From an optimization exercise on the open Yosys and OpenROAD flow, aimed at small area; shortcuts taken in it are not production practice.
In this exercise RTL edits were held to simulation tests only and were not proved equivalent to the original.
Not every run is shown, and edits may drop behaviour that the tests do not exercise.

### flow/design.v
`timescale 1 ns / 1 ps
module ame_sobel_filter #(
    parameter LINE_DATA_BITS = 7,
    parameter COMP_DATA_BITS = 8
) (
    input logic clk_i,
    input logic rst_n_i,
    input  logic comp_init_i,
    output logic comp_done_o,
    input logic [5:0] [LINE_DATA_BITS-1:0] line_data_i,
    output logic [3:0] [3:0] [COMP_DATA_BITS-1:0] comp_data_o
);
typedef enum logic [2:0] {
    IDLE   = 3'b000,
    COMP_1 = 3'b001,
    COMP_2 = 3'b010,
    COMP_3 = 3'b011,
    COMP_4 = 3'b100,
    COMP_5 = 3'b101,
    COMP_6 = 3'b110
} state_t;
state_t ctl_sta;
logic [5:0] [1:0] [COMP_DATA_BITS-1:0] line_data;
logic [3:0] [3:0] [COMP_DATA_BITS-1:0] comp_data;
typedef enum logic {
    DATA_1 = 1'b0,
    DATA_2 = 1'b1
} comp_data_t;
generate
    for (genvar i = 0; i < 6; i++) begin: comp_block
        assign line_data[i][DATA_1] = line_data_i[i];
        assign line_data[i][DATA_2] = line_data_i[i] << 1;
    end
endgenerate
logic comp_done;
assign comp_done_o = comp_done;
assign comp_data_o = comp_data;
always_ff @(posedge clk_i or negedge rst_n_i)
begin
    if (!rst_n_i) begin
        ctl_sta <= IDLE;
        comp_done <= 'b0;
        comp_data <= 'b0;
    end else begin
        case (ctl_sta)
            IDLE:
                ctl_sta <= comp_init_i ? COMP_1 : ctl_sta;
            COMP_1:
                ctl_sta <= COMP_2;
            COMP_2:
                ctl_sta <= COMP_3;
            COMP_3:
                ctl_sta <= COMP_4;
            COMP_4:
                ctl_sta <= COMP_5;
            COMP_5:
                ctl_sta <= COMP_6;
            COMP_6:
                ctl_sta <= comp_init_i ? COMP_1 : IDLE;
            default:
                ctl_sta <= IDLE;
        endcase
        comp_done <= (ctl_sta == COMP_6);
        case (ctl_sta)
            IDLE:
                comp_data <= 'b0;
            COMP_1: begin
                comp_data[0][0] <= - line_data[0][DATA_1] - line_data[1][DATA_2] - line_data[2][DATA_1];
                comp_data[1][0] <= - line_data[1][DATA_1] - line_data[2][DATA_2] - line_data[3][DATA_1];
                comp_data[2][0] <= - line_data[2][DATA_1] - line_data[3][DATA_2] - line_data[4][DATA_1];
                comp_data[3][0] <= - line_data[3][DATA_1] - line_data[4][DATA_2] - line_data[5][DATA_1];
            end
            COMP_2: begin
                comp_data[0][1] <= - line_data[0][DATA_1] - line_data[1][DATA_2] - line_data[2][DATA_1];
                comp_data[1][1] <= - line_data[1][DATA_1] - line_data[2][DATA_2] - line_data[3][DATA_1];
                comp_data[2][1] <= - line_data[2][DATA_1] - line_data[3][DATA_2] - line_data[4][DATA_1];
                comp_data[3][1] <= - line_data[3][DATA_1] - line_data[4][DATA_2] - line_data[5][DATA_1];
            end
            COMP_3: begin
                comp_data[0][0] <= comp_data[0][0] + line_data[0][DATA_1] + line_data[1][DATA_2] + line_data[2][DATA_1];
                comp_data[1][0] <= comp_data[1][0] + line_data[1][DATA_1] + line_data[2][DATA_2] + line_data[3][DATA_1];
                comp_data[2][0] <= comp_data[2][0] + line_data[2][DATA_1] + line_data[3][DATA_2] + line_data[4][DATA_1];
                comp_data[3][0] <= comp_data[3][0] + line_data[3][DATA_1] + line_data[4][DATA_2] + line_data[5][DATA_1];
                comp_data[0][2] <= - line_data[0][DATA_1] - line_data[1][DATA_2] - line_data[2][DATA_1];
                comp_data[1][2] <= - line_data[1][DATA_1] - line_data[2][DATA_2] - line_data[3][DATA_1];
                comp_data[2][2] <= - line_data[2][DATA_1] - line_data[3][DATA_2] - line_data[4][DATA_1];
                comp_data[3][2] <= - line_data[3][DATA_1] - line_data[4][DATA_2] - line_data[5][DATA_1];
            end
            COMP_4: begin
                comp_data[0][1] <= comp_data[0][1] + line_data[0][DATA_1] + line_data[1][DATA_2] + line_data[2][DATA_1];
                comp_data[1][1] <= comp_data[1][1] + line_data[1][DATA_1] + line_data[2][DATA_2] + line_data[3][DATA_1];
                comp_data[2][1] <= comp_data[2][1] + line_data[2][DATA_1] + line_data[3][DATA_2] + line_data[4][DATA_1];
                comp_data[3][1] <= comp_data[3][1] + line_data[3][DATA_1] + line_data[4][DATA_2] + line_data[5][DATA_1];
                comp_data[0][3] <= - line_data[0][DATA_1] - line_data[1][DATA_2] - line_data[2][DATA_1];
                comp_data[1][3] <= - line_data[1][DATA_1] - line_data[2][DATA_2] - line_data[3][DATA_1];
                comp_data[2][3] <= - line_data[2][DATA_1] - line_data[3][DATA_2] - line_data[4][DATA_1];
                comp_data[3][3] <= - line_data[3][DATA_1] - line_data[4][DATA_2] - line_data[5][DATA_1];
            end
            COMP_5: begin
                comp_data[0][2] <= comp_data[0][2] + line_data[0][DATA_1] + line_data[1][DATA_2] + line_data[2][DATA_1];
                comp_data[1][2] <= comp_data[1][2] + line_data[1][DATA_1] + line_data[2][DATA_2] + line_data[3][DATA_1];
                comp_data[2][2] <= comp_data[2][2] + line_data[2][DATA_1] + line_data[3][DATA_2] + line_data[4][DATA_1];
                comp_data[3][2] <= comp_data[3][2] + line_data[3][DATA_1] + line_data[4][DATA_2] + line_data[5][DATA_1];
            end
            COMP_6: begin
                comp_data[0][3] <= comp_data[0][3] + line_data[0][DATA_1] + line_data[1][DATA_2] + line_data[2][DATA_1];
                comp_data[1][3] <= comp_data[1][3] + line_data[1][DATA_1] + line_data[2][DATA_2] + line_data[3][DATA_1];
                comp_data[2][3] <= comp_data[2][3] + line_data[2][DATA_1] + line_data[3][DATA_2] + line_data[4][DATA_1];
                comp_data[3][3] <= comp_data[3][3] + line_data[3][DATA_1] + line_data[4][DATA_2] + line_data[5][DATA_1];
            end
            default:
                comp_data <= 'b0;
        endcase
    end
end
endmodule
### flow/run.sh
#!/bin/bash
# synth_recipe.tcl (not shown) runs the flow's synth.tcl, then flattens the netlist and writes it again
# the make line also repeats each setting of config.mk as NAME=value (left out here)
make -C /OpenROAD-flow-scripts/flow DESIGN_CONFIG=/design/flow/config.mk WORK_HOME=/design/flow/orfs CLKGATE_MAP_FILE= SYNTH_SCRIPT=/design/flow/synth_recipe.tcl finish
### flow/config.mk
export PLATFORM = sky130hd
export DESIGN_NAME = ame_sobel_filter
export DESIGN_NICKNAME = ame_sobel_filter
export VERILOG_FILES = /design/flow/design.v
export SDC_FILE = /design/flow/constraint.sdc
export NUM_CORES = 4
export LEC_CHECK = 0
export CAP_MARGIN = 20
export CORE_MARGIN = 2
export CORE_UTILIZATION = 40
export SLEW_MARGIN = 20
### flow/constraint.sdc
create_clock -name core_clock -period 5.0 [get_ports {clk_i}]
set_input_delay 1.0000 -clock core_clock [delete_from_list [all_inputs] [get_ports {clk_i}]]
set_output_delay 1.0000 -clock core_clock [all_outputs]
set_load 0.01 [all_outputs]
### Cells coloured by class, run 1

The bar under the picture is 50 um long.
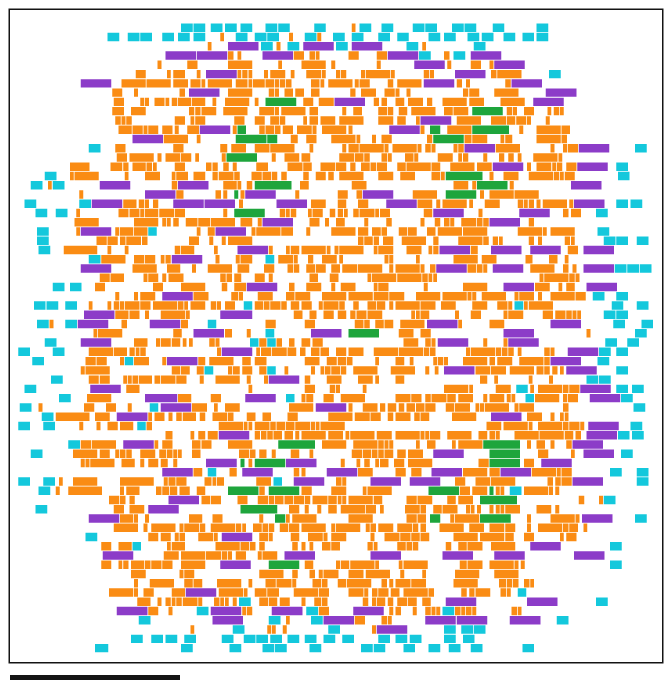
legend:
  all other logic:
    colour: orange
    cells: 1,272
    share_of_their_area: 64%
  clock drivers and dummy loads:
    colour: green
    cells: 32
    share_of_their_area: 4.2%
  other buffers and delay cells:
    colour: cyan
    cells: 192
    share_of_their_area: 11%
  flops:
    colour: purple
    cells: 132
    share_of_their_area: 20%
Core Region: 34,600 um^2
num rows: 68
Final Util: 49.3%
sequential share of cell area: 19.4%
Design Area, Final: 17,100 um^2

### I/O nets highlighted, run 1

The bar under the picture is 50 um long.
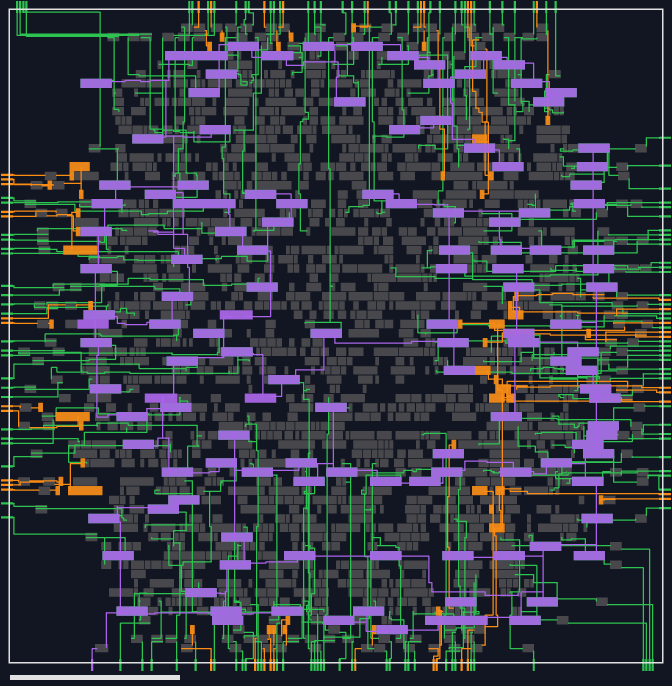
legend:
  comp_data_o:
    colour: green
    bits: 128
    direction: output
    edge: 36 top, 35 right, 35 bottom, 22 left
    end_cells: 128
    wire: 7,100 um
  line_data_i:
    colour: orange
    bits: 42
    direction: input
    edge: 12 left, 10 right, 10 bottom, 10 top
    end_cells: 54
    wire: 1,310 um
  rst_n_i:
    colour: purple
    bits: 1
    direction: input
    edge: bottom
    end_cells: 132
    wire: 1,570 um
IO Count: 174
port bufs: 173

### Clock tree branches, run 1

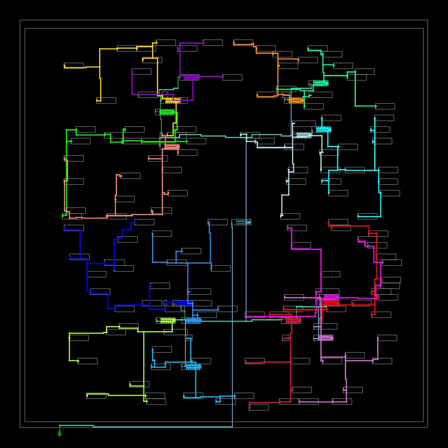
clk root buf: clkbuf_16
total CTS buffers: 17

### Cell placement, run 1

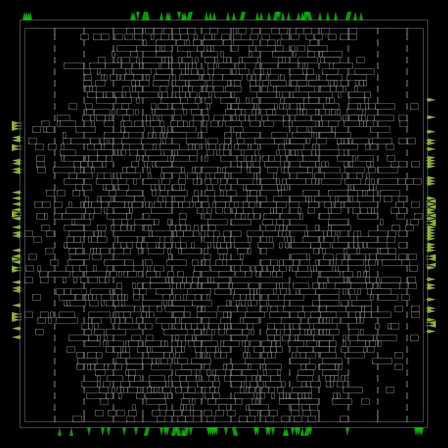
Well Taps: 455
fillcell total: 3,185
Seq cells: 132
Non-Filler Instances: 2,083

==> impl_metrics.toml, run 1 <==
[routing]
drc = 0
wl_met2_mm = 19.4
wl_per_cell_um = 21.6

[setup_path]
path_cells = "clkdlybuf4s50_1, inv_1, fa_1, inv_1, fa_1, ha_1, fa_1, a21o_1, a21oi_1, xor2_1, nor2_1, a221o_1"
r2r_end = "comp_data[127]"
crit_buf_inv = 3
slowest_stage = "fa_1"
max_stage_delay_ns = 0.59
cp_top_family = "adder cells"
startpoint_type = "input pin"
r2r_slack_ns = 1.92

[synthesis]
synth-compound-area-share_pct = 21.4
ys_seq_area_share_pct = 23.5
synth_area_leaders = "dfrtp_1 23%, fa_1 22%, ha_1 12%"
async_flop_share_pct = 100
synth.area.mux_share_pct = 0.720
post_synth_xor_area_fraction_pct = 6.86
synth.distinct_cells = 44
synthAdderAreaFrac_pct = 34.6
synth_top_family_by_area = "adder cells"

[place]
dpl_cell_area_um2 = 16400
dp_hpwl_mm = 34.2

[timing]
final-max-slew-violation-count = 0
fmax_mhz = 234
worst_slack_ns = 0.733
period_share_pct = 85.3

[layout]
final_layout_size_suffix_gt1_share_pct = 4.85
area_delta_synth_final_pct = 21.2
layout_commonest_cell = "inv_1"
signal_buffers = 192
clkbuf_count = 20
regArea_um2 = 3310

[min_path]
hold_depth = 2
hp-start = "comp_data[3]"

[grt]
grt_usage_pct = 25.6
antenna_found_initial = 0

[outcome]
outcome = "no timing/DRC/antenna violations"

[die]
dieArea_um2 = 36700

[run]
cap_violations = 0

[clock_tree]
cts_hold_buffers = 0
clock-sinks = 132
[run 1: state kept, by name (all words and copies together) (netlist names)]
| signal | cells |
|---|---|
| ctl_sta | 3 |
| comp_done | 1 |
| comp_data | 128 |
[run 1: kinds of logic (layout without fill, tap and decap cells)]
| logic type | Yosys count | after routing |
|---|---|---|
| mux | 10 | 10 |
| xor+xnor | 103 | 103 |
| flops | 132 | 132 |
| compound gates | 448 | 448 |
| fa+ha+maj | 294 | 294 |
| buf+inv | 317 | 497 |
| simple gates | 144 | 144 |
[run 1: synth_stat cells, drive strengths merged (7+ instances only)]
| cell type | n |
|---|---|
| clkbuf | 28 |
| o21bai | 24 |
| nor2b | 12 |
| a221o | 22 |
| a211oi | 28 |
| inv | 272 |
| xor2 | 40 |
| dfrtp | 132 |
| nand2b | 7 |
| a21oi | 110 |
| a2111o | 16 |
| fa | 158 |
| a22o | 46 |
| nand2 | 91 |
| mux2i | 9 |
| buf | 16 |
| a21o | 44 |
| a22oi | 17 |
| xnor2 | 63 |
| ha | 136 |
| o21ai | 108 |
| nor2 | 26 |
### Gate-type map, run 1

The bar under the picture is 50 um long.
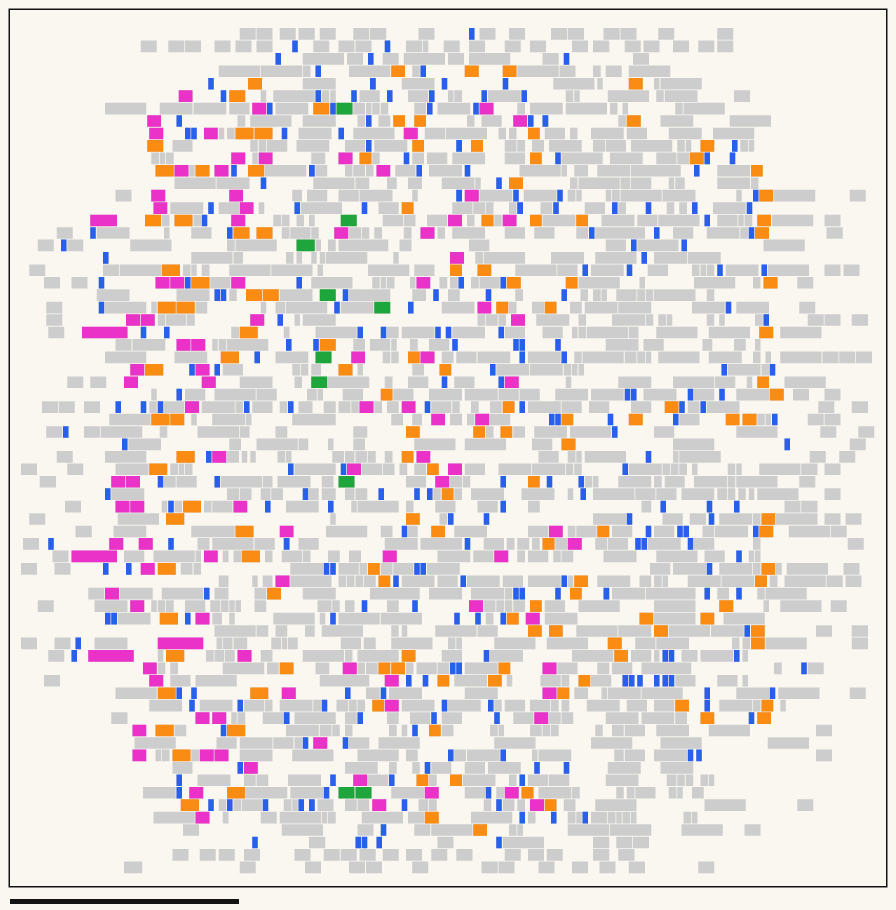

==> run 1 -> run 2 <==
==> flow/design.v (replaced) <==
`timescale 1 ns / 1 ps
module ame_sobel_filter #(
    parameter LINE_DATA_BITS = 7,
    parameter COMP_DATA_BITS = 8
) (
    input logic clk_i,
    input logic rst_n_i,
    input  logic comp_init_i,
    output logic comp_done_o,
    input logic [5:0] [LINE_DATA_BITS-1:0] line_data_i,
    output logic [3:0] [3:0] [COMP_DATA_BITS-1:0] comp_data_o
);
logic [2:0] ctl_sta;
logic       comp_done;
logic [3:0] [COMP_DATA_BITS-1:0] col_sum;
logic [3:0] [COMP_DATA_BITS-1:0] sum_d1;
logic [3:0] [COMP_DATA_BITS-1:0] sum_d2;
logic [3:0] [3:0] [COMP_DATA_BITS-1:0] comp_data;
logic [3:0] [COMP_DATA_BITS-1:0] comp_diff;
generate
    for (genvar r = 0; r < 4; r++) begin: row_block
        logic [6:0] a, b, c;
        logic [7:0] cs_s, cs_c, rp_c, sb_c, nd;
        assign a = line_data_i[r];
        assign b = line_data_i[r+1];
        assign c = line_data_i[r+2];
        assign cs_s[0] = a[0] ^ c[0];
        assign cs_c[0] = a[0] & c[0];
        for (genvar i = 1; i < 7; i++) begin: csa
            assign cs_s[i] = a[i] ^ c[i] ^ b[i-1];
            assign cs_c[i] = (a[i] & c[i]) | (a[i] & b[i-1]) | (c[i] & b[i-1]);
        end
        assign cs_s[7] = b[6];
        assign cs_c[7] = 1'b0;
        assign col_sum[r][0] = cs_s[0];
        assign col_sum[r][1] = cs_s[1] ^ cs_c[0];
        assign rp_c[1]       = cs_s[1] & cs_c[0];
        for (genvar i = 2; i < 7; i++) begin: rpa
            assign col_sum[r][i] = cs_s[i] ^ cs_c[i-1] ^ rp_c[i-1];
            assign rp_c[i]       = (cs_s[i] & cs_c[i-1]) | (cs_s[i] & rp_c[i-1]) | (cs_c[i-1] & rp_c[i-1]);
        end
        assign col_sum[r][7] = cs_s[7] ^ cs_c[6] ^ rp_c[6];
        assign nd = ~sum_d2[r];
        assign comp_diff[r][0] = col_sum[r][0] ^ nd[0] ^ 1'b1;
        assign sb_c[0]         = col_sum[r][0] | nd[0];
        for (genvar i = 1; i < 7; i++) begin: sub
            assign comp_diff[r][i] = col_sum[r][i] ^ nd[i] ^ sb_c[i-1];
            assign sb_c[i]         = (col_sum[r][i] & nd[i]) | (col_sum[r][i] & sb_c[i-1]) | (nd[i] & sb_c[i-1]);
        end
        assign comp_diff[r][7] = col_sum[r][7] ^ nd[7] ^ sb_c[6];
    end
endgenerate
assign comp_done_o = comp_done;
assign comp_data_o = comp_data;
always_ff @(posedge clk_i or negedge rst_n_i)
begin
    if (!rst_n_i) begin
        ctl_sta   <= 3'd0;
        comp_done <= 1'b0;
    end else begin
        if (ctl_sta == 3'd0)
            ctl_sta <= comp_init_i ? 3'd1 : 3'd0;
        else if (ctl_sta == 3'd6)
            ctl_sta <= comp_init_i ? 3'd1 : 3'd0;
        else
            ctl_sta <= ctl_sta + 3'd1;
        comp_done <= (ctl_sta == 3'd6);
    end
end
generate
    for (genvar r = 0; r < 4; r++) begin: shift_block
        always_ff @(posedge clk_i)
        begin
            sum_d1[r] <= col_sum[r];
            sum_d2[r] <= sum_d1[r];
            comp_data[r][3] <= comp_diff[r];
            comp_data[r][2] <= comp_data[r][3];
            comp_data[r][1] <= comp_data[r][2];
            comp_data[r][0] <= comp_data[r][1];
        end
    end
endgenerate
endmodule
==> flow/flow/run.sh (new file) <==
#!/bin/bash
# Standard layout, with the smallest buffer on the ports and a clock tree of
# small buffers without dummy loads.
export BUFFER_PORTS_ARGS="-buffer_cell sky130_fd_sc_hd__buf_1"
export CTS_ARGS="-sink_clustering_enable -repair_clock_nets -dont_use_dummy_load -buf_list {sky130_fd_sc_hd__clkbuf_4 sky130_fd_sc_hd__clkbuf_8}"
bash standard.sh > standard.log 2>&1
==> flow/standard.sh (new file) <==
#!/bin/bash
# synth_recipe.tcl (not shown) runs the flow's synth.tcl, then flattens the netlist and writes it again
# the make line also repeats each setting of config.mk as NAME=value (left out here)
make -C /OpenROAD-flow-scripts/flow DESIGN_CONFIG=/design/flow/config.mk WORK_HOME=/design/flow/orfs CLKGATE_MAP_FILE= SYNTH_SCRIPT=/design/flow/synth_recipe.tcl "${@:-finish}"
--- a/flow/config.mk
+++ b/flow/config.mk
@@ -9,3 +9,3 @@
 export CORE_MARGIN = 2
-export CORE_UTILIZATION = 40
+export CORE_UTILIZATION = 70
 export SLEW_MARGIN = 20
removed: flow/run.sh
### Gate-type map, run 2

The bar under the picture is 20 um long.
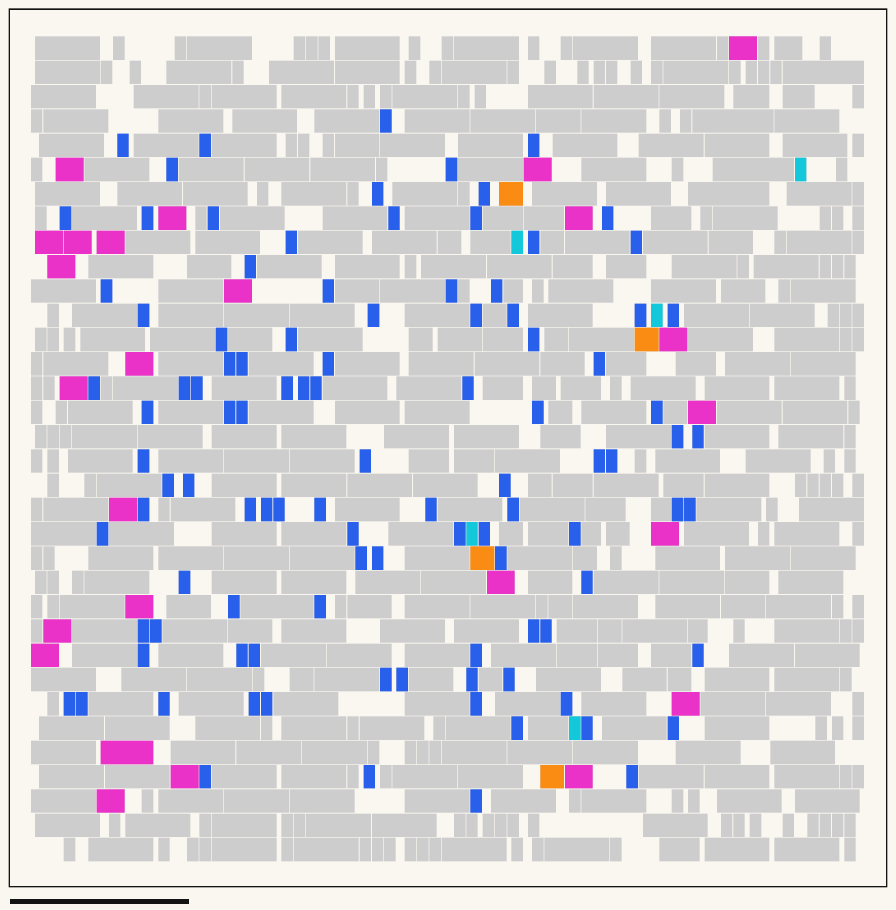
legend:
  NAND gates:
    colour: cyan
    cells: 5
    most_used: nand2_1
  inverters:
    colour: blue
    cells: 104
    most_used: inv_1
  AND-OR and OR-AND gates:
    colour: orange
    cells: 4
    most_used: a21o_1
  XOR/XNOR gates:
    colour: magenta
    cells: 25
    where: spread over the die
fraction of area in multi-input gates: 25.6%
most common cell after layout, fill and taps aside: dfxtp_1
Non-Filler Instances: 743

### Cell placement, run 2

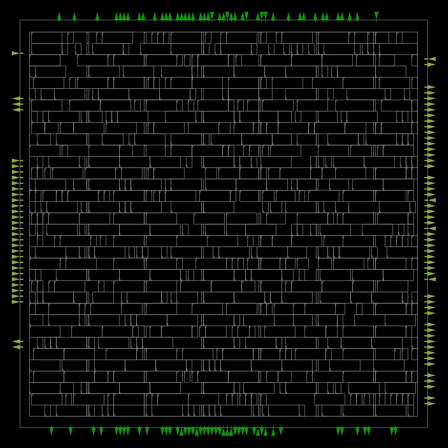
Final Util: 84.8%
Core Region: 8640 um^2
Well Taps: 108

### I/O nets highlighted, run 2

The bar under the picture is 20 um long.
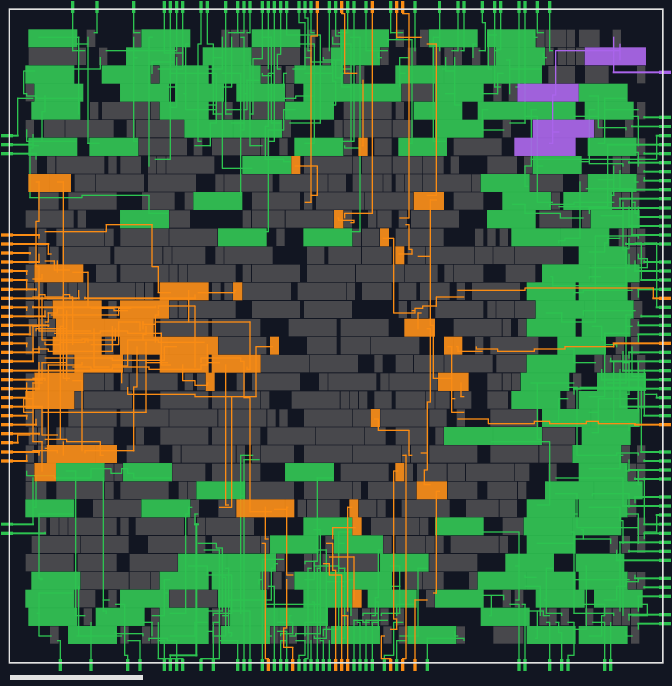

### The metal 3 layer, run 2

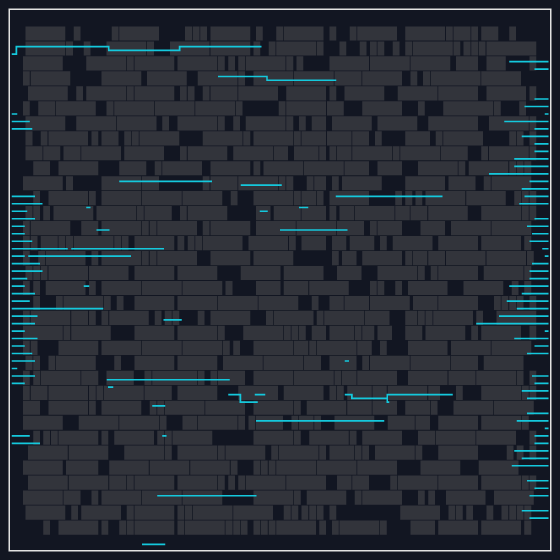
share of all routed wire: 5.7%
longest straight run: 23.0 um

==> impl_metrics.toml, run 2 <==
[outcome]
outcome = "no timing/DRC/antenna violations"

[synthesis]
ys_seq_area_share_pct = 63.6
yosys-top-cells-count = "192 x dfxtp_1, 104 x inv_1, 60 x fa_1"
yosysMostFrequentCell = "dfxtp_1"
synth_area_leaders = "dfxtp_1 62%, fa_1 19%, inv_1 6.3%"
synth.distinct_cells = 15
yosysWarnings = 1
async_flop_share_pct = 2.04

[min_path]
hold_depth = 0
hp-start = "sum_d1[24]"

[clock_tree]
path_clk_slew_ns = 0.10
cts_hold_buffers = 0
numCtsBuffers = 17
cts_tree = "done"
clock-sinks = 196

[setup_path]
slowest_stage = "fa_2"
r2r_slack_ns = 1.84
startpoint_type = "input pin"
r2r_end = "comp_data[63]"
max_stage_delay_ns = 0.57
path_cells = "buf_1, inv_1, fa_1, inv_1, ha_1, inv_1, fa_1, fa_1, fa_2, inv_1, fa_1, fa_1, fa_1, xor2_2, xnor2_1"

[timing]
worst_slack_ns = 0.161
final-max-slew-violation-count = 0
fmax_mhz = 207
fin_setup_tns_ns = 0
period_share_pct = 96.8

[layout]
reg.largest.list = "comp_data (128), sum_d1 (32), sum_d2 (32)"
fin_area_um2 = 7330
largest_register_ffs = 128
final_layout_size_suffix_gt1_share_pct = 5.35
top_register = "comp_data"
area_delta_synth_final_pct = 18.2

[grt]
grt_pass1_wl_mm = 17.6
antenna_found_initial = 0
grt_usage_pct = 24.1

[place]
port_buffers = 173
dpl_cell_area_um2 = 7080
dp_hpwl_mm = 8.34

[die]
dieArea_um2 = 9630
fp.dieW_um = 98.1
core.rowCount = 34
io_pins = 174

[routing]
routed-via-count = 3422
wl_per_cell_um = 14.2
wl_met3_um = 601
wl_met2_mm = 5.87
drc = 0

[run]
cap_violations = 0
run 2: final cells by class:
cell class                      instances  area, um^2
Clock buffer                           17         234
Tap cell                              108         135
Fill cell                             458        1310
Sequential cell                       196        3940
Timing Repair Buffer                  186         747
Multi-Input combinational cell        132        1880
Inverter                              104         390
run 2: cell families (layout without fill, tap and decap cells):
family / count (synthesis) / in the layout / synth area share, %
buffers and inverters: 104 / 307 / 6.30
and+or+nand+nor: 13 / 13 / 1.03
xor gates and xnor gates: 25 / 25 / 3.53
muxes: 2 / 2 / 0.343
adders and majority gates: 84 / 84 / 24.2
DFF: 196 / 196 / 63.6
AOI/OAI and AO/OA: 8 / 8 / 0.969
run 2: timing repair:
action,4_1_cts,5_1_grt
endpoints found under the setup margin,0,2
buffers inserted,0,0
resized for setup,0,3
run 2: critical path, delay by kind of cell:
kind       cells  cell delay (ns)
xor+xnor       2             0.42
buf+inv        5             0.36
fa+ha+maj      8             3.39
### Cells coloured by class, run 2

The bar under the picture is 20 um long.
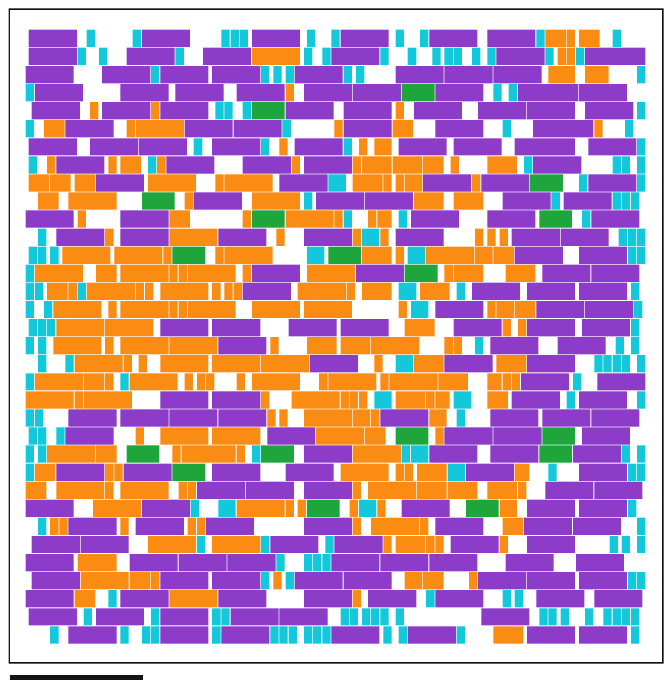

==> run 2 -> run 3 <==
==> flow/run.sh (new file) <==
#!/bin/bash
# synth_recipe.tcl (not shown) runs the flow's synth.tcl, then flattens the netlist and writes it again
# the make line also repeats each setting of config.mk as NAME=value (left out here)
make -C /OpenROAD-flow-scripts/flow DESIGN_CONFIG=/design/flow/config.mk WORK_HOME=/design/flow/orfs CLKGATE_MAP_FILE= SYNTH_SCRIPT=/design/flow/synth_recipe.tcl finish
--- a/flow/config.mk
+++ b/flow/config.mk
@@ -9,3 +9,3 @@
 export CORE_MARGIN = 2
-export CORE_UTILIZATION = 70
+export CORE_UTILIZATION = 40
 export SLEW_MARGIN = 20
removed: flow/flow/run.sh
removed: flow/standard.sh
### Cells coloured by class, run 3

The bar under the picture is 50 um long.
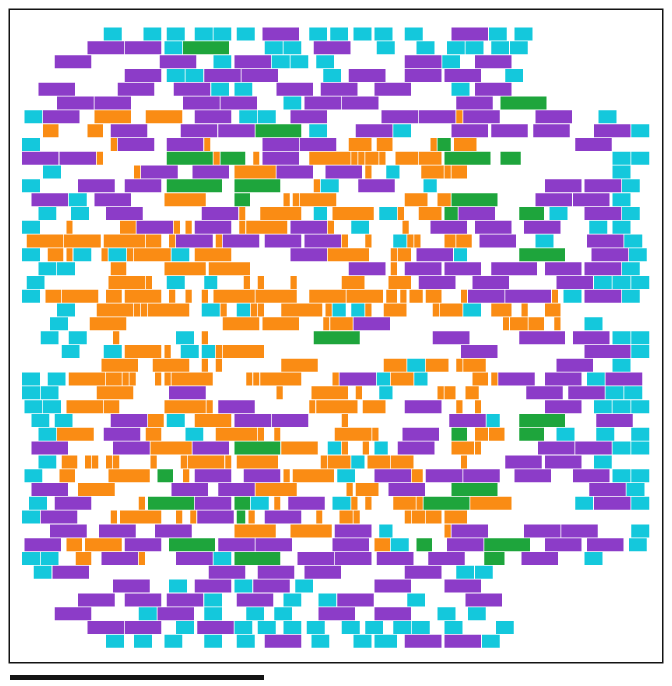
legend:
  flops:
    colour: purple
    cells: 196
    share_of_their_area: 45%
  clock drivers and dummy loads:
    colour: green
    cells: 31
    share_of_their_area: 6.7%
  other buffers and delay cells:
    colour: cyan
    cells: 191
    share_of_their_area: 21%
  all other logic:
    colour: orange
    cells: 236
    share_of_their_area: 27%
sequential share of cell area: 44.0%
Design Area, Final: 8960 um^2
num rows: 45
Core Region: 15,100 um^2
Final Util: 59.2%

### I/O nets highlighted, run 3

The bar under the picture is 50 um long.
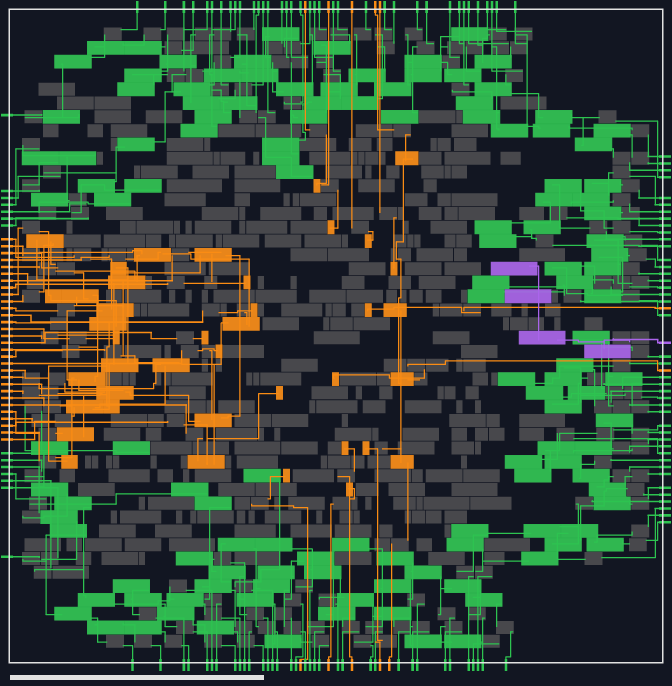
legend:
  rst_n_i:
    colour: purple
    bits: 1
    direction: input
    edge: right
    end_cells: 4
    wire: 43.4 um
  comp_data_o:
    colour: green
    bits: 128
    direction: output
    edge: 42 right, 37 top, 35 bottom, 14 left
    end_cells: 128
    wire: 2,770 um
  line_data_i:
    colour: orange
    bits: 42
    direction: input
    edge: 30 left, 5 bottom, 5 top, 2 right
    end_cells: 40
    wire: 1,840 um

==> impl_metrics.toml, run 3 <==
[outcome]
outcome = "no timing/DRC/antenna violations"

[synthesis]
synth_edf_count = 0
synth_area_leaders = "dfxtp_1 62%, fa_1 19%, inv_1 6.3%"
post_synth_xor_area_fraction_pct = 3.53
synth_top_family_by_area = "adder cells"
synth-compound-area-share_pct = 0.969
synth.distinct_cells = 15
ys_seq_area_share_pct = 63.6
synthSimpleGateAreaFrac_pct = 1.03
yosysMostFrequentCell = "dfxtp_1"
synth_top_cell_area_share_pct = 62.0
synth.area.mux_share_pct = 0.343
synthAdderAreaFrac_pct = 24.2
yosys-top-cells-count = "192 x dfxtp_1, 104 x inv_1, 60 x fa_1"
yosysWarnings = 1
async_flop_share_pct = 2.04

[routing]
drc = 0
drt-met1-wl_mm = 4.48
wl_met2_mm = 4.94
wl_per_cell_um = 12.4
routed-via-count = 3377
wl_met3_um = 842

[layout]
stdcell_count = 842
nNonClkInverters = 104
final-nonclk-buf-share_pct = 20.9
clkbuf_count = 20
reg.largest.list = "comp_data (128), sum_d1 (32), sum_d2 (32)"
clock_cell_area_share_pct = 6.51
layout_commonest_cell = "dfxtp_1"
largest_cell_class = "flip-flops and latches"
multiInputGateArea_um2 = 1940
multi_input_gates = 132
multi_input_area_share_pct = 21.6
signal_buffers = 191
area_delta_synth_final_pct = 44.5
final_layout_size_suffix_gt1_share_pct = 12.4
regArea_um2 = 3940
top_register = "comp_data"
largest_register_ffs = 128

[clock_tree]
path_clk_slew_ns = 0.07
numCtsBuffers = 17
cts_hold_buffers = 0
cts_tree = "done"
post_cts_resized = 20
cts_setup_buffers = 0

[run]
cap_violations = 0

[die]
fp.dieW_um = 128
io_pins = 174
dieArea_um2 = 16500
start_util_pct = 40.9

[setup_path]
end_kind = "flip-flop"
cp_top_family = "adder cells"
startpoint_type = "input pin"
crit_buf_inv = 5
max_stage_delay_ns = 0.57
worstPathArrival_ns = 5.14
path_cells = "clkdlybuf4s50_1, inv_2, fa_1, inv_1, ha_1, inv_1, fa_2, inv_1, ha_1, a21o_1, fa_2, fa_2, fa_1, fa_1, xor2_1, xnor2_1"
slowest_stage = "fa_2"
crit_type = "in2reg"

[grt]
grt_pass1_wl_mm = 17.4
antenna_found_initial = 0
grt_usage_pct = 13.9

[timing]
period_share_pct = 96.6
final-max-slew-violation-count = 0
worst_slack_ns = 0.172
fmax_mhz = 207

[place]
dp_hpwl_mm = 8.25
port_buffers = 173
### Clock tree branches, run 3

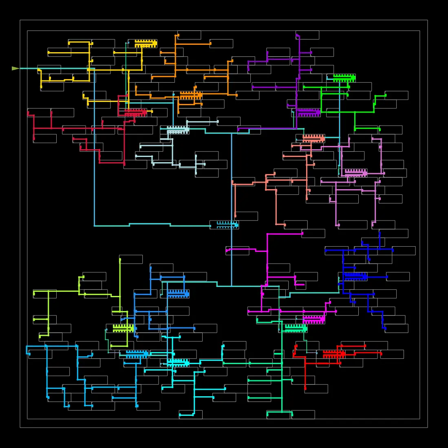
Seq cells: 196
CTS sink cnt: 196

### Cell placement, run 3

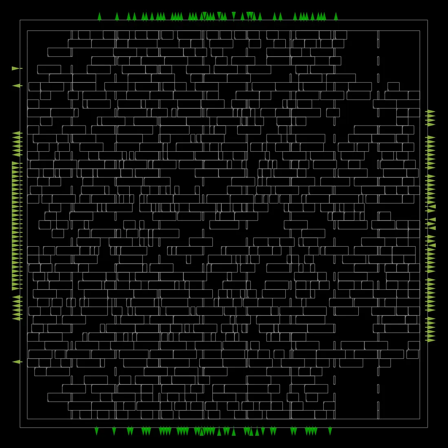
Well Taps: 188
fillcell total: 1,198

[run 3: changes by cell type in the layout (fill, tap and decap cells not counted), moves of 2 or more]
cell / delta
clkbuf_16: +17
buf_1: -173
clkinv_4: +2
clkinvlp_4: +2
buf_4: +5
inv_8: +2
fa_1: -28
fa_2: +28
clkbuf_8: -14
clkdlybuf4s50_1: +172
inv_6: +3
[run 3: stage by stage]
step | area [um^2] | setup TNS, ns | hold WS (ns)
floorplan | 6200 | 0 | 0.310
global placement | 8300 | -4.39 | 0.310
detailed placement | 8300 | -4.55 | 0.313
CTS | 8930 | 0 | 0.327
global route | 8960 | 0 | 0.333
finish | 8960 | 0 | 0.326
[run 3: worst paths after layout]
kind	start	to	slack, ns	cells past startpoint
worst min register to register	sum_d1[8]	sum_d2[8]	0.33	0
worst max-delay path	line_data_i[22]	comp_data[127]	0.17	16
worst max register to register	sum_d2[25]	comp_data[127]	2.12	10
worst min-delay path	sum_d1[8]	sum_d2[8]	0.33	0
max in group asynchronous	rst_n_i	comp_done	4.05	1
min in group asynchronous	rst_n_i	ctl_sta[2]	0.78	1
### The metal 3 layer, run 3

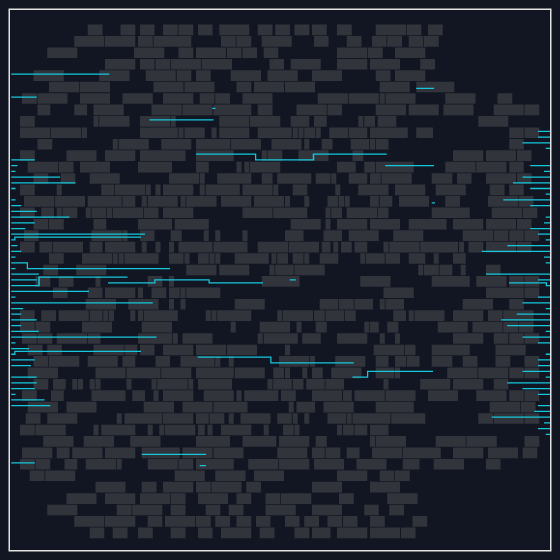

==> run 4: a larger rewrite; changed files in full <==
removed: flow/run.sh
==> flow/design.v <==
`timescale 1 ns / 1 ps
module ame_sobel_filter #(
    parameter LINE_DATA_BITS = 7,
    parameter COMP_DATA_BITS = 8
) (
    input logic clk_i,
    input logic rst_n_i,
    input  logic comp_init_i,
    output logic comp_done_o,
    input logic [5:0] [LINE_DATA_BITS-1:0] line_data_i,
    output logic [3:0] [3:0] [COMP_DATA_BITS-1:0] comp_data_o
);
localparam logic [2:0] IDLE  = 3'b000;
localparam logic [2:0] COL_0 = 3'b001;
localparam logic [2:0] COL_1 = 3'b010;
localparam logic [2:0] COL_2 = 3'b100;
localparam logic [2:0] COL_3 = 3'b101;
localparam logic [2:0] COL_4 = 3'b110;
localparam logic [2:0] COL_5 = 3'b111;
logic [2:0] ctl_sta;
logic       comp_done;
logic sub_2;
logic sub_0;
logic [41:0] line_bits;
logic [3:0] [COMP_DATA_BITS-1:0] comp_new;
logic [3:0] [3:0] [COMP_DATA_BITS-1:0] comp_data;
assign line_bits = line_data_i;
assign sub_2 = ctl_sta[2];
assign sub_0 = ctl_sta[2] & ctl_sta[1];
assign comp_done_o = comp_done;
assign comp_data_o = comp_data;
always_ff @(posedge clk_i or negedge rst_n_i)
begin
    if (!rst_n_i) begin
        ctl_sta   <= IDLE;
        comp_done <= 1'b0;
    end else begin
        case (ctl_sta)
            IDLE:    ctl_sta <= comp_init_i ? COL_0 : IDLE;
            COL_0:   ctl_sta <= COL_1;
            COL_1:   ctl_sta <= COL_2;
            COL_2:   ctl_sta <= COL_3;
            COL_3:   ctl_sta <= COL_4;
            COL_4:   ctl_sta <= COL_5;
            COL_5:   ctl_sta <= comp_init_i ? COL_0 : IDLE;
            default: ctl_sta <= IDLE;
        endcase
        comp_done <= (ctl_sta == COL_5);
    end
end
generate
    if (1) begin: row_0
        logic [7:0] na, nb;
        logic s0, s1, s2, s3, s4, s5, s6, s7, s8, s9, s10, s11, s12, s13, s14, s15, s16, s17, s18, s19, s20, s21, s22, s23, s24, s25, s26, s27, s28;
        logic c0, c1, c2, c3, c4, c5, c6, c7, c8, c9, c10, c11, c12, c13, c14, c15, c16, c17, c18, c19, c20, c21, c22, c23, c24, c25, c26, c27, c28;
        assign na = ~({8{sub_2}} & comp_data[0][2]);
        assign nb = ~({8{sub_0}} & comp_data[0][0]);
        assign s0 = na[0] ^ nb[0] ^ line_bits[0];
        assign c0 = (na[0] & nb[0]) | (na[0] & line_bits[0]) | (nb[0] & line_bits[0]);
        assign s1 = line_bits[14] ^ s0;
        assign c1 = line_bits[14] & s0;
        assign s2 = na[1] ^ nb[1] ^ 1'b1;
        assign c2 = (na[1] & nb[1]) | (na[1] & 1'b1) | (nb[1] & 1'b1);
        assign s3 = line_bits[7] ^ line_bits[1] ^ line_bits[15];
        assign c3 = (line_bits[7] & line_bits[1]) | (line_bits[7] & line_bits[15]) | (line_bits[1] & line_bits[15]);
        assign s4 = s2 ^ c0 ^ s3;
        assign c4 = (s2 & c0) | (s2 & s3) | (c0 & s3);
        assign s5 = c1 ^ s4;
        assign c5 = c1 & s4;
        assign s6 = na[2] ^ nb[2] ^ line_bits[8];
        assign c6 = (na[2] & nb[2]) | (na[2] & line_bits[8]) | (nb[2] & line_bits[8]);
        assign s7 = line_bits[2] ^ line_bits[16] ^ c2;
        assign c7 = (line_bits[2] & line_bits[16]) | (line_bits[2] & c2) | (line_bits[16] & c2);
        assign s8 = c3 ^ s6 ^ s7;
        assign c8 = (c3 & s6) | (c3 & s7) | (s6 & s7);
        assign s9 = c4 ^ s8 ^ c5;
        assign c9 = (c4 & s8) | (c4 & c5) | (s8 & c5);
        assign s10 = na[3] ^ nb[3] ^ line_bits[9];
        assign c10 = (na[3] & nb[3]) | (na[3] & line_bits[9]) | (nb[3] & line_bits[9]);
        assign s11 = line_bits[3] ^ line_bits[17] ^ c6;
        assign c11 = (line_bits[3] & line_bits[17]) | (line_bits[3] & c6) | (line_bits[17] & c6);
        assign s12 = c7 ^ s10 ^ c8;
        assign c12 = (c7 & s10) | (c7 & c8) | (s10 & c8);
        assign s13 = s11 ^ s12 ^ c9;
        assign c13 = (s11 & s12) | (s11 & c9) | (s12 & c9);
        assign s14 = na[4] ^ nb[4] ^ line_bits[10];
        assign c14 = (na[4] & nb[4]) | (na[4] & line_bits[10]) | (nb[4] & line_bits[10]);
        assign s15 = line_bits[4] ^ line_bits[18] ^ c10;
        assign c15 = (line_bits[4] & line_bits[18]) | (line_bits[4] & c10) | (line_bits[18] & c10);
        assign s16 = s14 ^ c11 ^ s15;
        assign c16 = (s14 & c11) | (s14 & s15) | (c11 & s15);
        assign s17 = c12 ^ s16 ^ c13;
        assign c17 = (c12 & s16) | (c12 & c13) | (s16 & c13);
        assign s18 = na[5] ^ nb[5] ^ line_bits[11];
        assign c18 = (na[5] & nb[5]) | (na[5] & line_bits[11]) | (nb[5] & line_bits[11]);
        assign s19 = line_bits[5] ^ line_bits[19] ^ c14;
        assign c19 = (line_bits[5] & line_bits[19]) | (line_bits[5] & c14) | (line_bits[19] & c14);
        assign s20 = s18 ^ c15 ^ s19;
        assign c20 = (s18 & c15) | (s18 & s19) | (c15 & s19);
        assign s21 = c16 ^ s20 ^ c17;
        assign c21 = (c16 & s20) | (c16 & c17) | (s20 & c17);
        assign s22 = na[6] ^ nb[6] ^ line_bits[12];
        assign c22 = (na[6] & nb[6]) | (na[6] & line_bits[12]) | (nb[6] & line_bits[12]);
        assign s23 = line_bits[6] ^ line_bits[20] ^ c18;
        assign c23 = (line_bits[6] & line_bits[20]) | (line_bits[6] & c18) | (line_bits[20] & c18);
        assign s24 = s22 ^ c19 ^ s23;
        assign c24 = (s22 & c19) | (s22 & s23) | (c19 & s23);
        assign s25 = c20 ^ s24 ^ c21;
        assign c25 = (c20 & s24) | (c20 & c21) | (s24 & c21);
        assign s26 = na[7] ^ nb[7] ^ line_bits[13];
        assign s27 = c22 ^ s26 ^ c23;
        assign s28 = c24 ^ s27 ^ c25;
        assign comp_new[0][0] = s1;
        assign comp_new[0][1] = s5;
        assign comp_new[0][2] = s9;
        assign comp_new[0][3] = s13;
        assign comp_new[0][4] = s17;
        assign comp_new[0][5] = s21;
        assign comp_new[0][6] = s25;
        assign comp_new[0][7] = s28;
    end
    if (1) begin: row_1
        logic [7:0] na, nb;
        logic s0, s1, s2, s3, s4, s5, s6, s7, s8, s9, s10, s11, s12, s13, s14, s15, s16, s17, s18, s19, s20, s21, s22, s23, s24, s25, s26, s27, s28;
        logic c0, c1, c2, c3, c4, c5, c6, c7, c8, c9, c10, c11, c12, c13, c14, c15, c16, c17, c18, c19, c20, c21, c22, c23, c24, c25, c26, c27, c28;
        assign na = ~({8{sub_2}} & comp_data[1][2]);
        assign nb = ~({8{sub_0}} & comp_data[1][0]);
        assign s0 = na[0] ^ nb[0] ^ line_bits[7];
        assign c0 = (na[0] & nb[0]) | (na[0] & line_bits[7]) | (nb[0] & line_bits[7]);
        assign s1 = line_bits[21] ^ s0;
        assign c1 = line_bits[21] & s0;
        assign s2 = na[1] ^ nb[1] ^ 1'b1;
        assign c2 = (na[1] & nb[1]) | (na[1] & 1'b1) | (nb[1] & 1'b1);
        assign s3 = line_bits[14] ^ line_bits[8] ^ line_bits[22];
        assign c3 = (line_bits[14] & line_bits[8]) | (line_bits[14] & line_bits[22]) | (line_bits[8] & line_bits[22]);
        assign s4 = s2 ^ c0 ^ s3;
        assign c4 = (s2 & c0) | (s2 & s3) | (c0 & s3);
        assign s5 = c1 ^ s4;
        assign c5 = c1 & s4;
        assign s6 = na[2] ^ nb[2] ^ line_bits[15];
        assign c6 = (na[2] & nb[2]) | (na[2] & line_bits[15]) | (nb[2] & line_bits[15]);
        assign s7 = line_bits[9] ^ line_bits[23] ^ c2;
        assign c7 = (line_bits[9] & line_bits[23]) | (line_bits[9] & c2) | (line_bits[23] & c2);
        assign s8 = c3 ^ s6 ^ s7;
        assign c8 = (c3 & s6) | (c3 & s7) | (s6 & s7);
        assign s9 = c4 ^ s8 ^ c5;
        assign c9 = (c4 & s8) | (c4 & c5) | (s8 & c5);
        assign s10 = na[3] ^ nb[3] ^ line_bits[16];
        assign c10 = (na[3] & nb[3]) | (na[3] & line_bits[16]) | (nb[3] & line_bits[16]);
        assign s11 = line_bits[10] ^ line_bits[24] ^ c6;
        assign c11 = (line_bits[10] & line_bits[24]) | (line_bits[10] & c6) | (line_bits[24] & c6);
        assign s12 = c7 ^ s10 ^ c8;
        assign c12 = (c7 & s10) | (c7 & c8) | (s10 & c8);
        assign s13 = s11 ^ s12 ^ c9;
        assign c13 = (s11 & s12) | (s11 & c9) | (s12 & c9);
        assign s14 = na[4] ^ nb[4] ^ line_bits[17];
        assign c14 = (na[4] & nb[4]) | (na[4] & line_bits[17]) | (nb[4] & line_bits[17]);
        assign s15 = line_bits[11] ^ line_bits[25] ^ c10;
        assign c15 = (line_bits[11] & line_bits[25]) | (line_bits[11] & c10) | (line_bits[25] & c10);
        assign s16 = s14 ^ c11 ^ s15;
        assign c16 = (s14 & c11) | (s14 & s15) | (c11 & s15);
        assign s17 = c12 ^ s16 ^ c13;
        assign c17 = (c12 & s16) | (c12 & c13) | (s16 & c13);
        assign s18 = na[5] ^ nb[5] ^ line_bits[18];
        assign c18 = (na[5] & nb[5]) | (na[5] & line_bits[18]) | (nb[5] & line_bits[18]);
        assign s19 = line_bits[12] ^ line_bits[26] ^ c14;
        assign c19 = (line_bits[12] & line_bits[26]) | (line_bits[12] & c14) | (line_bits[26] & c14);
        assign s20 = s18 ^ c15 ^ s19;
        assign c20 = (s18 & c15) | (s18 & s19) | (c15 & s19);
        assign s21 = c16 ^ s20 ^ c17;
        assign c21 = (c16 & s20) | (c16 & c17) | (s20 & c17);
        assign s22 = na[6] ^ nb[6] ^ line_bits[19];
        assign c22 = (na[6] & nb[6]) | (na[6] & line_bits[19]) | (nb[6] & line_bits[19]);
        assign s23 = line_bits[13] ^ line_bits[27] ^ c18;
        assign c23 = (line_bits[13] & line_bits[27]) | (line_bits[13] & c18) | (line_bits[27] & c18);
        assign s24 = s22 ^ c19 ^ s23;
        assign c24 = (s22 & c19) | (s22 & s23) | (c19 & s23);
        assign s25 = c20 ^ s24 ^ c21;
        assign c25 = (c20 & s24) | (c20 & c21) | (s24 & c21);
        assign s26 = na[7] ^ nb[7] ^ line_bits[20];
        assign s27 = c22 ^ s26 ^ c23;
        assign s28 = c24 ^ s27 ^ c25;
        assign comp_new[1][0] = s1;
        assign comp_new[1][1] = s5;
        assign comp_new[1][2] = s9;
        assign comp_new[1][3] = s13;
        assign comp_new[1][4] = s17;
        assign comp_new[1][5] = s21;
        assign comp_new[1][6] = s25;
        assign comp_new[1][7] = s28;
    end
    if (1) begin: row_2
        logic [7:0] na, nb;
        logic s0, s1, s2, s3, s4, s5, s6, s7, s8, s9, s10, s11, s12, s13, s14, s15, s16, s17, s18, s19, s20, s21, s22, s23, s24, s25, s26, s27, s28;
        logic c0, c1, c2, c3, c4, c5, c6, c7, c8, c9, c10, c11, c12, c13, c14, c15, c16, c17, c18, c19, c20, c21, c22, c23, c24, c25, c26, c27, c28;
        assign na = ~({8{sub_2}} & comp_data[2][2]);
        assign nb = ~({8{sub_0}} & comp_data[2][0]);
        assign s0 = na[0] ^ nb[0] ^ line_bits[14];
        assign c0 = (na[0] & nb[0]) | (na[0] & line_bits[14]) | (nb[0] & line_bits[14]);
        assign s1 = line_bits[28] ^ s0;
        assign c1 = line_bits[28] & s0;
        assign s2 = na[1] ^ nb[1] ^ 1'b1;
        assign c2 = (na[1] & nb[1]) | (na[1] & 1'b1) | (nb[1] & 1'b1);
        assign s3 = line_bits[21] ^ line_bits[15] ^ line_bits[29];
        assign c3 = (line_bits[21] & line_bits[15]) | (line_bits[21] & line_bits[29]) | (line_bits[15] & line_bits[29]);
        assign s4 = s2 ^ c0 ^ s3;
        assign c4 = (s2 & c0) | (s2 & s3) | (c0 & s3);
        assign s5 = c1 ^ s4;
        assign c5 = c1 & s4;
        assign s6 = na[2] ^ nb[2] ^ line_bits[22];
        assign c6 = (na[2] & nb[2]) | (na[2] & line_bits[22]) | (nb[2] & line_bits[22]);
        assign s7 = line_bits[16] ^ line_bits[30] ^ c2;
        assign c7 = (line_bits[16] & line_bits[30]) | (line_bits[16] & c2) | (line_bits[30] & c2);
        assign s8 = c3 ^ s6 ^ s7;
        assign c8 = (c3 & s6) | (c3 & s7) | (s6 & s7);
        assign s9 = c4 ^ s8 ^ c5;
        assign c9 = (c4 & s8) | (c4 & c5) | (s8 & c5);
        assign s10 = na[3] ^ nb[3] ^ line_bits[23];
        assign c10 = (na[3] & nb[3]) | (na[3] & line_bits[23]) | (nb[3] & line_bits[23]);
        assign s11 = line_bits[17] ^ line_bits[31] ^ c6;
        assign c11 = (line_bits[17] & line_bits[31]) | (line_bits[17] & c6) | (line_bits[31] & c6);
        assign s12 = c7 ^ s10 ^ c8;
        assign c12 = (c7 & s10) | (c7 & c8) | (s10 & c8);
        assign s13 = s11 ^ s12 ^ c9;
        assign c13 = (s11 & s12) | (s11 & c9) | (s12 & c9);
        assign s14 = na[4] ^ nb[4] ^ line_bits[24];
        assign c14 = (na[4] & nb[4]) | (na[4] & line_bits[24]) | (nb[4] & line_bits[24]);
        assign s15 = line_bits[18] ^ line_bits[32] ^ c10;
        assign c15 = (line_bits[18] & line_bits[32]) | (line_bits[18] & c10) | (line_bits[32] & c10);
        assign s16 = s14 ^ c11 ^ s15;
        assign c16 = (s14 & c11) | (s14 & s15) | (c11 & s15);
        assign s17 = c12 ^ s16 ^ c13;
        assign c17 = (c12 & s16) | (c12 & c13) | (s16 & c13);
        assign s18 = na[5] ^ nb[5] ^ line_bits[25];
        assign c18 = (na[5] & nb[5]) | (na[5] & line_bits[25]) | (nb[5] & line_bits[25]);
        assign s19 = line_bits[19] ^ line_bits[33] ^ c14;
        assign c19 = (line_bits[19] & line_bits[33]) | (line_bits[19] & c14) | (line_bits[33] & c14);
        assign s20 = s18 ^ c15 ^ s19;
        assign c20 = (s18 & c15) | (s18 & s19) | (c15 & s19);
        assign s21 = c16 ^ s20 ^ c17;
        assign c21 = (c16 & s20) | (c16 & c17) | (s20 & c17);
        assign s22 = na[6] ^ nb[6] ^ line_bits[26];
        assign c22 = (na[6] & nb[6]) | (na[6] & line_bits[26]) | (nb[6] & line_bits[26]);
        assign s23 = line_bits[20] ^ line_bits[34] ^ c18;
        assign c23 = (line_bits[20] & line_bits[34]) | (line_bits[20] & c18) | (line_bits[34] & c18);
        assign s24 = s22 ^ c19 ^ s23;
        assign c24 = (s22 & c19) | (s22 & s23) | (c19 & s23);
        assign s25 = c20 ^ s24 ^ c21;
        assign c25 = (c20 & s24) | (c20 & c21) | (s24 & c21);
        assign s26 = na[7] ^ nb[7] ^ line_bits[27];
        assign s27 = c22 ^ s26 ^ c23;
        assign s28 = c24 ^ s27 ^ c25;
        assign comp_new[2][0] = s1;
        assign comp_new[2][1] = s5;
        assign comp_new[2][2] = s9;
        assign comp_new[2][3] = s13;
        assign comp_new[2][4] = s17;
        assign comp_new[2][5] = s21;
        assign comp_new[2][6] = s25;
        assign comp_new[2][7] = s28;
    end
    if (1) begin: row_3
        logic [7:0] na, nb;
        logic s0, s1, s2, s3, s4, s5, s6, s7, s8, s9, s10, s11, s12, s13, s14, s15, s16, s17, s18, s19, s20, s21, s22, s23, s24, s25, s26, s27, s28;
        logic c0, c1, c2, c3, c4, c5, c6, c7, c8, c9, c10, c11, c12, c13, c14, c15, c16, c17, c18, c19, c20, c21, c22, c23, c24, c25, c26, c27, c28;
        assign na = ~({8{sub_2}} & comp_data[3][2]);
        assign nb = ~({8{sub_0}} & comp_data[3][0]);
        assign s0 = na[0] ^ nb[0] ^ line_bits[21];
        assign c0 = (na[0] & nb[0]) | (na[0] & line_bits[21]) | (nb[0] & line_bits[21]);
        assign s1 = line_bits[35] ^ s0;
        assign c1 = line_bits[35] & s0;
        assign s2 = na[1] ^ nb[1] ^ 1'b1;
        assign c2 = (na[1] & nb[1]) | (na[1] & 1'b1) | (nb[1] & 1'b1);
        assign s3 = line_bits[28] ^ line_bits[22] ^ line_bits[36];
        assign c3 = (line_bits[28] & line_bits[22]) | (line_bits[28] & line_bits[36]) | (line_bits[22] & line_bits[36]);
        assign s4 = s2 ^ c0 ^ s3;
        assign c4 = (s2 & c0) | (s2 & s3) | (c0 & s3);
        assign s5 = c1 ^ s4;
        assign c5 = c1 & s4;
        assign s6 = na[2] ^ nb[2] ^ line_bits[29];
        assign c6 = (na[2] & nb[2]) | (na[2] & line_bits[29]) | (nb[2] & line_bits[29]);
        assign s7 = line_bits[23] ^ line_bits[37] ^ c2;
        assign c7 = (line_bits[23] & line_bits[37]) | (line_bits[23] & c2) | (line_bits[37] & c2);
        assign s8 = c3 ^ s6 ^ s7;
        assign c8 = (c3 & s6) | (c3 & s7) | (s6 & s7);
        assign s9 = c4 ^ s8 ^ c5;
        assign c9 = (c4 & s8) | (c4 & c5) | (s8 & c5);
        assign s10 = na[3] ^ nb[3] ^ line_bits[30];
        assign c10 = (na[3] & nb[3]) | (na[3] & line_bits[30]) | (nb[3] & line_bits[30]);
        assign s11 = line_bits[24] ^ line_bits[38] ^ c6;
        assign c11 = (line_bits[24] & line_bits[38]) | (line_bits[24] & c6) | (line_bits[38] & c6);
        assign s12 = c7 ^ s10 ^ c8;
        assign c12 = (c7 & s10) | (c7 & c8) | (s10 & c8);
        assign s13 = s11 ^ s12 ^ c9;
        assign c13 = (s11 & s12) | (s11 & c9) | (s12 & c9);
        assign s14 = na[4] ^ nb[4] ^ line_bits[31];
        assign c14 = (na[4] & nb[4]) | (na[4] & line_bits[31]) | (nb[4] & line_bits[31]);
        assign s15 = line_bits[25] ^ line_bits[39] ^ c10;
        assign c15 = (line_bits[25] & line_bits[39]) | (line_bits[25] & c10) | (line_bits[39] & c10);
        assign s16 = s14 ^ c11 ^ s15;
        assign c16 = (s14 & c11) | (s14 & s15) | (c11 & s15);
        assign s17 = c12 ^ s16 ^ c13;
        assign c17 = (c12 & s16) | (c12 & c13) | (s16 & c13);
        assign s18 = na[5] ^ nb[5] ^ line_bits[32];
        assign c18 = (na[5] & nb[5]) | (na[5] & line_bits[32]) | (nb[5] & line_bits[32]);
        assign s19 = line_bits[26] ^ line_bits[40] ^ c14;
        assign c19 = (line_bits[26] & line_bits[40]) | (line_bits[26] & c14) | (line_bits[40] & c14);
        assign s20 = s18 ^ c15 ^ s19;
        assign c20 = (s18 & c15) | (s18 & s19) | (c15 & s19);
        assign s21 = c16 ^ s20 ^ c17;
        assign c21 = (c16 & s20) | (c16 & c17) | (s20 & c17);
        assign s22 = na[6] ^ nb[6] ^ line_bits[33];
        assign c22 = (na[6] & nb[6]) | (na[6] & line_bits[33]) | (nb[6] & line_bits[33]);
        assign s23 = line_bits[27] ^ line_bits[41] ^ c18;
        assign c23 = (line_bits[27] & line_bits[41]) | (line_bits[27] & c18) | (line_bits[41] & c18);
        assign s24 = s22 ^ c19 ^ s23;
        assign c24 = (s22 & c19) | (s22 & s23) | (c19 & s23);
        assign s25 = c20 ^ s24 ^ c21;
        assign c25 = (c20 & s24) | (c20 & c21) | (s24 & c21);
        assign s26 = na[7] ^ nb[7] ^ line_bits[34];
        assign s27 = c22 ^ s26 ^ c23;
        assign s28 = c24 ^ s27 ^ c25;
        assign comp_new[3][0] = s1;
        assign comp_new[3][1] = s5;
        assign comp_new[3][2] = s9;
        assign comp_new[3][3] = s13;
        assign comp_new[3][4] = s17;
        assign comp_new[3][5] = s21;
        assign comp_new[3][6] = s25;
        assign comp_new[3][7] = s28;
    end
    for (genvar r = 0; r < 4; r++) begin: shift_block
        always_ff @(posedge clk_i)
        begin
            comp_data[r][3] <= comp_new[r];
            comp_data[r][2] <= comp_data[r][3];
            comp_data[r][1] <= comp_data[r][2];
            comp_data[r][0] <= comp_data[r][1];
        end
    end
endgenerate
endmodule
==> flow/flow/run.sh <==
#!/bin/bash
# Standard layout, with the smallest buffer on the ports and a clock tree of
# small buffers without dummy loads.
export BUFFER_PORTS_ARGS="-buffer_cell sky130_fd_sc_hd__buf_1"
export CTS_ARGS="-sink_clustering_enable -repair_clock_nets -dont_use_dummy_load -buf_list {sky130_fd_sc_hd__clkbuf_4 sky130_fd_sc_hd__clkbuf_8}"
bash standard.sh > standard.log 2>&1
==> flow/standard.sh <==
#!/bin/bash
# synth_recipe.tcl (not shown) runs the flow's synth.tcl, then flattens the netlist and writes it again
# the make line also repeats each setting of config.mk as NAME=value (left out here)
make -C /OpenROAD-flow-scripts/flow DESIGN_CONFIG=/design/flow/config.mk WORK_HOME=/design/flow/orfs CLKGATE_MAP_FILE= SYNTH_SCRIPT=/design/flow/synth_recipe.tcl "${@:-finish}"
==> flow/config.mk <==
export PLATFORM = sky130hd
export DESIGN_NAME = ame_sobel_filter
export DESIGN_NICKNAME = ame_sobel_filter
export VERILOG_FILES = /design/flow/design.v
export SDC_FILE = /design/flow/constraint.sdc
export NUM_CORES = 4
export LEC_CHECK = 0
export CAP_MARGIN = 20
export CORE_MARGIN = 2
export CORE_UTILIZATION = 70
export SLEW_MARGIN = 20
### The metal 3 layer, run 4

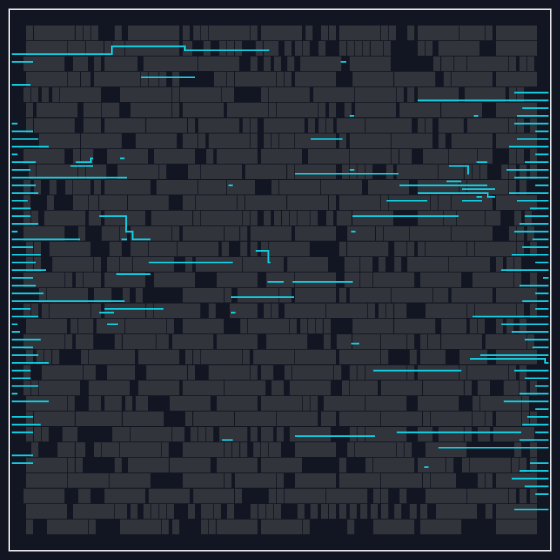
met3 Use GR: 5.93%
total wire length: 11.8 mm

### Cell placement, run 4

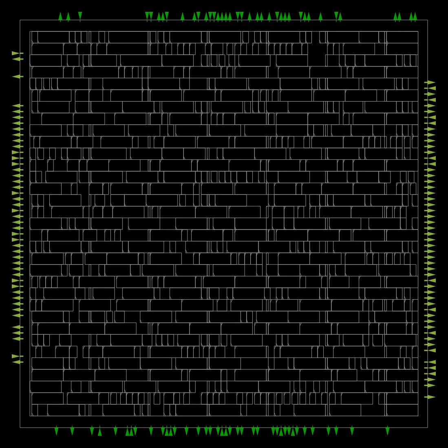
sequential share of cell area: 38.4%
fillcell total: 453
Well Taps: 105

==> impl_metrics.toml, run 4 <==
[outcome]
outcome = "no timing/DRC/antenna violations"

[synthesis]
synthFlopType = "dfxtp_1"
synth_area_leaders = "dfxtp_1 44%, fa_1 32%, inv_1 8.2%"
synth.distinct_cells = 20
synth_top_cell_area_share_pct = 44.1
post_synth_xor_area_fraction_pct = 3.36
synth_top_family_by_area = "adder cells"
synth_edf_count = 0
synth_top_cell_by_area = "dfxtp_1"
synthAdderAreaFrac_pct = 34.3
yosysMostFrequentCell = "dfxtp_1"
synth_area_um2 = 5820
syn-num-nets = 616
yosysWarnings = 1
synth.area.mux_share_pct = 0.172
synth-compound-area-share_pct = 1.10
ys_seq_area_share_pct = 45.8
synthSimpleGateAreaFrac_pct = 6.39
async_flop_share_pct = 3.03
yosys-top-cells-count = "128 x dfxtp_1, 127 x inv_1, 92 x fa_1"

[setup_path]
r2r_slack_ns = 0.22
path_depth = 18
crit_buf_inv = 6
end_kind = "flip-flop"
max_stage_delay_ns = 0.54
startpoint_type = "flip-flop"
r2r_cells = 18
crit_path_end = "comp_data[127]"
crit_type = "reg2reg"
path_cells = "buf_4, and3_1, ha_1, inv_1, fa_1, inv_1, fa_2, fa_1, inv_1, fa_1, inv_1, fa_1, inv_1, fa_1, fa_1, xnor3_1, xnor2_2, xnor2_1"
path_max_fanout = 5
slowest_stage = "fa_1"
worstPathArrival_ns = 5.10
cp_top_family = "adder cells"
r2r_end = "comp_data[127]"

[place]
dp_hpwl_mm = 9.20
dpl_cell_area_um2 = 6650
dp_cells = 746
port_buffers = 173

[routing]
wl_met2_mm = 6.16
routed-via-count = 3725
wl_met3_um = 777
drt-met1-wl_mm = 4.66
drc = 0
wl_per_cell_um = 15.3

[timing]
final-max-slew-violation-count = 0
fin_setup_tns_ns = 0
hold_slack_ns = 0.339
timing.slew.headroom_pct = 81.2
fmax_mhz = 209
fin_crit_ns = 4.78
worst_slack_ns = 0.221
fin_worst_skew_ns = 0.0259
period_share_pct = 95.6

[grt]
antenna_found_initial = 0
grt_max_degree = 28
grt_usage_pct = 28.3
grt_pass1_wl_mm = 18.6

[die]
core_area_um2 = 8130
io_pins = 174
dieArea_um2 = 9050
core.rowCount = 33
start_util_pct = 71.5
fp.dieW_um = 95.2

[run]
cap_violations = 0

[layout]
fin_area_um2 = 6940
layout_common_cells = "173 x buf_1, 128 x dfxtp_1, 127 x inv_1"
post-route-util_pct = 85.3
largest_register_ffs = 128
layout_commonest_cell = "buf_1"
final_layout_size_suffix_gt1_share_pct = 6.04
area_delta_synth_final_pct = 19.3
antenna_cells = 0
top_register = "comp_data"
stdcell_count = 767
reg.largest.list = "comp_data (128), ctl_sta (2), comp_done (1)"

[min_path]
hold_depth = 0
min_to = "comp_data[4]"
hp-start = "comp_data[12]"

[clock_tree]
numCtsBuffers = 17
path_clk_slew_ns = 0.08
cts_setup_buffers = 0
post_cts_resized = 1
cts_tree = "done"
cts_hold_buffers = 0
### I/O nets highlighted, run 4

The bar under the picture is 20 um long.
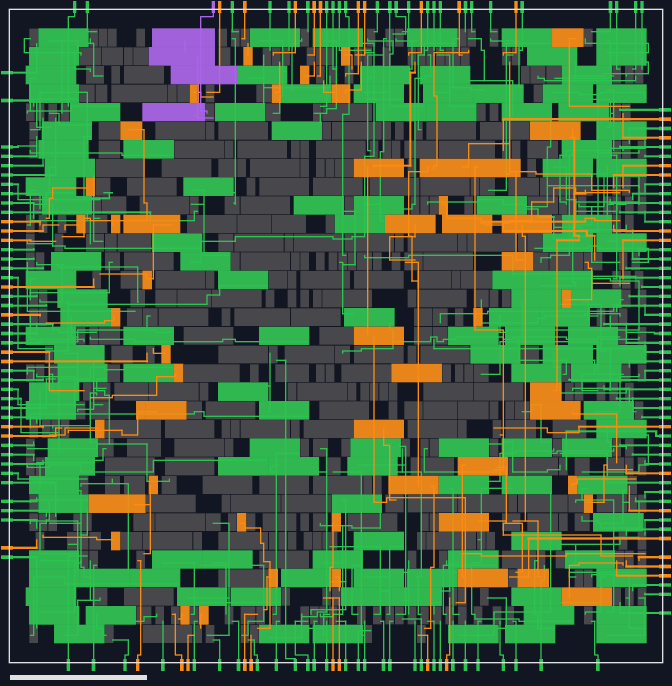
legend:
  rst_n_i:
    colour: purple
    bits: 1
    direction: input
    edge: top
    end_cells: 4
    wire: 31.2 um
  comp_data_o:
    colour: green
    bits: 128
    direction: output
    edge: 40 right, 34 left, 29 bottom, 25 top
    end_cells: 128
    wire: 3,600 um
  line_data_i:
    colour: orange
    bits: 42
    direction: input
    edge: 13 right, 10 top, 10 left, 9 bottom
    end_cells: 53
    wire: 1,320 um

### Clock tree branches, run 4

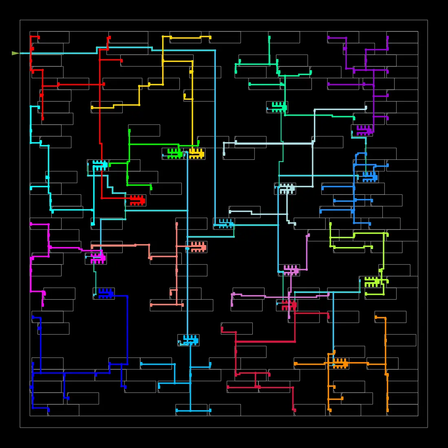
CTS sink cnt: 132
clk root buf: clkbuf_8

[run 4: changes by cell type in the layout (fill, tap and decap cells not counted), sizes merged, moves of 12 or more]
cell,before,now
clkdlybuf4s50,172,0
buf,18,188
dfxtp,192,128
fa,60,92
and2,0,20
and3,0,20
inv,109,127
nand2,5,21
xor2,13,0
ha,24,12
[run 4: worst reg2reg max path, stage by stage, from the launching register on]
cell,delay (ns)
dfrtp_2,0.41
buf_4,0.16
and3_1,0.16
ha_1,0.16
inv_1,0.06
fa_1,0.48
inv_1,0.06
fa_2,0.40
fa_1,0.54
inv_1,0.05
fa_1,0.38
inv_1,0.09
fa_1,0.20
inv_1,0.07
fa_1,0.38
fa_1,0.38
xnor3_1,0.41
xnor2_2,0.16
xnor2_1,0.13
[run 4: final cells by class]
cell class	count	area (um^2)	share of cell area, %
Clock buffer	17	234	3.37
Sequential cell	132	2670	38.4
Timing Repair Buffer	188	772	11.1
Inverter	127	477	6.87
Tap cell	105	131	1.89
Multi-Input combinational cell	198	2660	38.3
### Cells coloured by class, run 4

The bar under the picture is 20 um long.
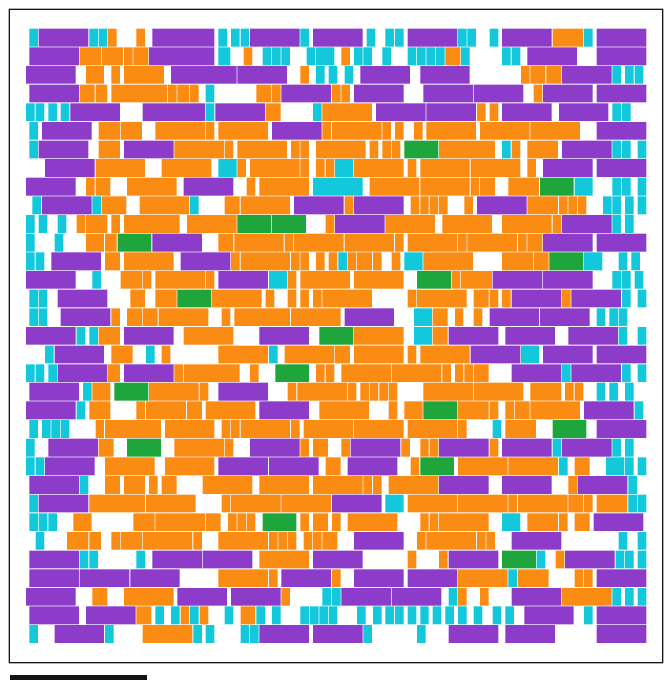

==> run 4 -> run 5 <==
==> flow/flow/run.sh (replaced) <==
#!/bin/bash
# The standard layout, with three changes:
#  - after the standard synthesis, flow/pol2.py re-picks the polarity of the
#    full adders and gates to drop inverters (registers untouched); Yosys
#    proves the new netlist equivalent to the standard one, and the standard
#    netlist is kept if that proof fails;
#  - the port buffers are the smallest buffer;
#  - the clock tree uses small buffers and no dummy loads.
set -u
export BUFFER_PORTS_ARGS="-buffer_cell sky130_fd_sc_hd__buf_1"
export CTS_ARGS="-sink_clustering_enable -repair_clock_nets -dont_use_dummy_load -buf_list {sky130_fd_sc_hd__clkbuf_4 sky130_fd_sc_hd__clkbuf_8}"
LIB=$FLOW_HOME/platforms/sky130hd/lib/sky130_fd_sc_hd__tt_025C_1v80.lib
R=orfs/results/sky130hd/ame_sobel_filter/base

bash standard.sh synth > synth.log 2>&1 || exit 1

cp $R/1_2_yosys.v std_netlist.v
if python3 flow/pol2.py $LIB std_netlist.v pol_netlist.v > pol.log 2>&1; then
    yosys -p "read_liberty -ignore_miss_func $LIB; read_verilog std_netlist.v; rename $FLOW_TOP gold; read_verilog pol_netlist.v; rename $FLOW_TOP gate; flatten; rename -hide gate/w:_* gate/w:*.*; async2sync; opt_clean; equiv_make gold gate eq; hierarchy -top eq; equiv_simple -undef; equiv_induct -undef; equiv_status -assert" > equiv.log 2>&1
    if [ $? -eq 0 ]; then
        echo "using the re-polarised netlist" >> pol.log
        cp pol_netlist.v $R/1_2_yosys.v
        touch $R/1_2_yosys.v
    else
        echo "equivalence failed: keeping the standard netlist" >> pol.log
    fi
fi

bash standard.sh > standard.log 2>&1
==> flow/flow/pol2.py (new file) <==
#!/usr/bin/env python3
"""Re-pick the polarity of cells in a flat, mapped netlist to drop inverters.

A full adder is self-dual: inverting all three inputs inverts both outputs.
A simple gate has a twin in the library with the inverted output (and2/nand2,
a21o/a21oi, xor2/xnor2, ...). Synthesis leaves inverters around fa cells and
between gates that flipping some of them removes. This script drops the
netlist's inverters, then picks for each fa cell whether to flip it and for
each gate which twin to use, so that the area of the gates plus the inverters
still needed is smallest (a local search), and writes the netlist back with
one inverter per net that still needs an inverted copy. xor3/xnor3 cells
become fa cells (smaller) with the carry left open. Registers are not touched.

usage: pol2.py LIB IN.v OUT.v
"""
import re, sys, random, itertools

LIBF, INF, OUTF = sys.argv[1:4]
P = 'sky130_fd_sc_hd__'

# ---- library: area, pins and functions of simple one-output cells
lib = open(LIBF).read()
area, func, inpins, outpin = {}, {}, {}, {}
for cm in re.finditer(r'\n\s*cell\s*\(\s*"?(\w+)"?\s*\)\s*\{', lib):
    name = cm.group(1)
    end = lib.find('\n    cell (', cm.end())
    end = len(lib) if end < 0 else end
    blk = lib[cm.end():end]
    am = re.search(r'\barea\s*:\s*([\d.]+)', blk)
    if am:
        area[name] = float(am.group(1))
    if 'ff (' in blk or 'latch (' in blk or 'statetable' in blk:
        continue
    ins, outs = [], []
    for pm in re.finditer(r'\n\s*pin\s*\(\s*"?(\w+)"?\s*\)\s*\{(.*?)\n\s{8}\}', blk, re.S):
        pb = pm.group(2)
        d = re.search(r'direction\s*:\s*"?(\w+)', pb)
        if not d:
            continue
        if d.group(1) == 'input':
            ins.append(pm.group(1))
        elif d.group(1) == 'output':
            f = re.search(r'function\s*:\s*"([^"]*)"', pb)
            outs.append((pm.group(1), f.group(1) if f else None))
    if len(outs) == 1 and outs[0][1] and 1 <= len(ins) <= 5:
        inpins[name] = sorted(ins)
        outpin[name] = outs[0][0]
        func[name] = outs[0][1]

def to_py(e):
    toks = re.findall(r"[A-Za-z_]\w*|[!&|+^()']|\S", e)
    out = []
    prev = None   # previous token kind: 'v' for a value end, 'o' for an operator
    for t in toks:
        if re.fullmatch(r"[A-Za-z_]\w*", t) or t == '(' or t == '!':
            if prev == 'v':
                out.append(' and ')
            out.append({'!': ' not ', '(': '('}.get(t, t))
            prev = 'o' if t in '!(' else 'v'
        elif t == ')':
            out.append(')'); prev = 'v'
        elif t == "'":
            out.insert(len(out) - 1, ' not ') if False else out.append('')
            raise ValueError('postfix not')
        else:
            out.append({'&': ' and ', '|': ' or ', '+': ' or ', '^': ' != '}[t]); prev = 'o'
    return ''.join(out)

def truth(name):
    e = to_py(func[name])
    ins = inpins[name]
    tt = 0
    for k, vals in enumerate(itertools.product([0, 1], repeat=len(ins))):
        env = dict(zip(ins, [bool(v) for v in vals]))
        if eval(e, {}, env):
            tt |= 1 << k
    return tt

def usable(n):
    return n.startswith(P) and 'lpflow' not in n and 'probe' not in n and re.search(r'_[01]$', n)

twin = {}
sig = {}
for n in func:
    if not usable(n):
        continue
    try:
        sig[n] = (tuple(inpins[n]), truth(n))
    except Exception:
        pass
bysig = {}
for n, s in sig.items():
    bysig.setdefault(s, []).append(n)
for n, (pins, tt) in sig.items():
    full = (1 << (1 << len(pins))) - 1
    cands = bysig.get((pins, tt ^ full), [])
    if cands:
        twin[n] = min(cands, key=lambda c: (area[c], c))

# ---- netlist
src = open(INF).read()
m = re.search(r'^\s*sky130_fd_sc_hd__\w+\s', src, re.M)
head, body_end = src[:m.start()], src.rindex('endmodule')
body = src[m.start():body_end]
cell_re = re.compile(r'\s*(sky130_fd_sc_hd__\w+)\s+(\S+)\s*\((.*?)\);', re.S)
pin_re = re.compile(r'\.(\w+)\(\s*((?:\\\S+\s)|[^()\s]*)\s*\)')
cells = []
pos = 0
for cm in cell_re.finditer(body):
    assert body[pos:cm.start()].strip() == '', body[pos:cm.start()]
    pos = cm.end()
    pins = [(p, n.strip()) for p, n in pin_re.findall(cm.group(3))]
    cells.append([cm.group(1), cm.group(2), pins])
assert body[pos:].strip() == ''
assert 'assign' not in head

OUTS = {'X', 'Y', 'Q', 'Q_N', 'SUM', 'COUT', 'HI', 'LO'}
ports = set()
for pm in re.finditer(r'^\s*output\s+(\[(\d+):(\d+)\]\s+)?(\S+);', head, re.M):
    if pm.group(1):
        hi, lo = int(pm.group(2)), int(pm.group(3))
        for i in range(min(hi, lo), max(hi, lo) + 1):
            ports.add(f'{pm.group(4)}[{i}]')
    else:
        ports.add(pm.group(4))

def short(t):
    return t[len(P):]
isinv = lambda t: re.fullmatch(r'inv_\d+', short(t)) is not None
isfa = lambda t: re.fullmatch(r'fa_\d+', short(t)) is not None

# xor3/xnor3 -> fa with open carry; xnor3 needs its output inverted
base_pol = {}
for i, c in enumerate(cells):
    s = short(c[0])
    if re.fullmatch(r'x(n?)or3_1', s) and not any(n in ports for p, n in c[2]):
        d = dict(c[2])
        neg = s.startswith('xnor')
        c[0] = P + 'fa_1'
        c[2] = [('A', d['A']), ('B', d['B']), ('CIN', d['C']), ('COUT', ''), ('SUM', d['X'])]
        base_pol[i] = 1 if neg else 0

inv_of = {}
for c in cells:
    if isinv(c[0]):
        d = dict(c[2])
        if d['Y'] not in ports:
            inv_of[d['Y']] = d['A']

def resolve(n):
    p = 0
    while n in inv_of:
        n = inv_of[n]; p ^= 1
    return n, p

driver = {}
for i, c in enumerate(cells):
    for p, n in c[2]:
        if p in OUTS and n:
            driver[n] = i

live = [i for i, c in enumerate(cells) if not (isinv(c[0]) and dict(c[2])['Y'] in inv_of)]
def drives_port(c):
    return any(p in OUTS and n in ports for p, n in c[2])
FA = [i for i in live if isfa(cells[i][0]) and not drives_port(cells[i])]
GATE = [i for i in live if cells[i][0] in twin and not drives_port(cells[i]) and not isinv(cells[i][0])]
FAset, GATEset = set(FA), set(GATE)

loads = []  # (cell, pin index, root, pol)
for i in live:
    for k, (p, n) in enumerate(cells[i][2]):
        if p in OUTS:
            continue
        r, pol = resolve(n)
        loads.append((i, k, r, pol))
byroot = {}
for L in loads:
    byroot.setdefault(L[2], []).append(L)

const = lambda r: re.fullmatch(r"1'h[01]", r) is not None
INV_A = area[P + 'inv_1']

def srcflip(f, r):
    s = driver.get(r)
    return f.get(s, 0) ^ base_pol.get(s, 0) if s is not None else 0

def need(f, L):
    i, k, r, pol = L
    return pol ^ srcflip(f, r) ^ (f[i] if i in FAset else 0)

def gate_area(f, i):
    return area[twin[cells[i][0]]] if f[i] else area[cells[i][0]]

def total(f):
    a = 0.0
    needs = set()
    for L in loads:
        if need(f, L) and not const(L[2]):
            needs.add(L[2])
    a += INV_A * len(needs)
    for i in GATE:
        a += gate_area(f, i)
    return a

f = {i: 0 for i in FA + GATE}
start = total(f)
best, bestf = start, dict(f)
rng = random.Random(1)
var = FA + GATE
for restart in range(12):
    if restart:
        f = dict(bestf)
        for i in var:
            if rng.random() < 0.3:
                f[i] ^= 1
    cur = total(f)
    improved = True
    while improved:
        improved = False
        for i in var:
            f[i] ^= 1
            c2 = total(f)
            if c2 < cur - 1e-9:
                cur = c2; improved = True
            else:
                f[i] ^= 1
    if cur < best - 1e-9:
        best, bestf = cur, dict(f)
f = bestf

# ---- rewrite
newinv = {}
def inverted(r):
    if const(r):
        return "1'h1" if r.endswith('0') else "1'h0"
    if r not in newinv:
        newinv[r] = f'_polinv_{len(newinv)}_'
    return newinv[r]

for L in loads:
    i, k, r, pol = L
    p = cells[i][2][k][0]
    cells[i][2][k] = (p, inverted(r) if need(f, L) else r)
for i in GATE:
    if f[i]:
        old, new = cells[i][0], twin[cells[i][0]]
        op, np_ = outpin[old], outpin[new]
        cells[i][0] = new
        cells[i][2] = [(np_ if p == op else p, n) for p, n in cells[i][2]]

ninv_before = sum(1 for c in cells if isinv(c[0]))
sys.stderr.write(f'pol2.py: area of gates and removable inverters {start:.1f} -> {best:.1f}; '
                 f'{len(FA)} fa, {len(GATE)} gates; {len(inv_of)} inverters -> {len(newinv)}\n')

def fmt(n):
    return n + ' ' if n.startswith('\\') else n
out = [head]
for w in newinv.values():
    out.append(f'  wire {w};\n')
for i in live:
    c = cells[i]
    pins = ',\n'.join(f'    .{p}({fmt(n)})' for p, n in c[2])
    out.append(f'  {c[0]} {c[1]} (\n{pins}\n  );\n')
for r, w in newinv.items():
    out.append(f'  {P}inv_1 _polinv_cell_{w[8:-1]}_ (\n    .A({fmt(r)}),\n    .Y({w})\n  );\n')
out.append(src[body_end:])
open(OUTF, 'w').write(''.join(out))
### Cells coloured by class, run 5

The bar under the picture is 20 um long.
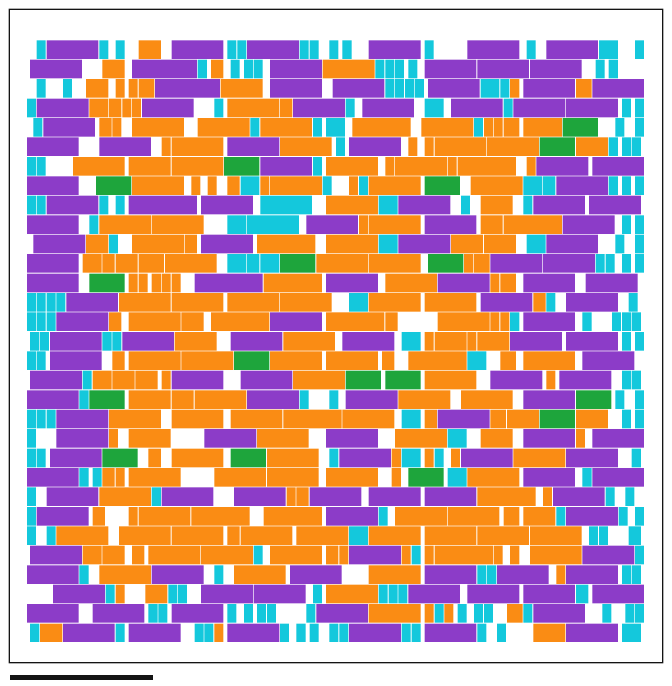
legend:
  other buffers and delay cells:
    colour: cyan
    cells: 197
    share_of_their_area: 13%
  cells driving clock nets:
    colour: green
    cells: 17
    share_of_their_area: 3.6%
  all other logic:
    colour: orange
    cells: 212
    share_of_their_area: 42%
  flops:
    colour: purple
    cells: 132
    share_of_their_area: 41%
Final Util: 90.1%
num rows: 31
sequential share of cell area: 40.5%

### Cell placement, run 5

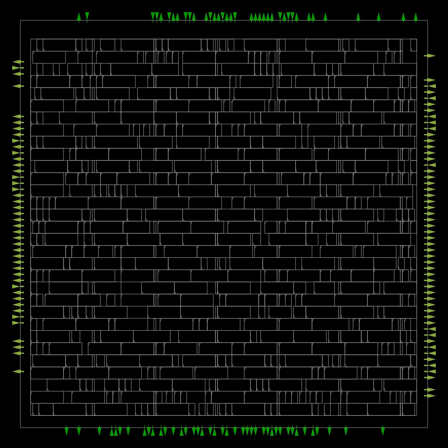
Non-Filler Instances: 657
Seq cells: 132
Core Region: 7290 um^2

==> impl_metrics.toml, run 5 <==
[setup_path]
r2r_cells = 14
crit_type = "in2reg"
end_kind = "flip-flop"
r2r_slack_ns = 0.05
startpoint_type = "input pin"
worstPathArrival_ns = 5.28
r2r_end = "comp_data[95]"
path_max_fanout = 3

[timing]
timing.slew.headroom_pct = 75.3
fin_crit_ns = 4.95
worst_slack_ns = 0.0488
period_share_pct = 99.0
fin_worst_skew_ns = 0.0245
fin_setup_tns_ns = 0
fmax_mhz = 202

[routing]
drc = 0
wl_per_cell_um = 20.4
routed_wl_mm = 13.4

[layout]
largest_register_ffs = 128
area_delta_synth_final_pct = 23.4
reg.largest.list = "comp_data (128), ctl_sta (2), comp_done (1)"
fillers = 295
multiInputGateArea_um2 = 2640
final_layout_size_suffix_gt1_share_pct = 11.8
layout_common_cells = "170 x buf_1, 128 x dfxtp_1, 83 x fa_1"
regArea_um2 = 2670
antenna_cells = 0
top_register = "comp_data"

[die]
start_util_pct = 73.0
io_pins = 174
fp.dieW_um = 91.2
dieArea_um2 = 8320

[synthesis]
yosysWarnings = 1
synth_area_um2 = 5330
syn-num-nets = 503

[place]
port_buffers = 173
dp_cells = 636
dpl_cell_area_um2 = 6220
dp_hpwl_mm = 9.60

[clock_tree]
path_clk_slew_ns = 0.07
cts_setup_buffers = 2
post_cts_resized = 8
cts_root_buffer = "clkbuf_8"
cts_hold_buffers = 0
clock-sinks = 132
cts_tree = "done"
numCtsBuffers = 17

[grt]
grt_usage_pct = 32.3
grt_pass1_wl_mm = 19.6
grt_max_degree = 27
antenna_found_initial = 0

[run]
cap_violations = 0

[min_path]
min_to = "comp_data[71]"

[outcome]
outcome = "no timing/DRC/antenna violations"
### Gate-type map, run 5

The bar under the picture is 20 um long.
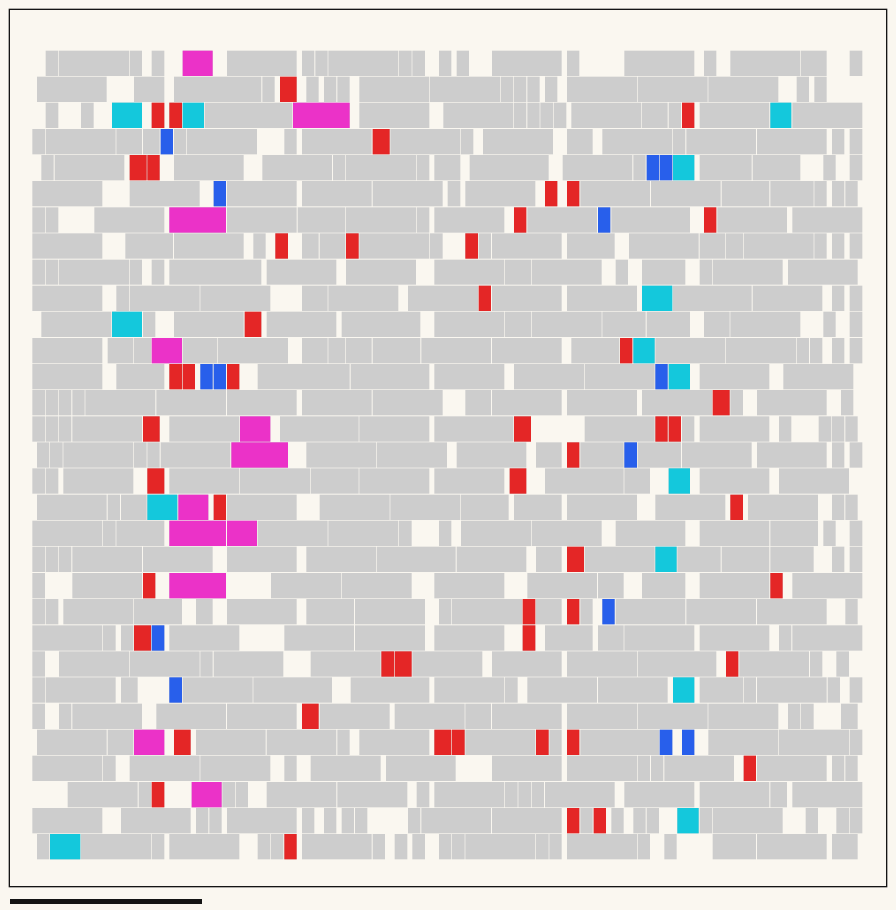
fraction of area in multi-input gates: 40.2%
most common cell after layout, fill and taps aside: buf_1

### I/O nets highlighted, run 5

The bar under the picture is 20 um long.
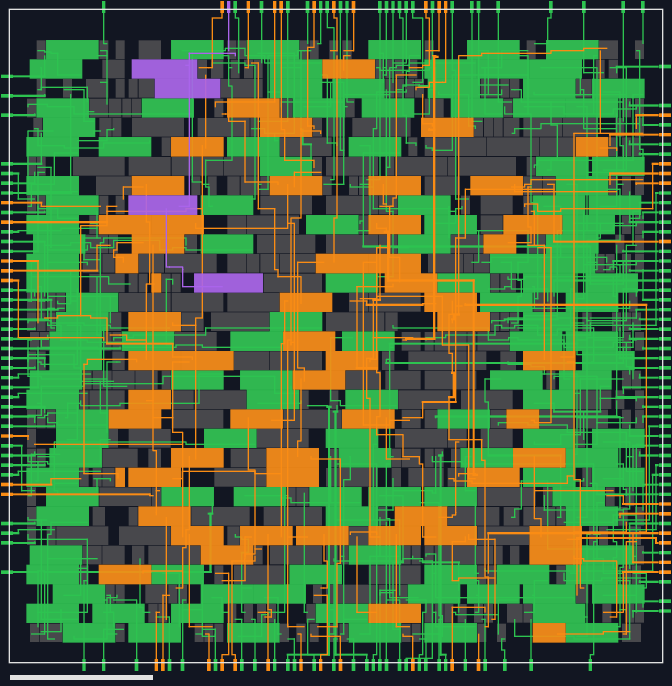
legend:
  rst_n_i:
    colour: purple
    bits: 1
    direction: input
    edge: top
    end_cells: 4
    wire: 54.0 um
  comp_data_o:
    colour: green
    bits: 128
    direction: output
    edge: 41 right, 34 left, 29 bottom, 24 top
    end_cells: 128
    wire: 4,340 um
  line_data_i:
    colour: orange
    bits: 42
    direction: input
    edge: 12 right, 12 bottom, 10 top, 8 left
    end_cells: 56
    wire: 2,190 um

## run 5: layout make-up
cell class	instances	share of cell area, %
repair buffers	197	13.0
well taps	99	1.88
clock buffers	17	3.56
flip-flops and latches	132	40.5
inverters	14	0.800
multi-input cells	198	40.2
## run 5: worst max-delay path by stage
stage | cells past startpoint | slack, ns | to | startpoint
floorplan | 12 | 0.01 | comp_data[127] | line_data_i[22]
global placement | 13 | -0.24 | comp_data[127] | line_data_i[22]
detailed placement | 12 | -0.45 | comp_data[31] | line_data_i[15]
CTS | 14 | 0.02 | comp_data[63] | flip-flop
global route | 14 | -0.07 | comp_data[63] | ctl_sta[1]
finish | 13 | 0.05 | comp_data[95] | line_data_i[14]
## run 5: worst max-delay path, cell delays in order
cell and delay (ns):
clkbuf_2 0.14, buf_4 0.17, fa_1 0.44, fa_1 0.50
ha_1 0.24, fa_2 0.41, fa_2 0.41, fa_1 0.46
fa_2 0.41, fa_1 0.47, xnor2_2 0.19, xnor2_2 0.25
xnor2_1 0.17
## run 5: routing by layer
metal  track usage (%)  vias to the layer above  part of all wire, %
li1                  -                     1498                    -
met1              38.7                     1776                   34
met2              55.7                      214                   55
met3              7.80                       32                  7.8
met4              14.8                        0                  2.7
met5                 0                        -                    0
### Clock tree branches, run 5

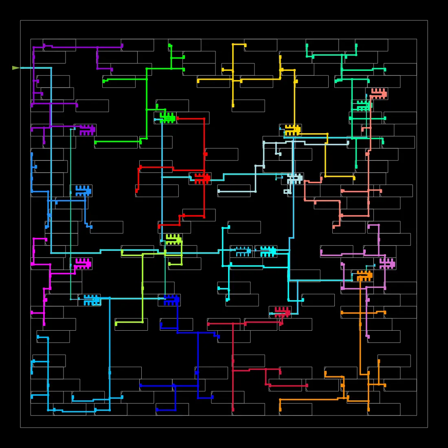

==> run 5 -> run 6 <==
--- a/flow/flow/run.sh
+++ b/flow/flow/run.sh
@@ -10,3 +10,3 @@
 export BUFFER_PORTS_ARGS="-buffer_cell sky130_fd_sc_hd__buf_1"
-export CTS_ARGS="-sink_clustering_enable -repair_clock_nets -dont_use_dummy_load -buf_list {sky130_fd_sc_hd__clkbuf_4 sky130_fd_sc_hd__clkbuf_8}"
+export CTS_ARGS="-sink_clustering_enable -repair_clock_nets -dont_use_dummy_load -buf_list {sky130_fd_sc_hd__clkbuf_4 sky130_fd_sc_hd__clkbuf_8} -sink_clustering_size 20 -sink_clustering_max_diameter 80"
 LIB=$FLOW_HOME/platforms/sky130hd/lib/sky130_fd_sc_hd__tt_025C_1v80.lib
--- a/flow/config.mk
+++ b/flow/config.mk
@@ -9,3 +9,3 @@
 export CORE_MARGIN = 2
-export CORE_UTILIZATION = 70
+export CORE_UTILIZATION = 60
 export SLEW_MARGIN = 20
### Clock tree branches, run 6

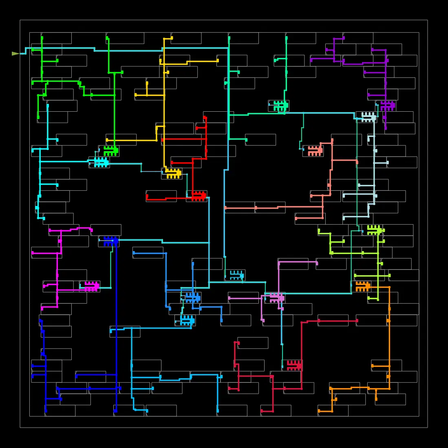
H-tree levels: 4

### The metal 3 layer, run 6

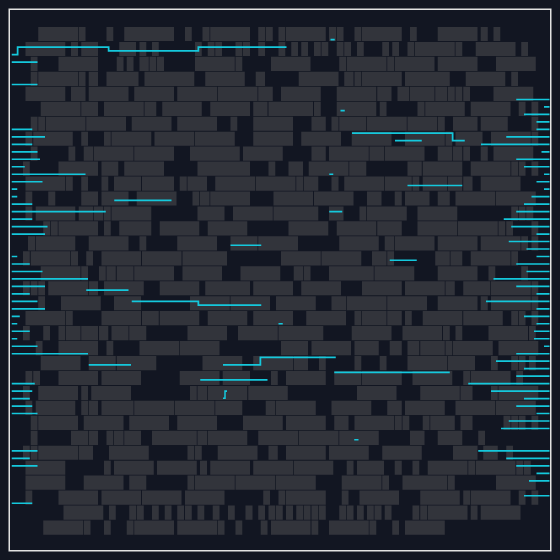
wire length on this layer: 652 um
longest straight run: 20.7 um
share of all routed wire: 6.2%
nets with wire on the layer: 99
main direction: horizontal

==> impl_metrics.toml, run 6 <==
[timing]
fin_crit_ns = 4.81
timing.slew.headroom_pct = 76.0
period_share_pct = 96.2
fin_setup_tns_ns = 0
fmax_mhz = 208
worst_slack_ns = 0.191
fin_worst_skew_ns = 0.0242

[die]
core_area_um2 = 8680
fp.dieW_um = 98.2
io_pins = 174
dieArea_um2 = 9650
core.rowCount = 34
start_util_pct = 61.4

[clock_tree]
cts_tree = "done"
cts_hold_buffers = 0
clock-sinks = 132
numCtsBuffers = 17
path_clk_slew_ns = 0.07
cts_setup_buffers = 0
post_cts_resized = 0
cts_root_buffer = "clkbuf_8"

[setup_path]
startpoint_type = "input pin"
path_cells = "clkbuf_2, fa_1, fa_1, ha_2, fa_2, fa_2, fa_1, fa_1, fa_1, inv_1, fa_1, xnor2_2, xnor2_1"
r2r_cells = 14
max_stage_delay_ns = 0.49
crit_buf_inv = 2
crit_type = "in2reg"
r2r_slack_ns = 0.19
path_depth = 13
worstPathArrival_ns = 5.12
crit_path_end = "comp_data[127]"
cp_common_cell = "fa_1"
slowest_stage = "fa_1"
end_kind = "flip-flop"

[layout]
layout_common_cells = "171 x buf_1, 128 x dfxtp_1, 87 x fa_1"
final_layout_size_suffix_gt1_share_pct = 10.3
antenna_cells = 0
layout_commonest_cell = "buf_1"
top_register = "comp_data"
area_delta_synth_final_pct = 22.6
largest_register_ffs = 128
reg.largest.list = "comp_data (128), ctl_sta (2), comp_done (1)"

[grt]
grt_max_degree = 27
antenna_found_initial = 0
grt_usage_pct = 23.9
grt_pass1_wl_mm = 17.3

[synthesis]
yosysWarnings = 1
syn-num-nets = 503
synth_area_um2 = 5330

[routing]
via_per_inst = 4.89
drc = 0
routed_wl_mm = 10.6

[outcome]
outcome = "no timing/DRC/antenna violations"

[run]
cap_violations = 0

[place]
dpl_cell_area_um2 = 6230
dp_hpwl_mm = 8.68
### Gate-type map, run 6

The bar under the picture is 20 um long.
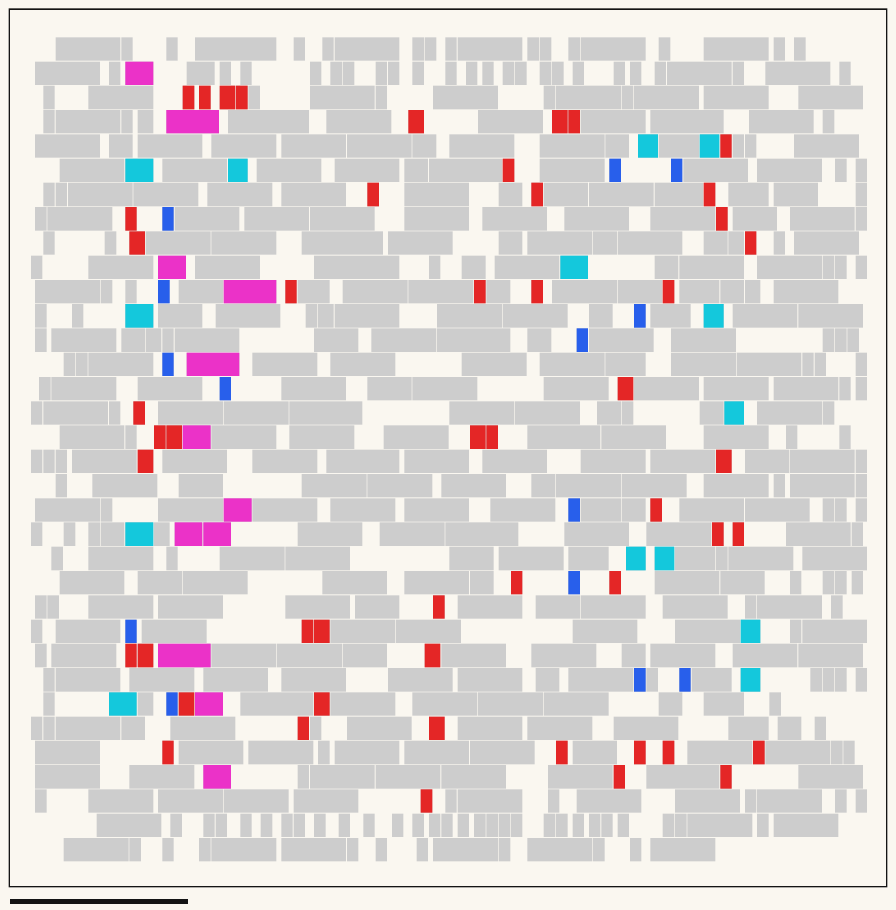
legend:
  NAND gates:
    colour: red
    cells: 51
    most_used: nand2_1
    where: spread over the die
  AND and OR gates:
    colour: cyan
    cells: 14
    most_used: and3_1
  XOR/XNOR gates:
    colour: magenta
    cells: 12
    most_used: xnor2_1
  inverters:
    colour: blue
    cells: 14
    most_used: inv_1
Non-Filler Instances: 664
fraction of area in multi-input gates: 40.2%

### Cell placement, run 6

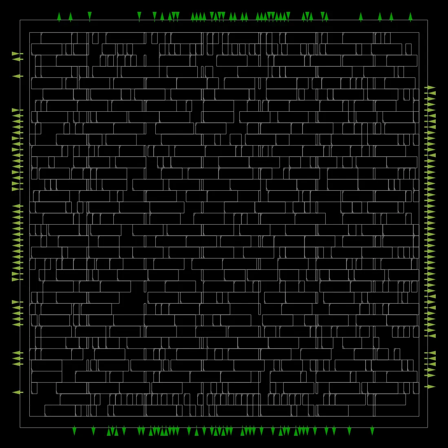
Well Taps: 108
fillcell total: 636
Final Util: 75.2%

## run 6: routing by layer
layer,part of all wire [%],vias to the layer above,global-route usage [%],wire length (um)
li1,-,1500,-,-
met1,42,1608,31.3,4440
met2,51,123,38.6,5360
met3,6.1,13,7.30,651
met4,1.4,0,8.01,148
met5,0,-,0,0
## run 6: worst min-delay path by stage
stage | end | slack (ns) | cells after the start
2_1_floorplan | comp_data[0] | 0.38 | 0
3_3_place_gp | comp_data[113] | 0.33 | 0
3_5_place_dp | comp_data[32] | 0.33 | 0
4_1_cts | comp_data[48] | 0.34 | 0
5_1_grt | comp_data[49] | 0.34 | 0
6_report | comp_data[118] | 0.34 | 0
## run 6: final cells by class
| class | count | area, um^2 | area share [%] |
|---|---|---|---|
| clock buffers | 17 | 234 | 3.59 |
| inverters | 14 | 52.6 | 0.805 |
| multi-input cells | 198 | 2620 | 40.2 |
| flip-flops and latches | 132 | 2660 | 40.8 |
| well taps | 108 | 135 | 2.07 |
| repair buffers | 195 | 817 | 12.5 |
==> run 6 -> run 7 <==
--- a/flow/flow/run.sh
+++ b/flow/flow/run.sh
@@ -10,3 +10,3 @@
 export BUFFER_PORTS_ARGS="-buffer_cell sky130_fd_sc_hd__buf_1"
-export CTS_ARGS="-sink_clustering_enable -repair_clock_nets -dont_use_dummy_load -buf_list {sky130_fd_sc_hd__clkbuf_4 sky130_fd_sc_hd__clkbuf_8} -sink_clustering_size 20 -sink_clustering_max_diameter 80"
+export CTS_ARGS="-sink_clustering_enable -repair_clock_nets -dont_use_dummy_load -buf_list {sky130_fd_sc_hd__clkbuf_8} -sink_clustering_size 30 -sink_clustering_max_diameter 100"
 LIB=$FLOW_HOME/platforms/sky130hd/lib/sky130_fd_sc_hd__tt_025C_1v80.lib
--- a/flow/config.mk
+++ b/flow/config.mk
@@ -7,5 +7,5 @@
 export LEC_CHECK = 0
-export CAP_MARGIN = 20
+export CAP_MARGIN = 0
 export CORE_MARGIN = 2
 export CORE_UTILIZATION = 60
-export SLEW_MARGIN = 20
+export SLEW_MARGIN = 0
### Cells coloured by class, run 7

The bar under the picture is 20 um long.
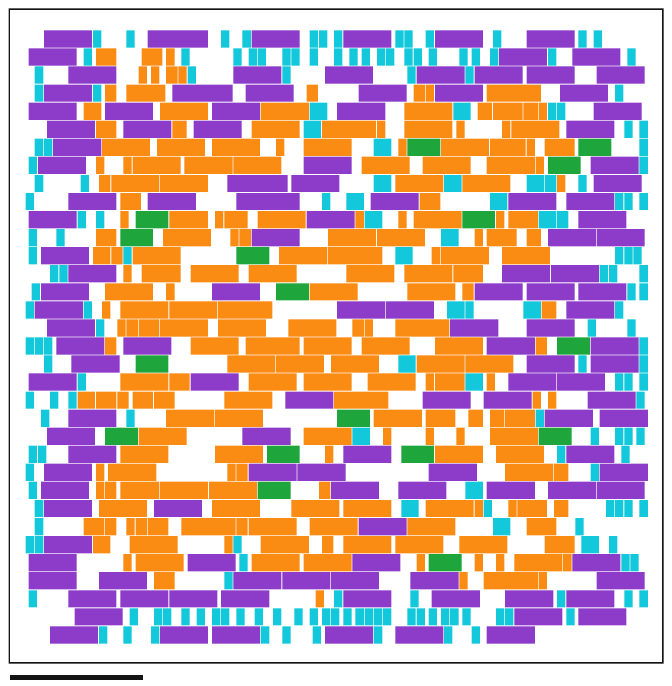
legend:
  all other logic:
    colour: orange
    cells: 212
    share_of_their_area: 42%
  cells driving clock nets:
    colour: green
    cells: 17
    share_of_their_area: 3.7%
  flops:
    colour: purple
    cells: 132
    share_of_their_area: 42%
  other buffers and delay cells:
    colour: cyan
    cells: 195
    share_of_their_area: 13%
sequential share of cell area: 40.8%
Core Region: 8680 um^2
Design Area, Final: 6530 um^2
num rows: 34

==> impl_metrics.toml, run 7 <==
[outcome]
outcome = "no timing/DRC/antenna violations"

[timing]
period_share_pct = 96.2
tightest_slew_ns = 0.360
timing.slew.headroom_pct = 76.0
worst_slack_ns = 0.191
fmax_mhz = 208
final-max-slew-violation-count = 0
fin_worst_skew_ns = 0.0242
finalSetupViolations = 0
finalHoldViolCount = 0
rsz0062_at_grt = "true"
fin_crit_ns = 4.81
hold_slack_ns = 0.341

[routing]
via_per_inst = 4.89
firstDrtPassIters = 5
routed-via-count = 3244
drt-met1-wl_mm = 4.44
drc = 0
highest_layer = "met4"
routed_wl_mm = 10.6
first_iter_violations = 54
ant_nets = 0
wl_met2_mm = 5.36
wl_per_cell_um = 16.0
wl_met3_um = 651

[setup_path]
worstPathArrival_ns = 5.12
crit_buf_inv = 2
path_depth = 13
max_stage_delay_ns = 0.49
path_cells = "clkbuf_2, fa_1, fa_1, ha_2, fa_2, fa_2, fa_1, fa_1, fa_1, inv_1, fa_1, xnor2_2, xnor2_1"
cp_common_cell = "fa_1"
path_max_fanout = 3
slowest_stage = "fa_1"
required_ns = 5.31
startpoint_type = "input pin"
end_kind = "flip-flop"
crit_type = "in2reg"
r2r_cells = 14
cp_top_family = "adder cells"

[place]
dp_cells = 646
gp_congestion = 0.798
dpl_cell_area_um2 = 6230
dp_hpwl_mm = 8.68
dp_slack_ns = -0.399
port_buffers = 173

[grt]
grt_pass1_wl_mm = 17.3
grt_overflow = 0
grt_max_degree = 27
antenna_found_initial = 0
grt_pass1_vias = 3500
grt_usage_pct = 23.9

[die]
io_pins = 174
nWellTaps = 108
start_util_pct = 61.4
die_y_um = 98.2
fp.dieW_um = 98.2
dieArea_um2 = 9650

[layout]
largest_cell_class = "flip-flops and latches"
multiInputGateArea_um2 = 2620
top_register = "comp_data"
regArea_um2 = 2660
fillers = 636
clkbuf_count = 17
layout_common_cells = "171 x buf_1, 128 x dfxtp_1, 87 x fa_1"
multi_input_gates = 198
design.seq.count = 132
nNonClkInverters = 14
largest_register_ffs = 128
stdcell_count = 664
final_layout_size_suffix_gt1_share_pct = 10.3
clock_cell_area_share_pct = 3.59
signal_buffers = 195
multi_input_area_share_pct = 40.2
reg.largest.list = "comp_data (128), ctl_sta (2), comp_done (1)"
layout.nets = 707
area_delta_synth_final_pct = 22.6
layout_commonest_cell = "buf_1"
antenna_cells = 0
final-nonclk-buf-share_pct = 12.5

[clock_tree]
clock-sinks = 132
numCtsBuffers = 17
clk_latency_ns = 0.42
cts_buffer_depth = 2
cts_max_level = 4
cts_hold_buffers = 0
cts_tree = "done"
cts_root_buffer = "clkbuf_8"
path_clk_slew_ns = 0.07

[synthesis]
yosysWarnings = 1
synth_area_per_cell_um2 = 15.0
synth_area_um2 = 5330
postSynthCellCount = 354
syn-num-nets = 503

[min_path]
hp-class = "reg2reg"
hold_depth = 0

[run]
cap_violations = 0
### I/O nets highlighted, run 7

The bar under the picture is 20 um long.
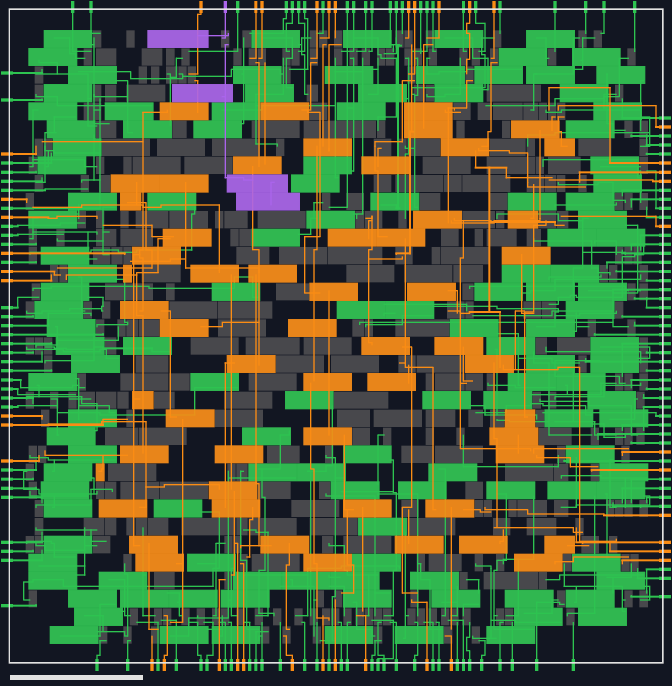

[run 7: metrics by stage]
stage	util, %	TNS (ns)
floorplan	-	0
global placement	71.8	-0.979
detailed placement	71.8	-1.51
CTS	74.5	0
global route	75.2	-0.0162
finish	75.2	0
[run 7: what timing repair did]
item                                    4_1_cts  5_1_grt
resized for setup                             0       15
setup buffers                                 0        1
endpoints found under the setup margin        0        4
[run 7: per-layer routing]
layer  vias up  GRT usage [%]
met2       123           38.6
met3        13           7.30
met1      1608           31.3
met5         -              0
met4         0           8.01
li1       1500              -
[run 7: worst paths after layout]
| path | to | slack (ns) | from |
|---|---|---|---|
| hold reg to reg | comp_data[118] | 0.34 | comp_data[126] |
| max in group asynchronous | asynchronous set/reset pin | 4.37 | rst_n_i |
| setup reg to reg | comp_data[31] | 0.19 | ctl_sta[1] |
| setup / recovery | comp_data[127] | 0.19 | line_data_i[22] |
| min in group asynchronous | ctl_sta[0] | 0.40 | rst_n_i |
| hold / removal | comp_data[118] | 0.34 | comp_data[126] |
==> run 7 -> run 8 <==
--- a/flow/config.mk
+++ b/flow/config.mk
@@ -10,2 +10,3 @@
 export CORE_UTILIZATION = 60
+export GPL_TIMING_DRIVEN = 0
 export SLEW_MARGIN = 0
### Cells coloured by class, run 8

The bar under the picture is 20 um long.
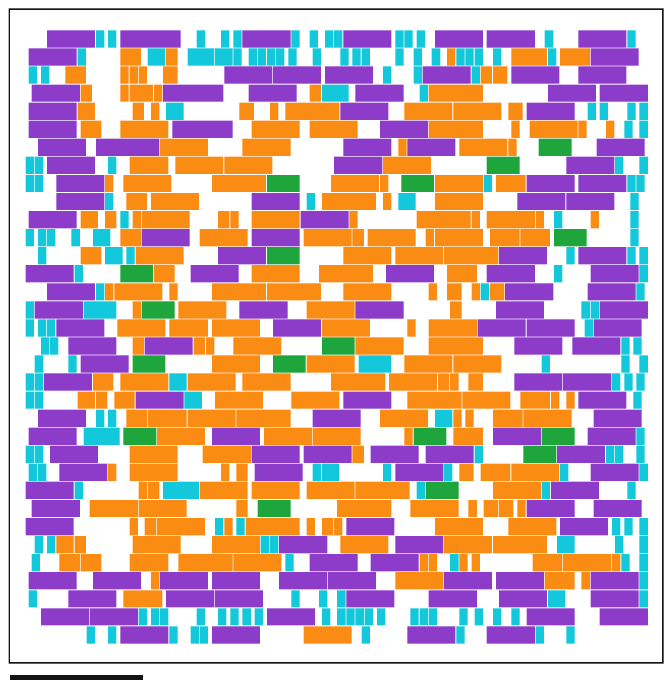
Final Util: 75.6%
Design Area, Final: 6560 um^2
sequential share of cell area: 40.6%

### I/O nets highlighted, run 8

The bar under the picture is 20 um long.
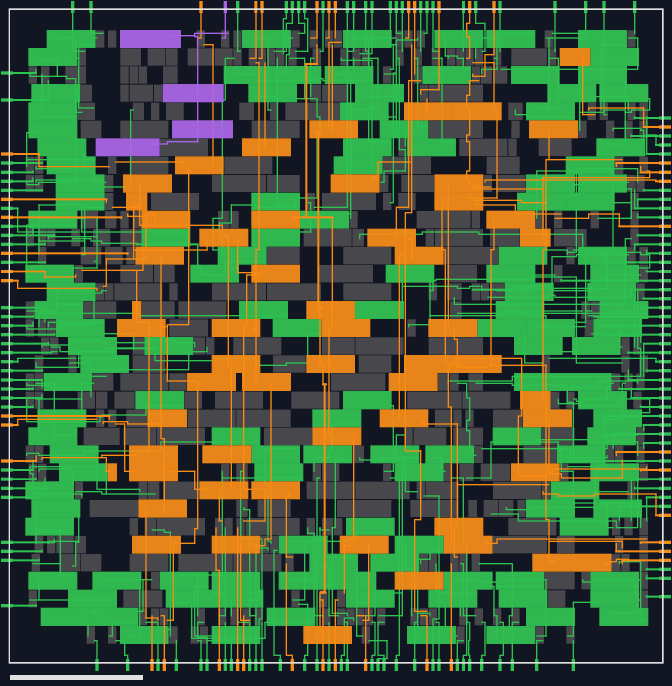
legend:
  rst_n_i:
    colour: purple
    bits: 1
    direction: input
    edge: top
    end_cells: 4
    wire: 38.1 um
  line_data_i:
    colour: orange
    bits: 42
    direction: input
    edge: 11 right, 11 bottom, 11 top, 9 left
    end_cells: 56
    wire: 1,840 um
  comp_data_o:
    colour: green
    bits: 128
    direction: output
    edge: 40 right, 32 bottom, 31 left, 25 top
    end_cells: 128
    wire: 3,500 um

### Clock tree branches, run 8

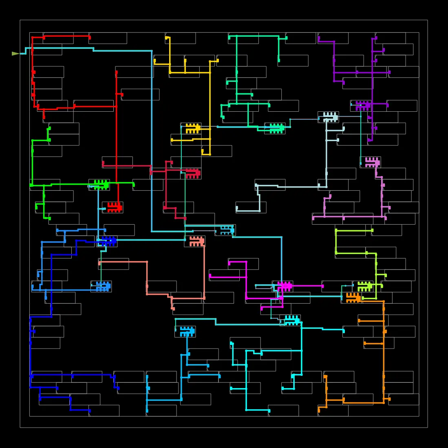

### Gate-type map, run 8

The bar under the picture is 20 um long.
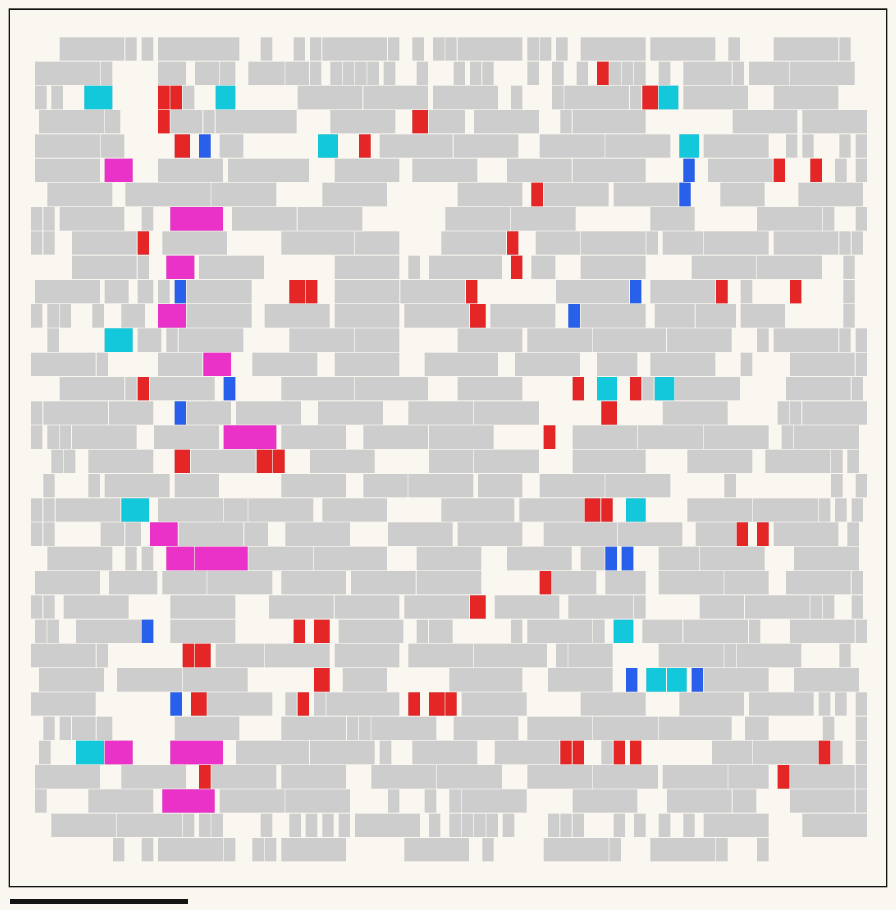
legend:
  AND and OR gates:
    colour: cyan
    cells: 14
    where: spread over the die
  XOR/XNOR gates:
    colour: magenta
    cells: 12
    most_used: xnor2_1
  inverters:
    colour: blue
    cells: 14
    most_used: inv_1
  NAND gates:
    colour: red
    cells: 51
    most_used: nand2_1
    where: spread over the die
Non-Filler Instances: 660
fraction of area in multi-input gates: 40.5%

==> impl_metrics.toml, run 8 <==
[timing]
rsz0062_at_grt = "true"
fin_worst_skew_ns = 0.0287
tightest_slew_ns = 0.352
hold_slack_ns = 0.334
fmax_mhz = 207
worst_slack_ns = 0.172
timing.slew.headroom_pct = 76.5
finalSetupViolations = 0
period_share_pct = 96.6
fin_setup_tns_ns = 0
fin_crit_ns = 4.83
final-max-slew-violation-count = 0
finalHoldViolCount = 0

[synthesis]
synth_area_um2 = 5330
yosysWarnings = 1
postSynthCellCount = 354
syn-num-nets = 503

[routing]
ant_nets = 0
via_per_inst = 5.00
highest_layer = "met4"
first_iter_violations = 56
wl_per_cell_um = 17.3
drc = 0
firstDrtPassIters = 5
routed_wl_mm = 11.4
wl_met2_mm = 5.91
wl_met3_um = 699
routed-via-count = 3303

[place]
gp_congestion = 0.787
dp_hpwl_mm = 8.93
dp_slack_ns = -0.542
dpl_cell_area_um2 = 6110
dp_cells = 635
port_buffers = 173

[die]
die_y_um = 98.2
fp.dieW_um = 98.2
dieArea_um2 = 9650
io_pins = 174
core.rowCount = 34
core_area_um2 = 8680
start_util_pct = 61.4

[setup_path]
path_max_fanout = 4
startpoint_type = "flip-flop"
required_ns = 5.28
end_kind = "flip-flop"
crit_type = "reg2reg"

[run]
cap_violations = 0

[grt]
use_met3_pct = 6.66
grt_overflow = 0
gr-max-usage-layer = "met2"
grt_usage_pct = 25.7
antenna_found_initial = 0
grt_pass1_wl_mm = 18.3
grt_max_degree = 17
grt_pass1_vias = 3598
grtUsageMet1_pct = 34.2
grt_use_met2_pct = 42.0

[layout]
layout_commonest_cell = "buf_1"
largest_register_ffs = 128
antenna_cells = 0
layout_common_cells = "173 x buf_1, 128 x dfxtp_1, 77 x fa_1"
fillers = 620
reg.largest.list = "comp_data (128), ctl_sta (2), comp_done (1)"
layout.nets = 703
top_register = "comp_data"
final_layout_size_suffix_gt1_share_pct = 11.2
area_delta_synth_final_pct = 23.2

[clock_tree]
cts_buffer_depth = 2
cts_root_buffer = "clkbuf_8"
numCtsBuffers = 17
cts_max_level = 4
cts_setup_buffers = 5
cts_hold_buffers = 0
post_cts_resized = 34

[min_path]
hp-class = "reg2reg"

[outcome]
outcome = "no timing/DRC/antenna violations"
[run 8: critical path: stages, from the launching register on]
cell and delay, ns:
dfrtp_2 0.45, buf_8 0.15, buf_4 0.15, and3_1 0.18, ha_1 0.19, inv_1 0.07
fa_1 0.44, fa_2 0.41, fa_1 0.52, fa_2 0.38, fa_1 0.46, fa_2 0.40
fa_1 0.46, xnor2_2 0.15, xnor2_1 0.15, xnor2_1 0.12
[run 8: final timing paths]
kind | from | to | slack, ns | cells past startpoint
max | ctl_sta[1] | comp_data[63] | 0.17 | 15
min | comp_data[72] | comp_data[64] | 0.33 | 0
max reg2reg | ctl_sta[1] | comp_data[63] | 0.17 | 15
min reg2reg | comp_data[72] | comp_data[64] | 0.33 | 0
max in group asynchronous | rst_n_i | ctl_sta[1] | 4.39 | 1
min in group asynchronous | rst_n_i | ctl_sta[0] | 0.40 | 1
[run 8: layout make-up]
cell class              instances  area [um^2]  share of cell area (%)
repair buffers                181          709                    10.8
inverters                      14         52.6                   0.801
clock buffers                  17          234                    3.57
multi-input cells             198         2650                    40.5
flip-flops and latches        132         2660                    40.6
well taps                     108          135                    2.06
plain buffers                  10          110                    1.68

==> screenshots <==
The metal 3 layer.
shot_01.png
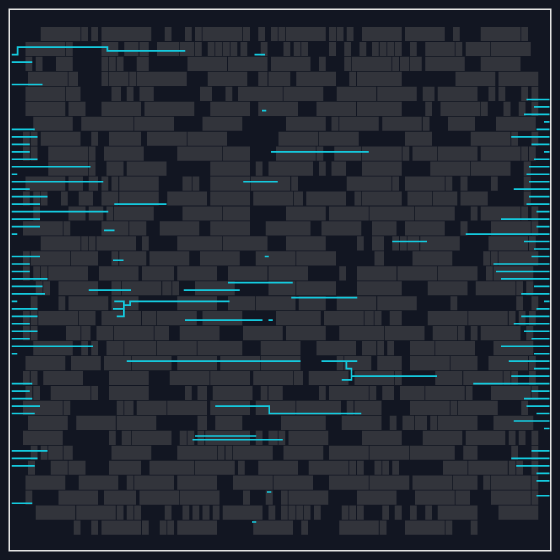
shot_02.png
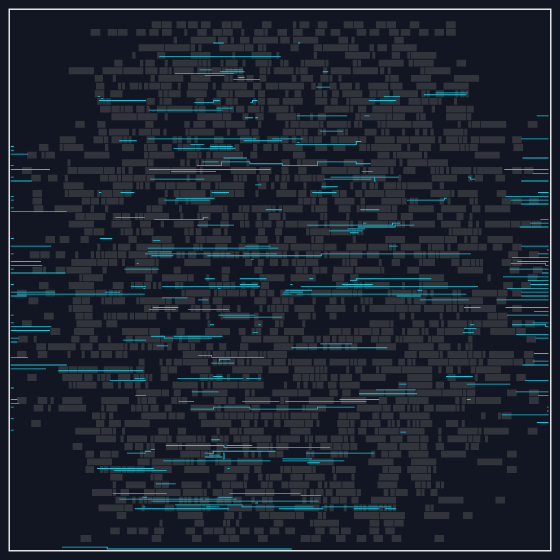
shot_03.png
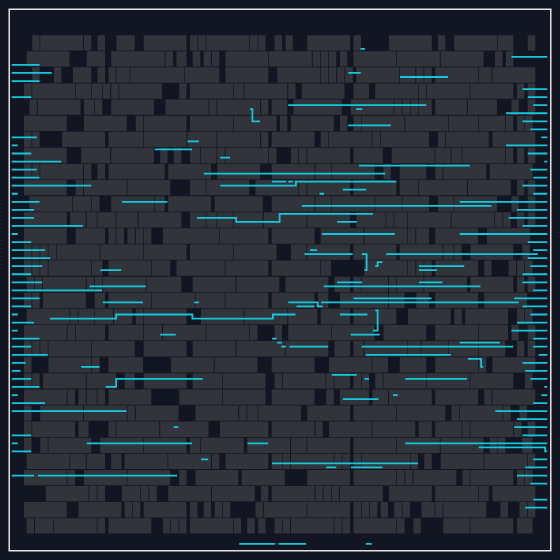
shot_03.png -> run 5
shot_02.png -> run 1
shot_01.png -> run 8

[port drivers added, routing unchanged]
In the flow no input, the clock included, has a driving cell. The finished layouts below were timed again as built, in two steps. Step 1 (the two cells are an assumption about what drives the block):
set clk [get_ports {clk_i}]
set_driving_cell -lib_cell sky130_fd_sc_hd__clkbuf_16 $clk
set_driving_cell -lib_cell sky130_fd_sc_hd__buf_2 [delete_from_list [all_inputs] $clk]
Step 2 times the ports against the registers' clock, not the clock port: input delays grow and output delays shrink by t, the midpoint of the rising clock arrivals with the driver on. Slacks: ideal / step 1 / step 2; pairs: ideal / step 1.
run	t (ns)	setup WS [ns]	clock arrival spread, ns
run 1	0.484	0.733 / 0.722 / 0.238	0.015 / 0.016
run 2	0.461	0.161 / 0.167 / -0.294	0.032 / 0.032
run 3	0.459	0.172 / 0.165 / -0.293	0.009 / 0.009
run 4	0.451	0.221 / 0.221 / -0.199	0.026 / 0.027
run 5	0.446	0.049 / 0.044 / -0.402	0.027 / 0.026
run 6	0.444	0.191 / 0.193 / -0.247	0.030 / 0.030
run 7	0.444	0.191 / 0.193 / -0.247	0.030 / 0.030
run 8	0.445	0.172 / 0.172 / -0.233	0.029 / 0.029
Met with ideal ports but missed after step 2: setup timing in 7 of these runs. The setup slack of run 1, which loses most, moves by -0.011 ns with the drivers and by -0.495 ns with both steps.
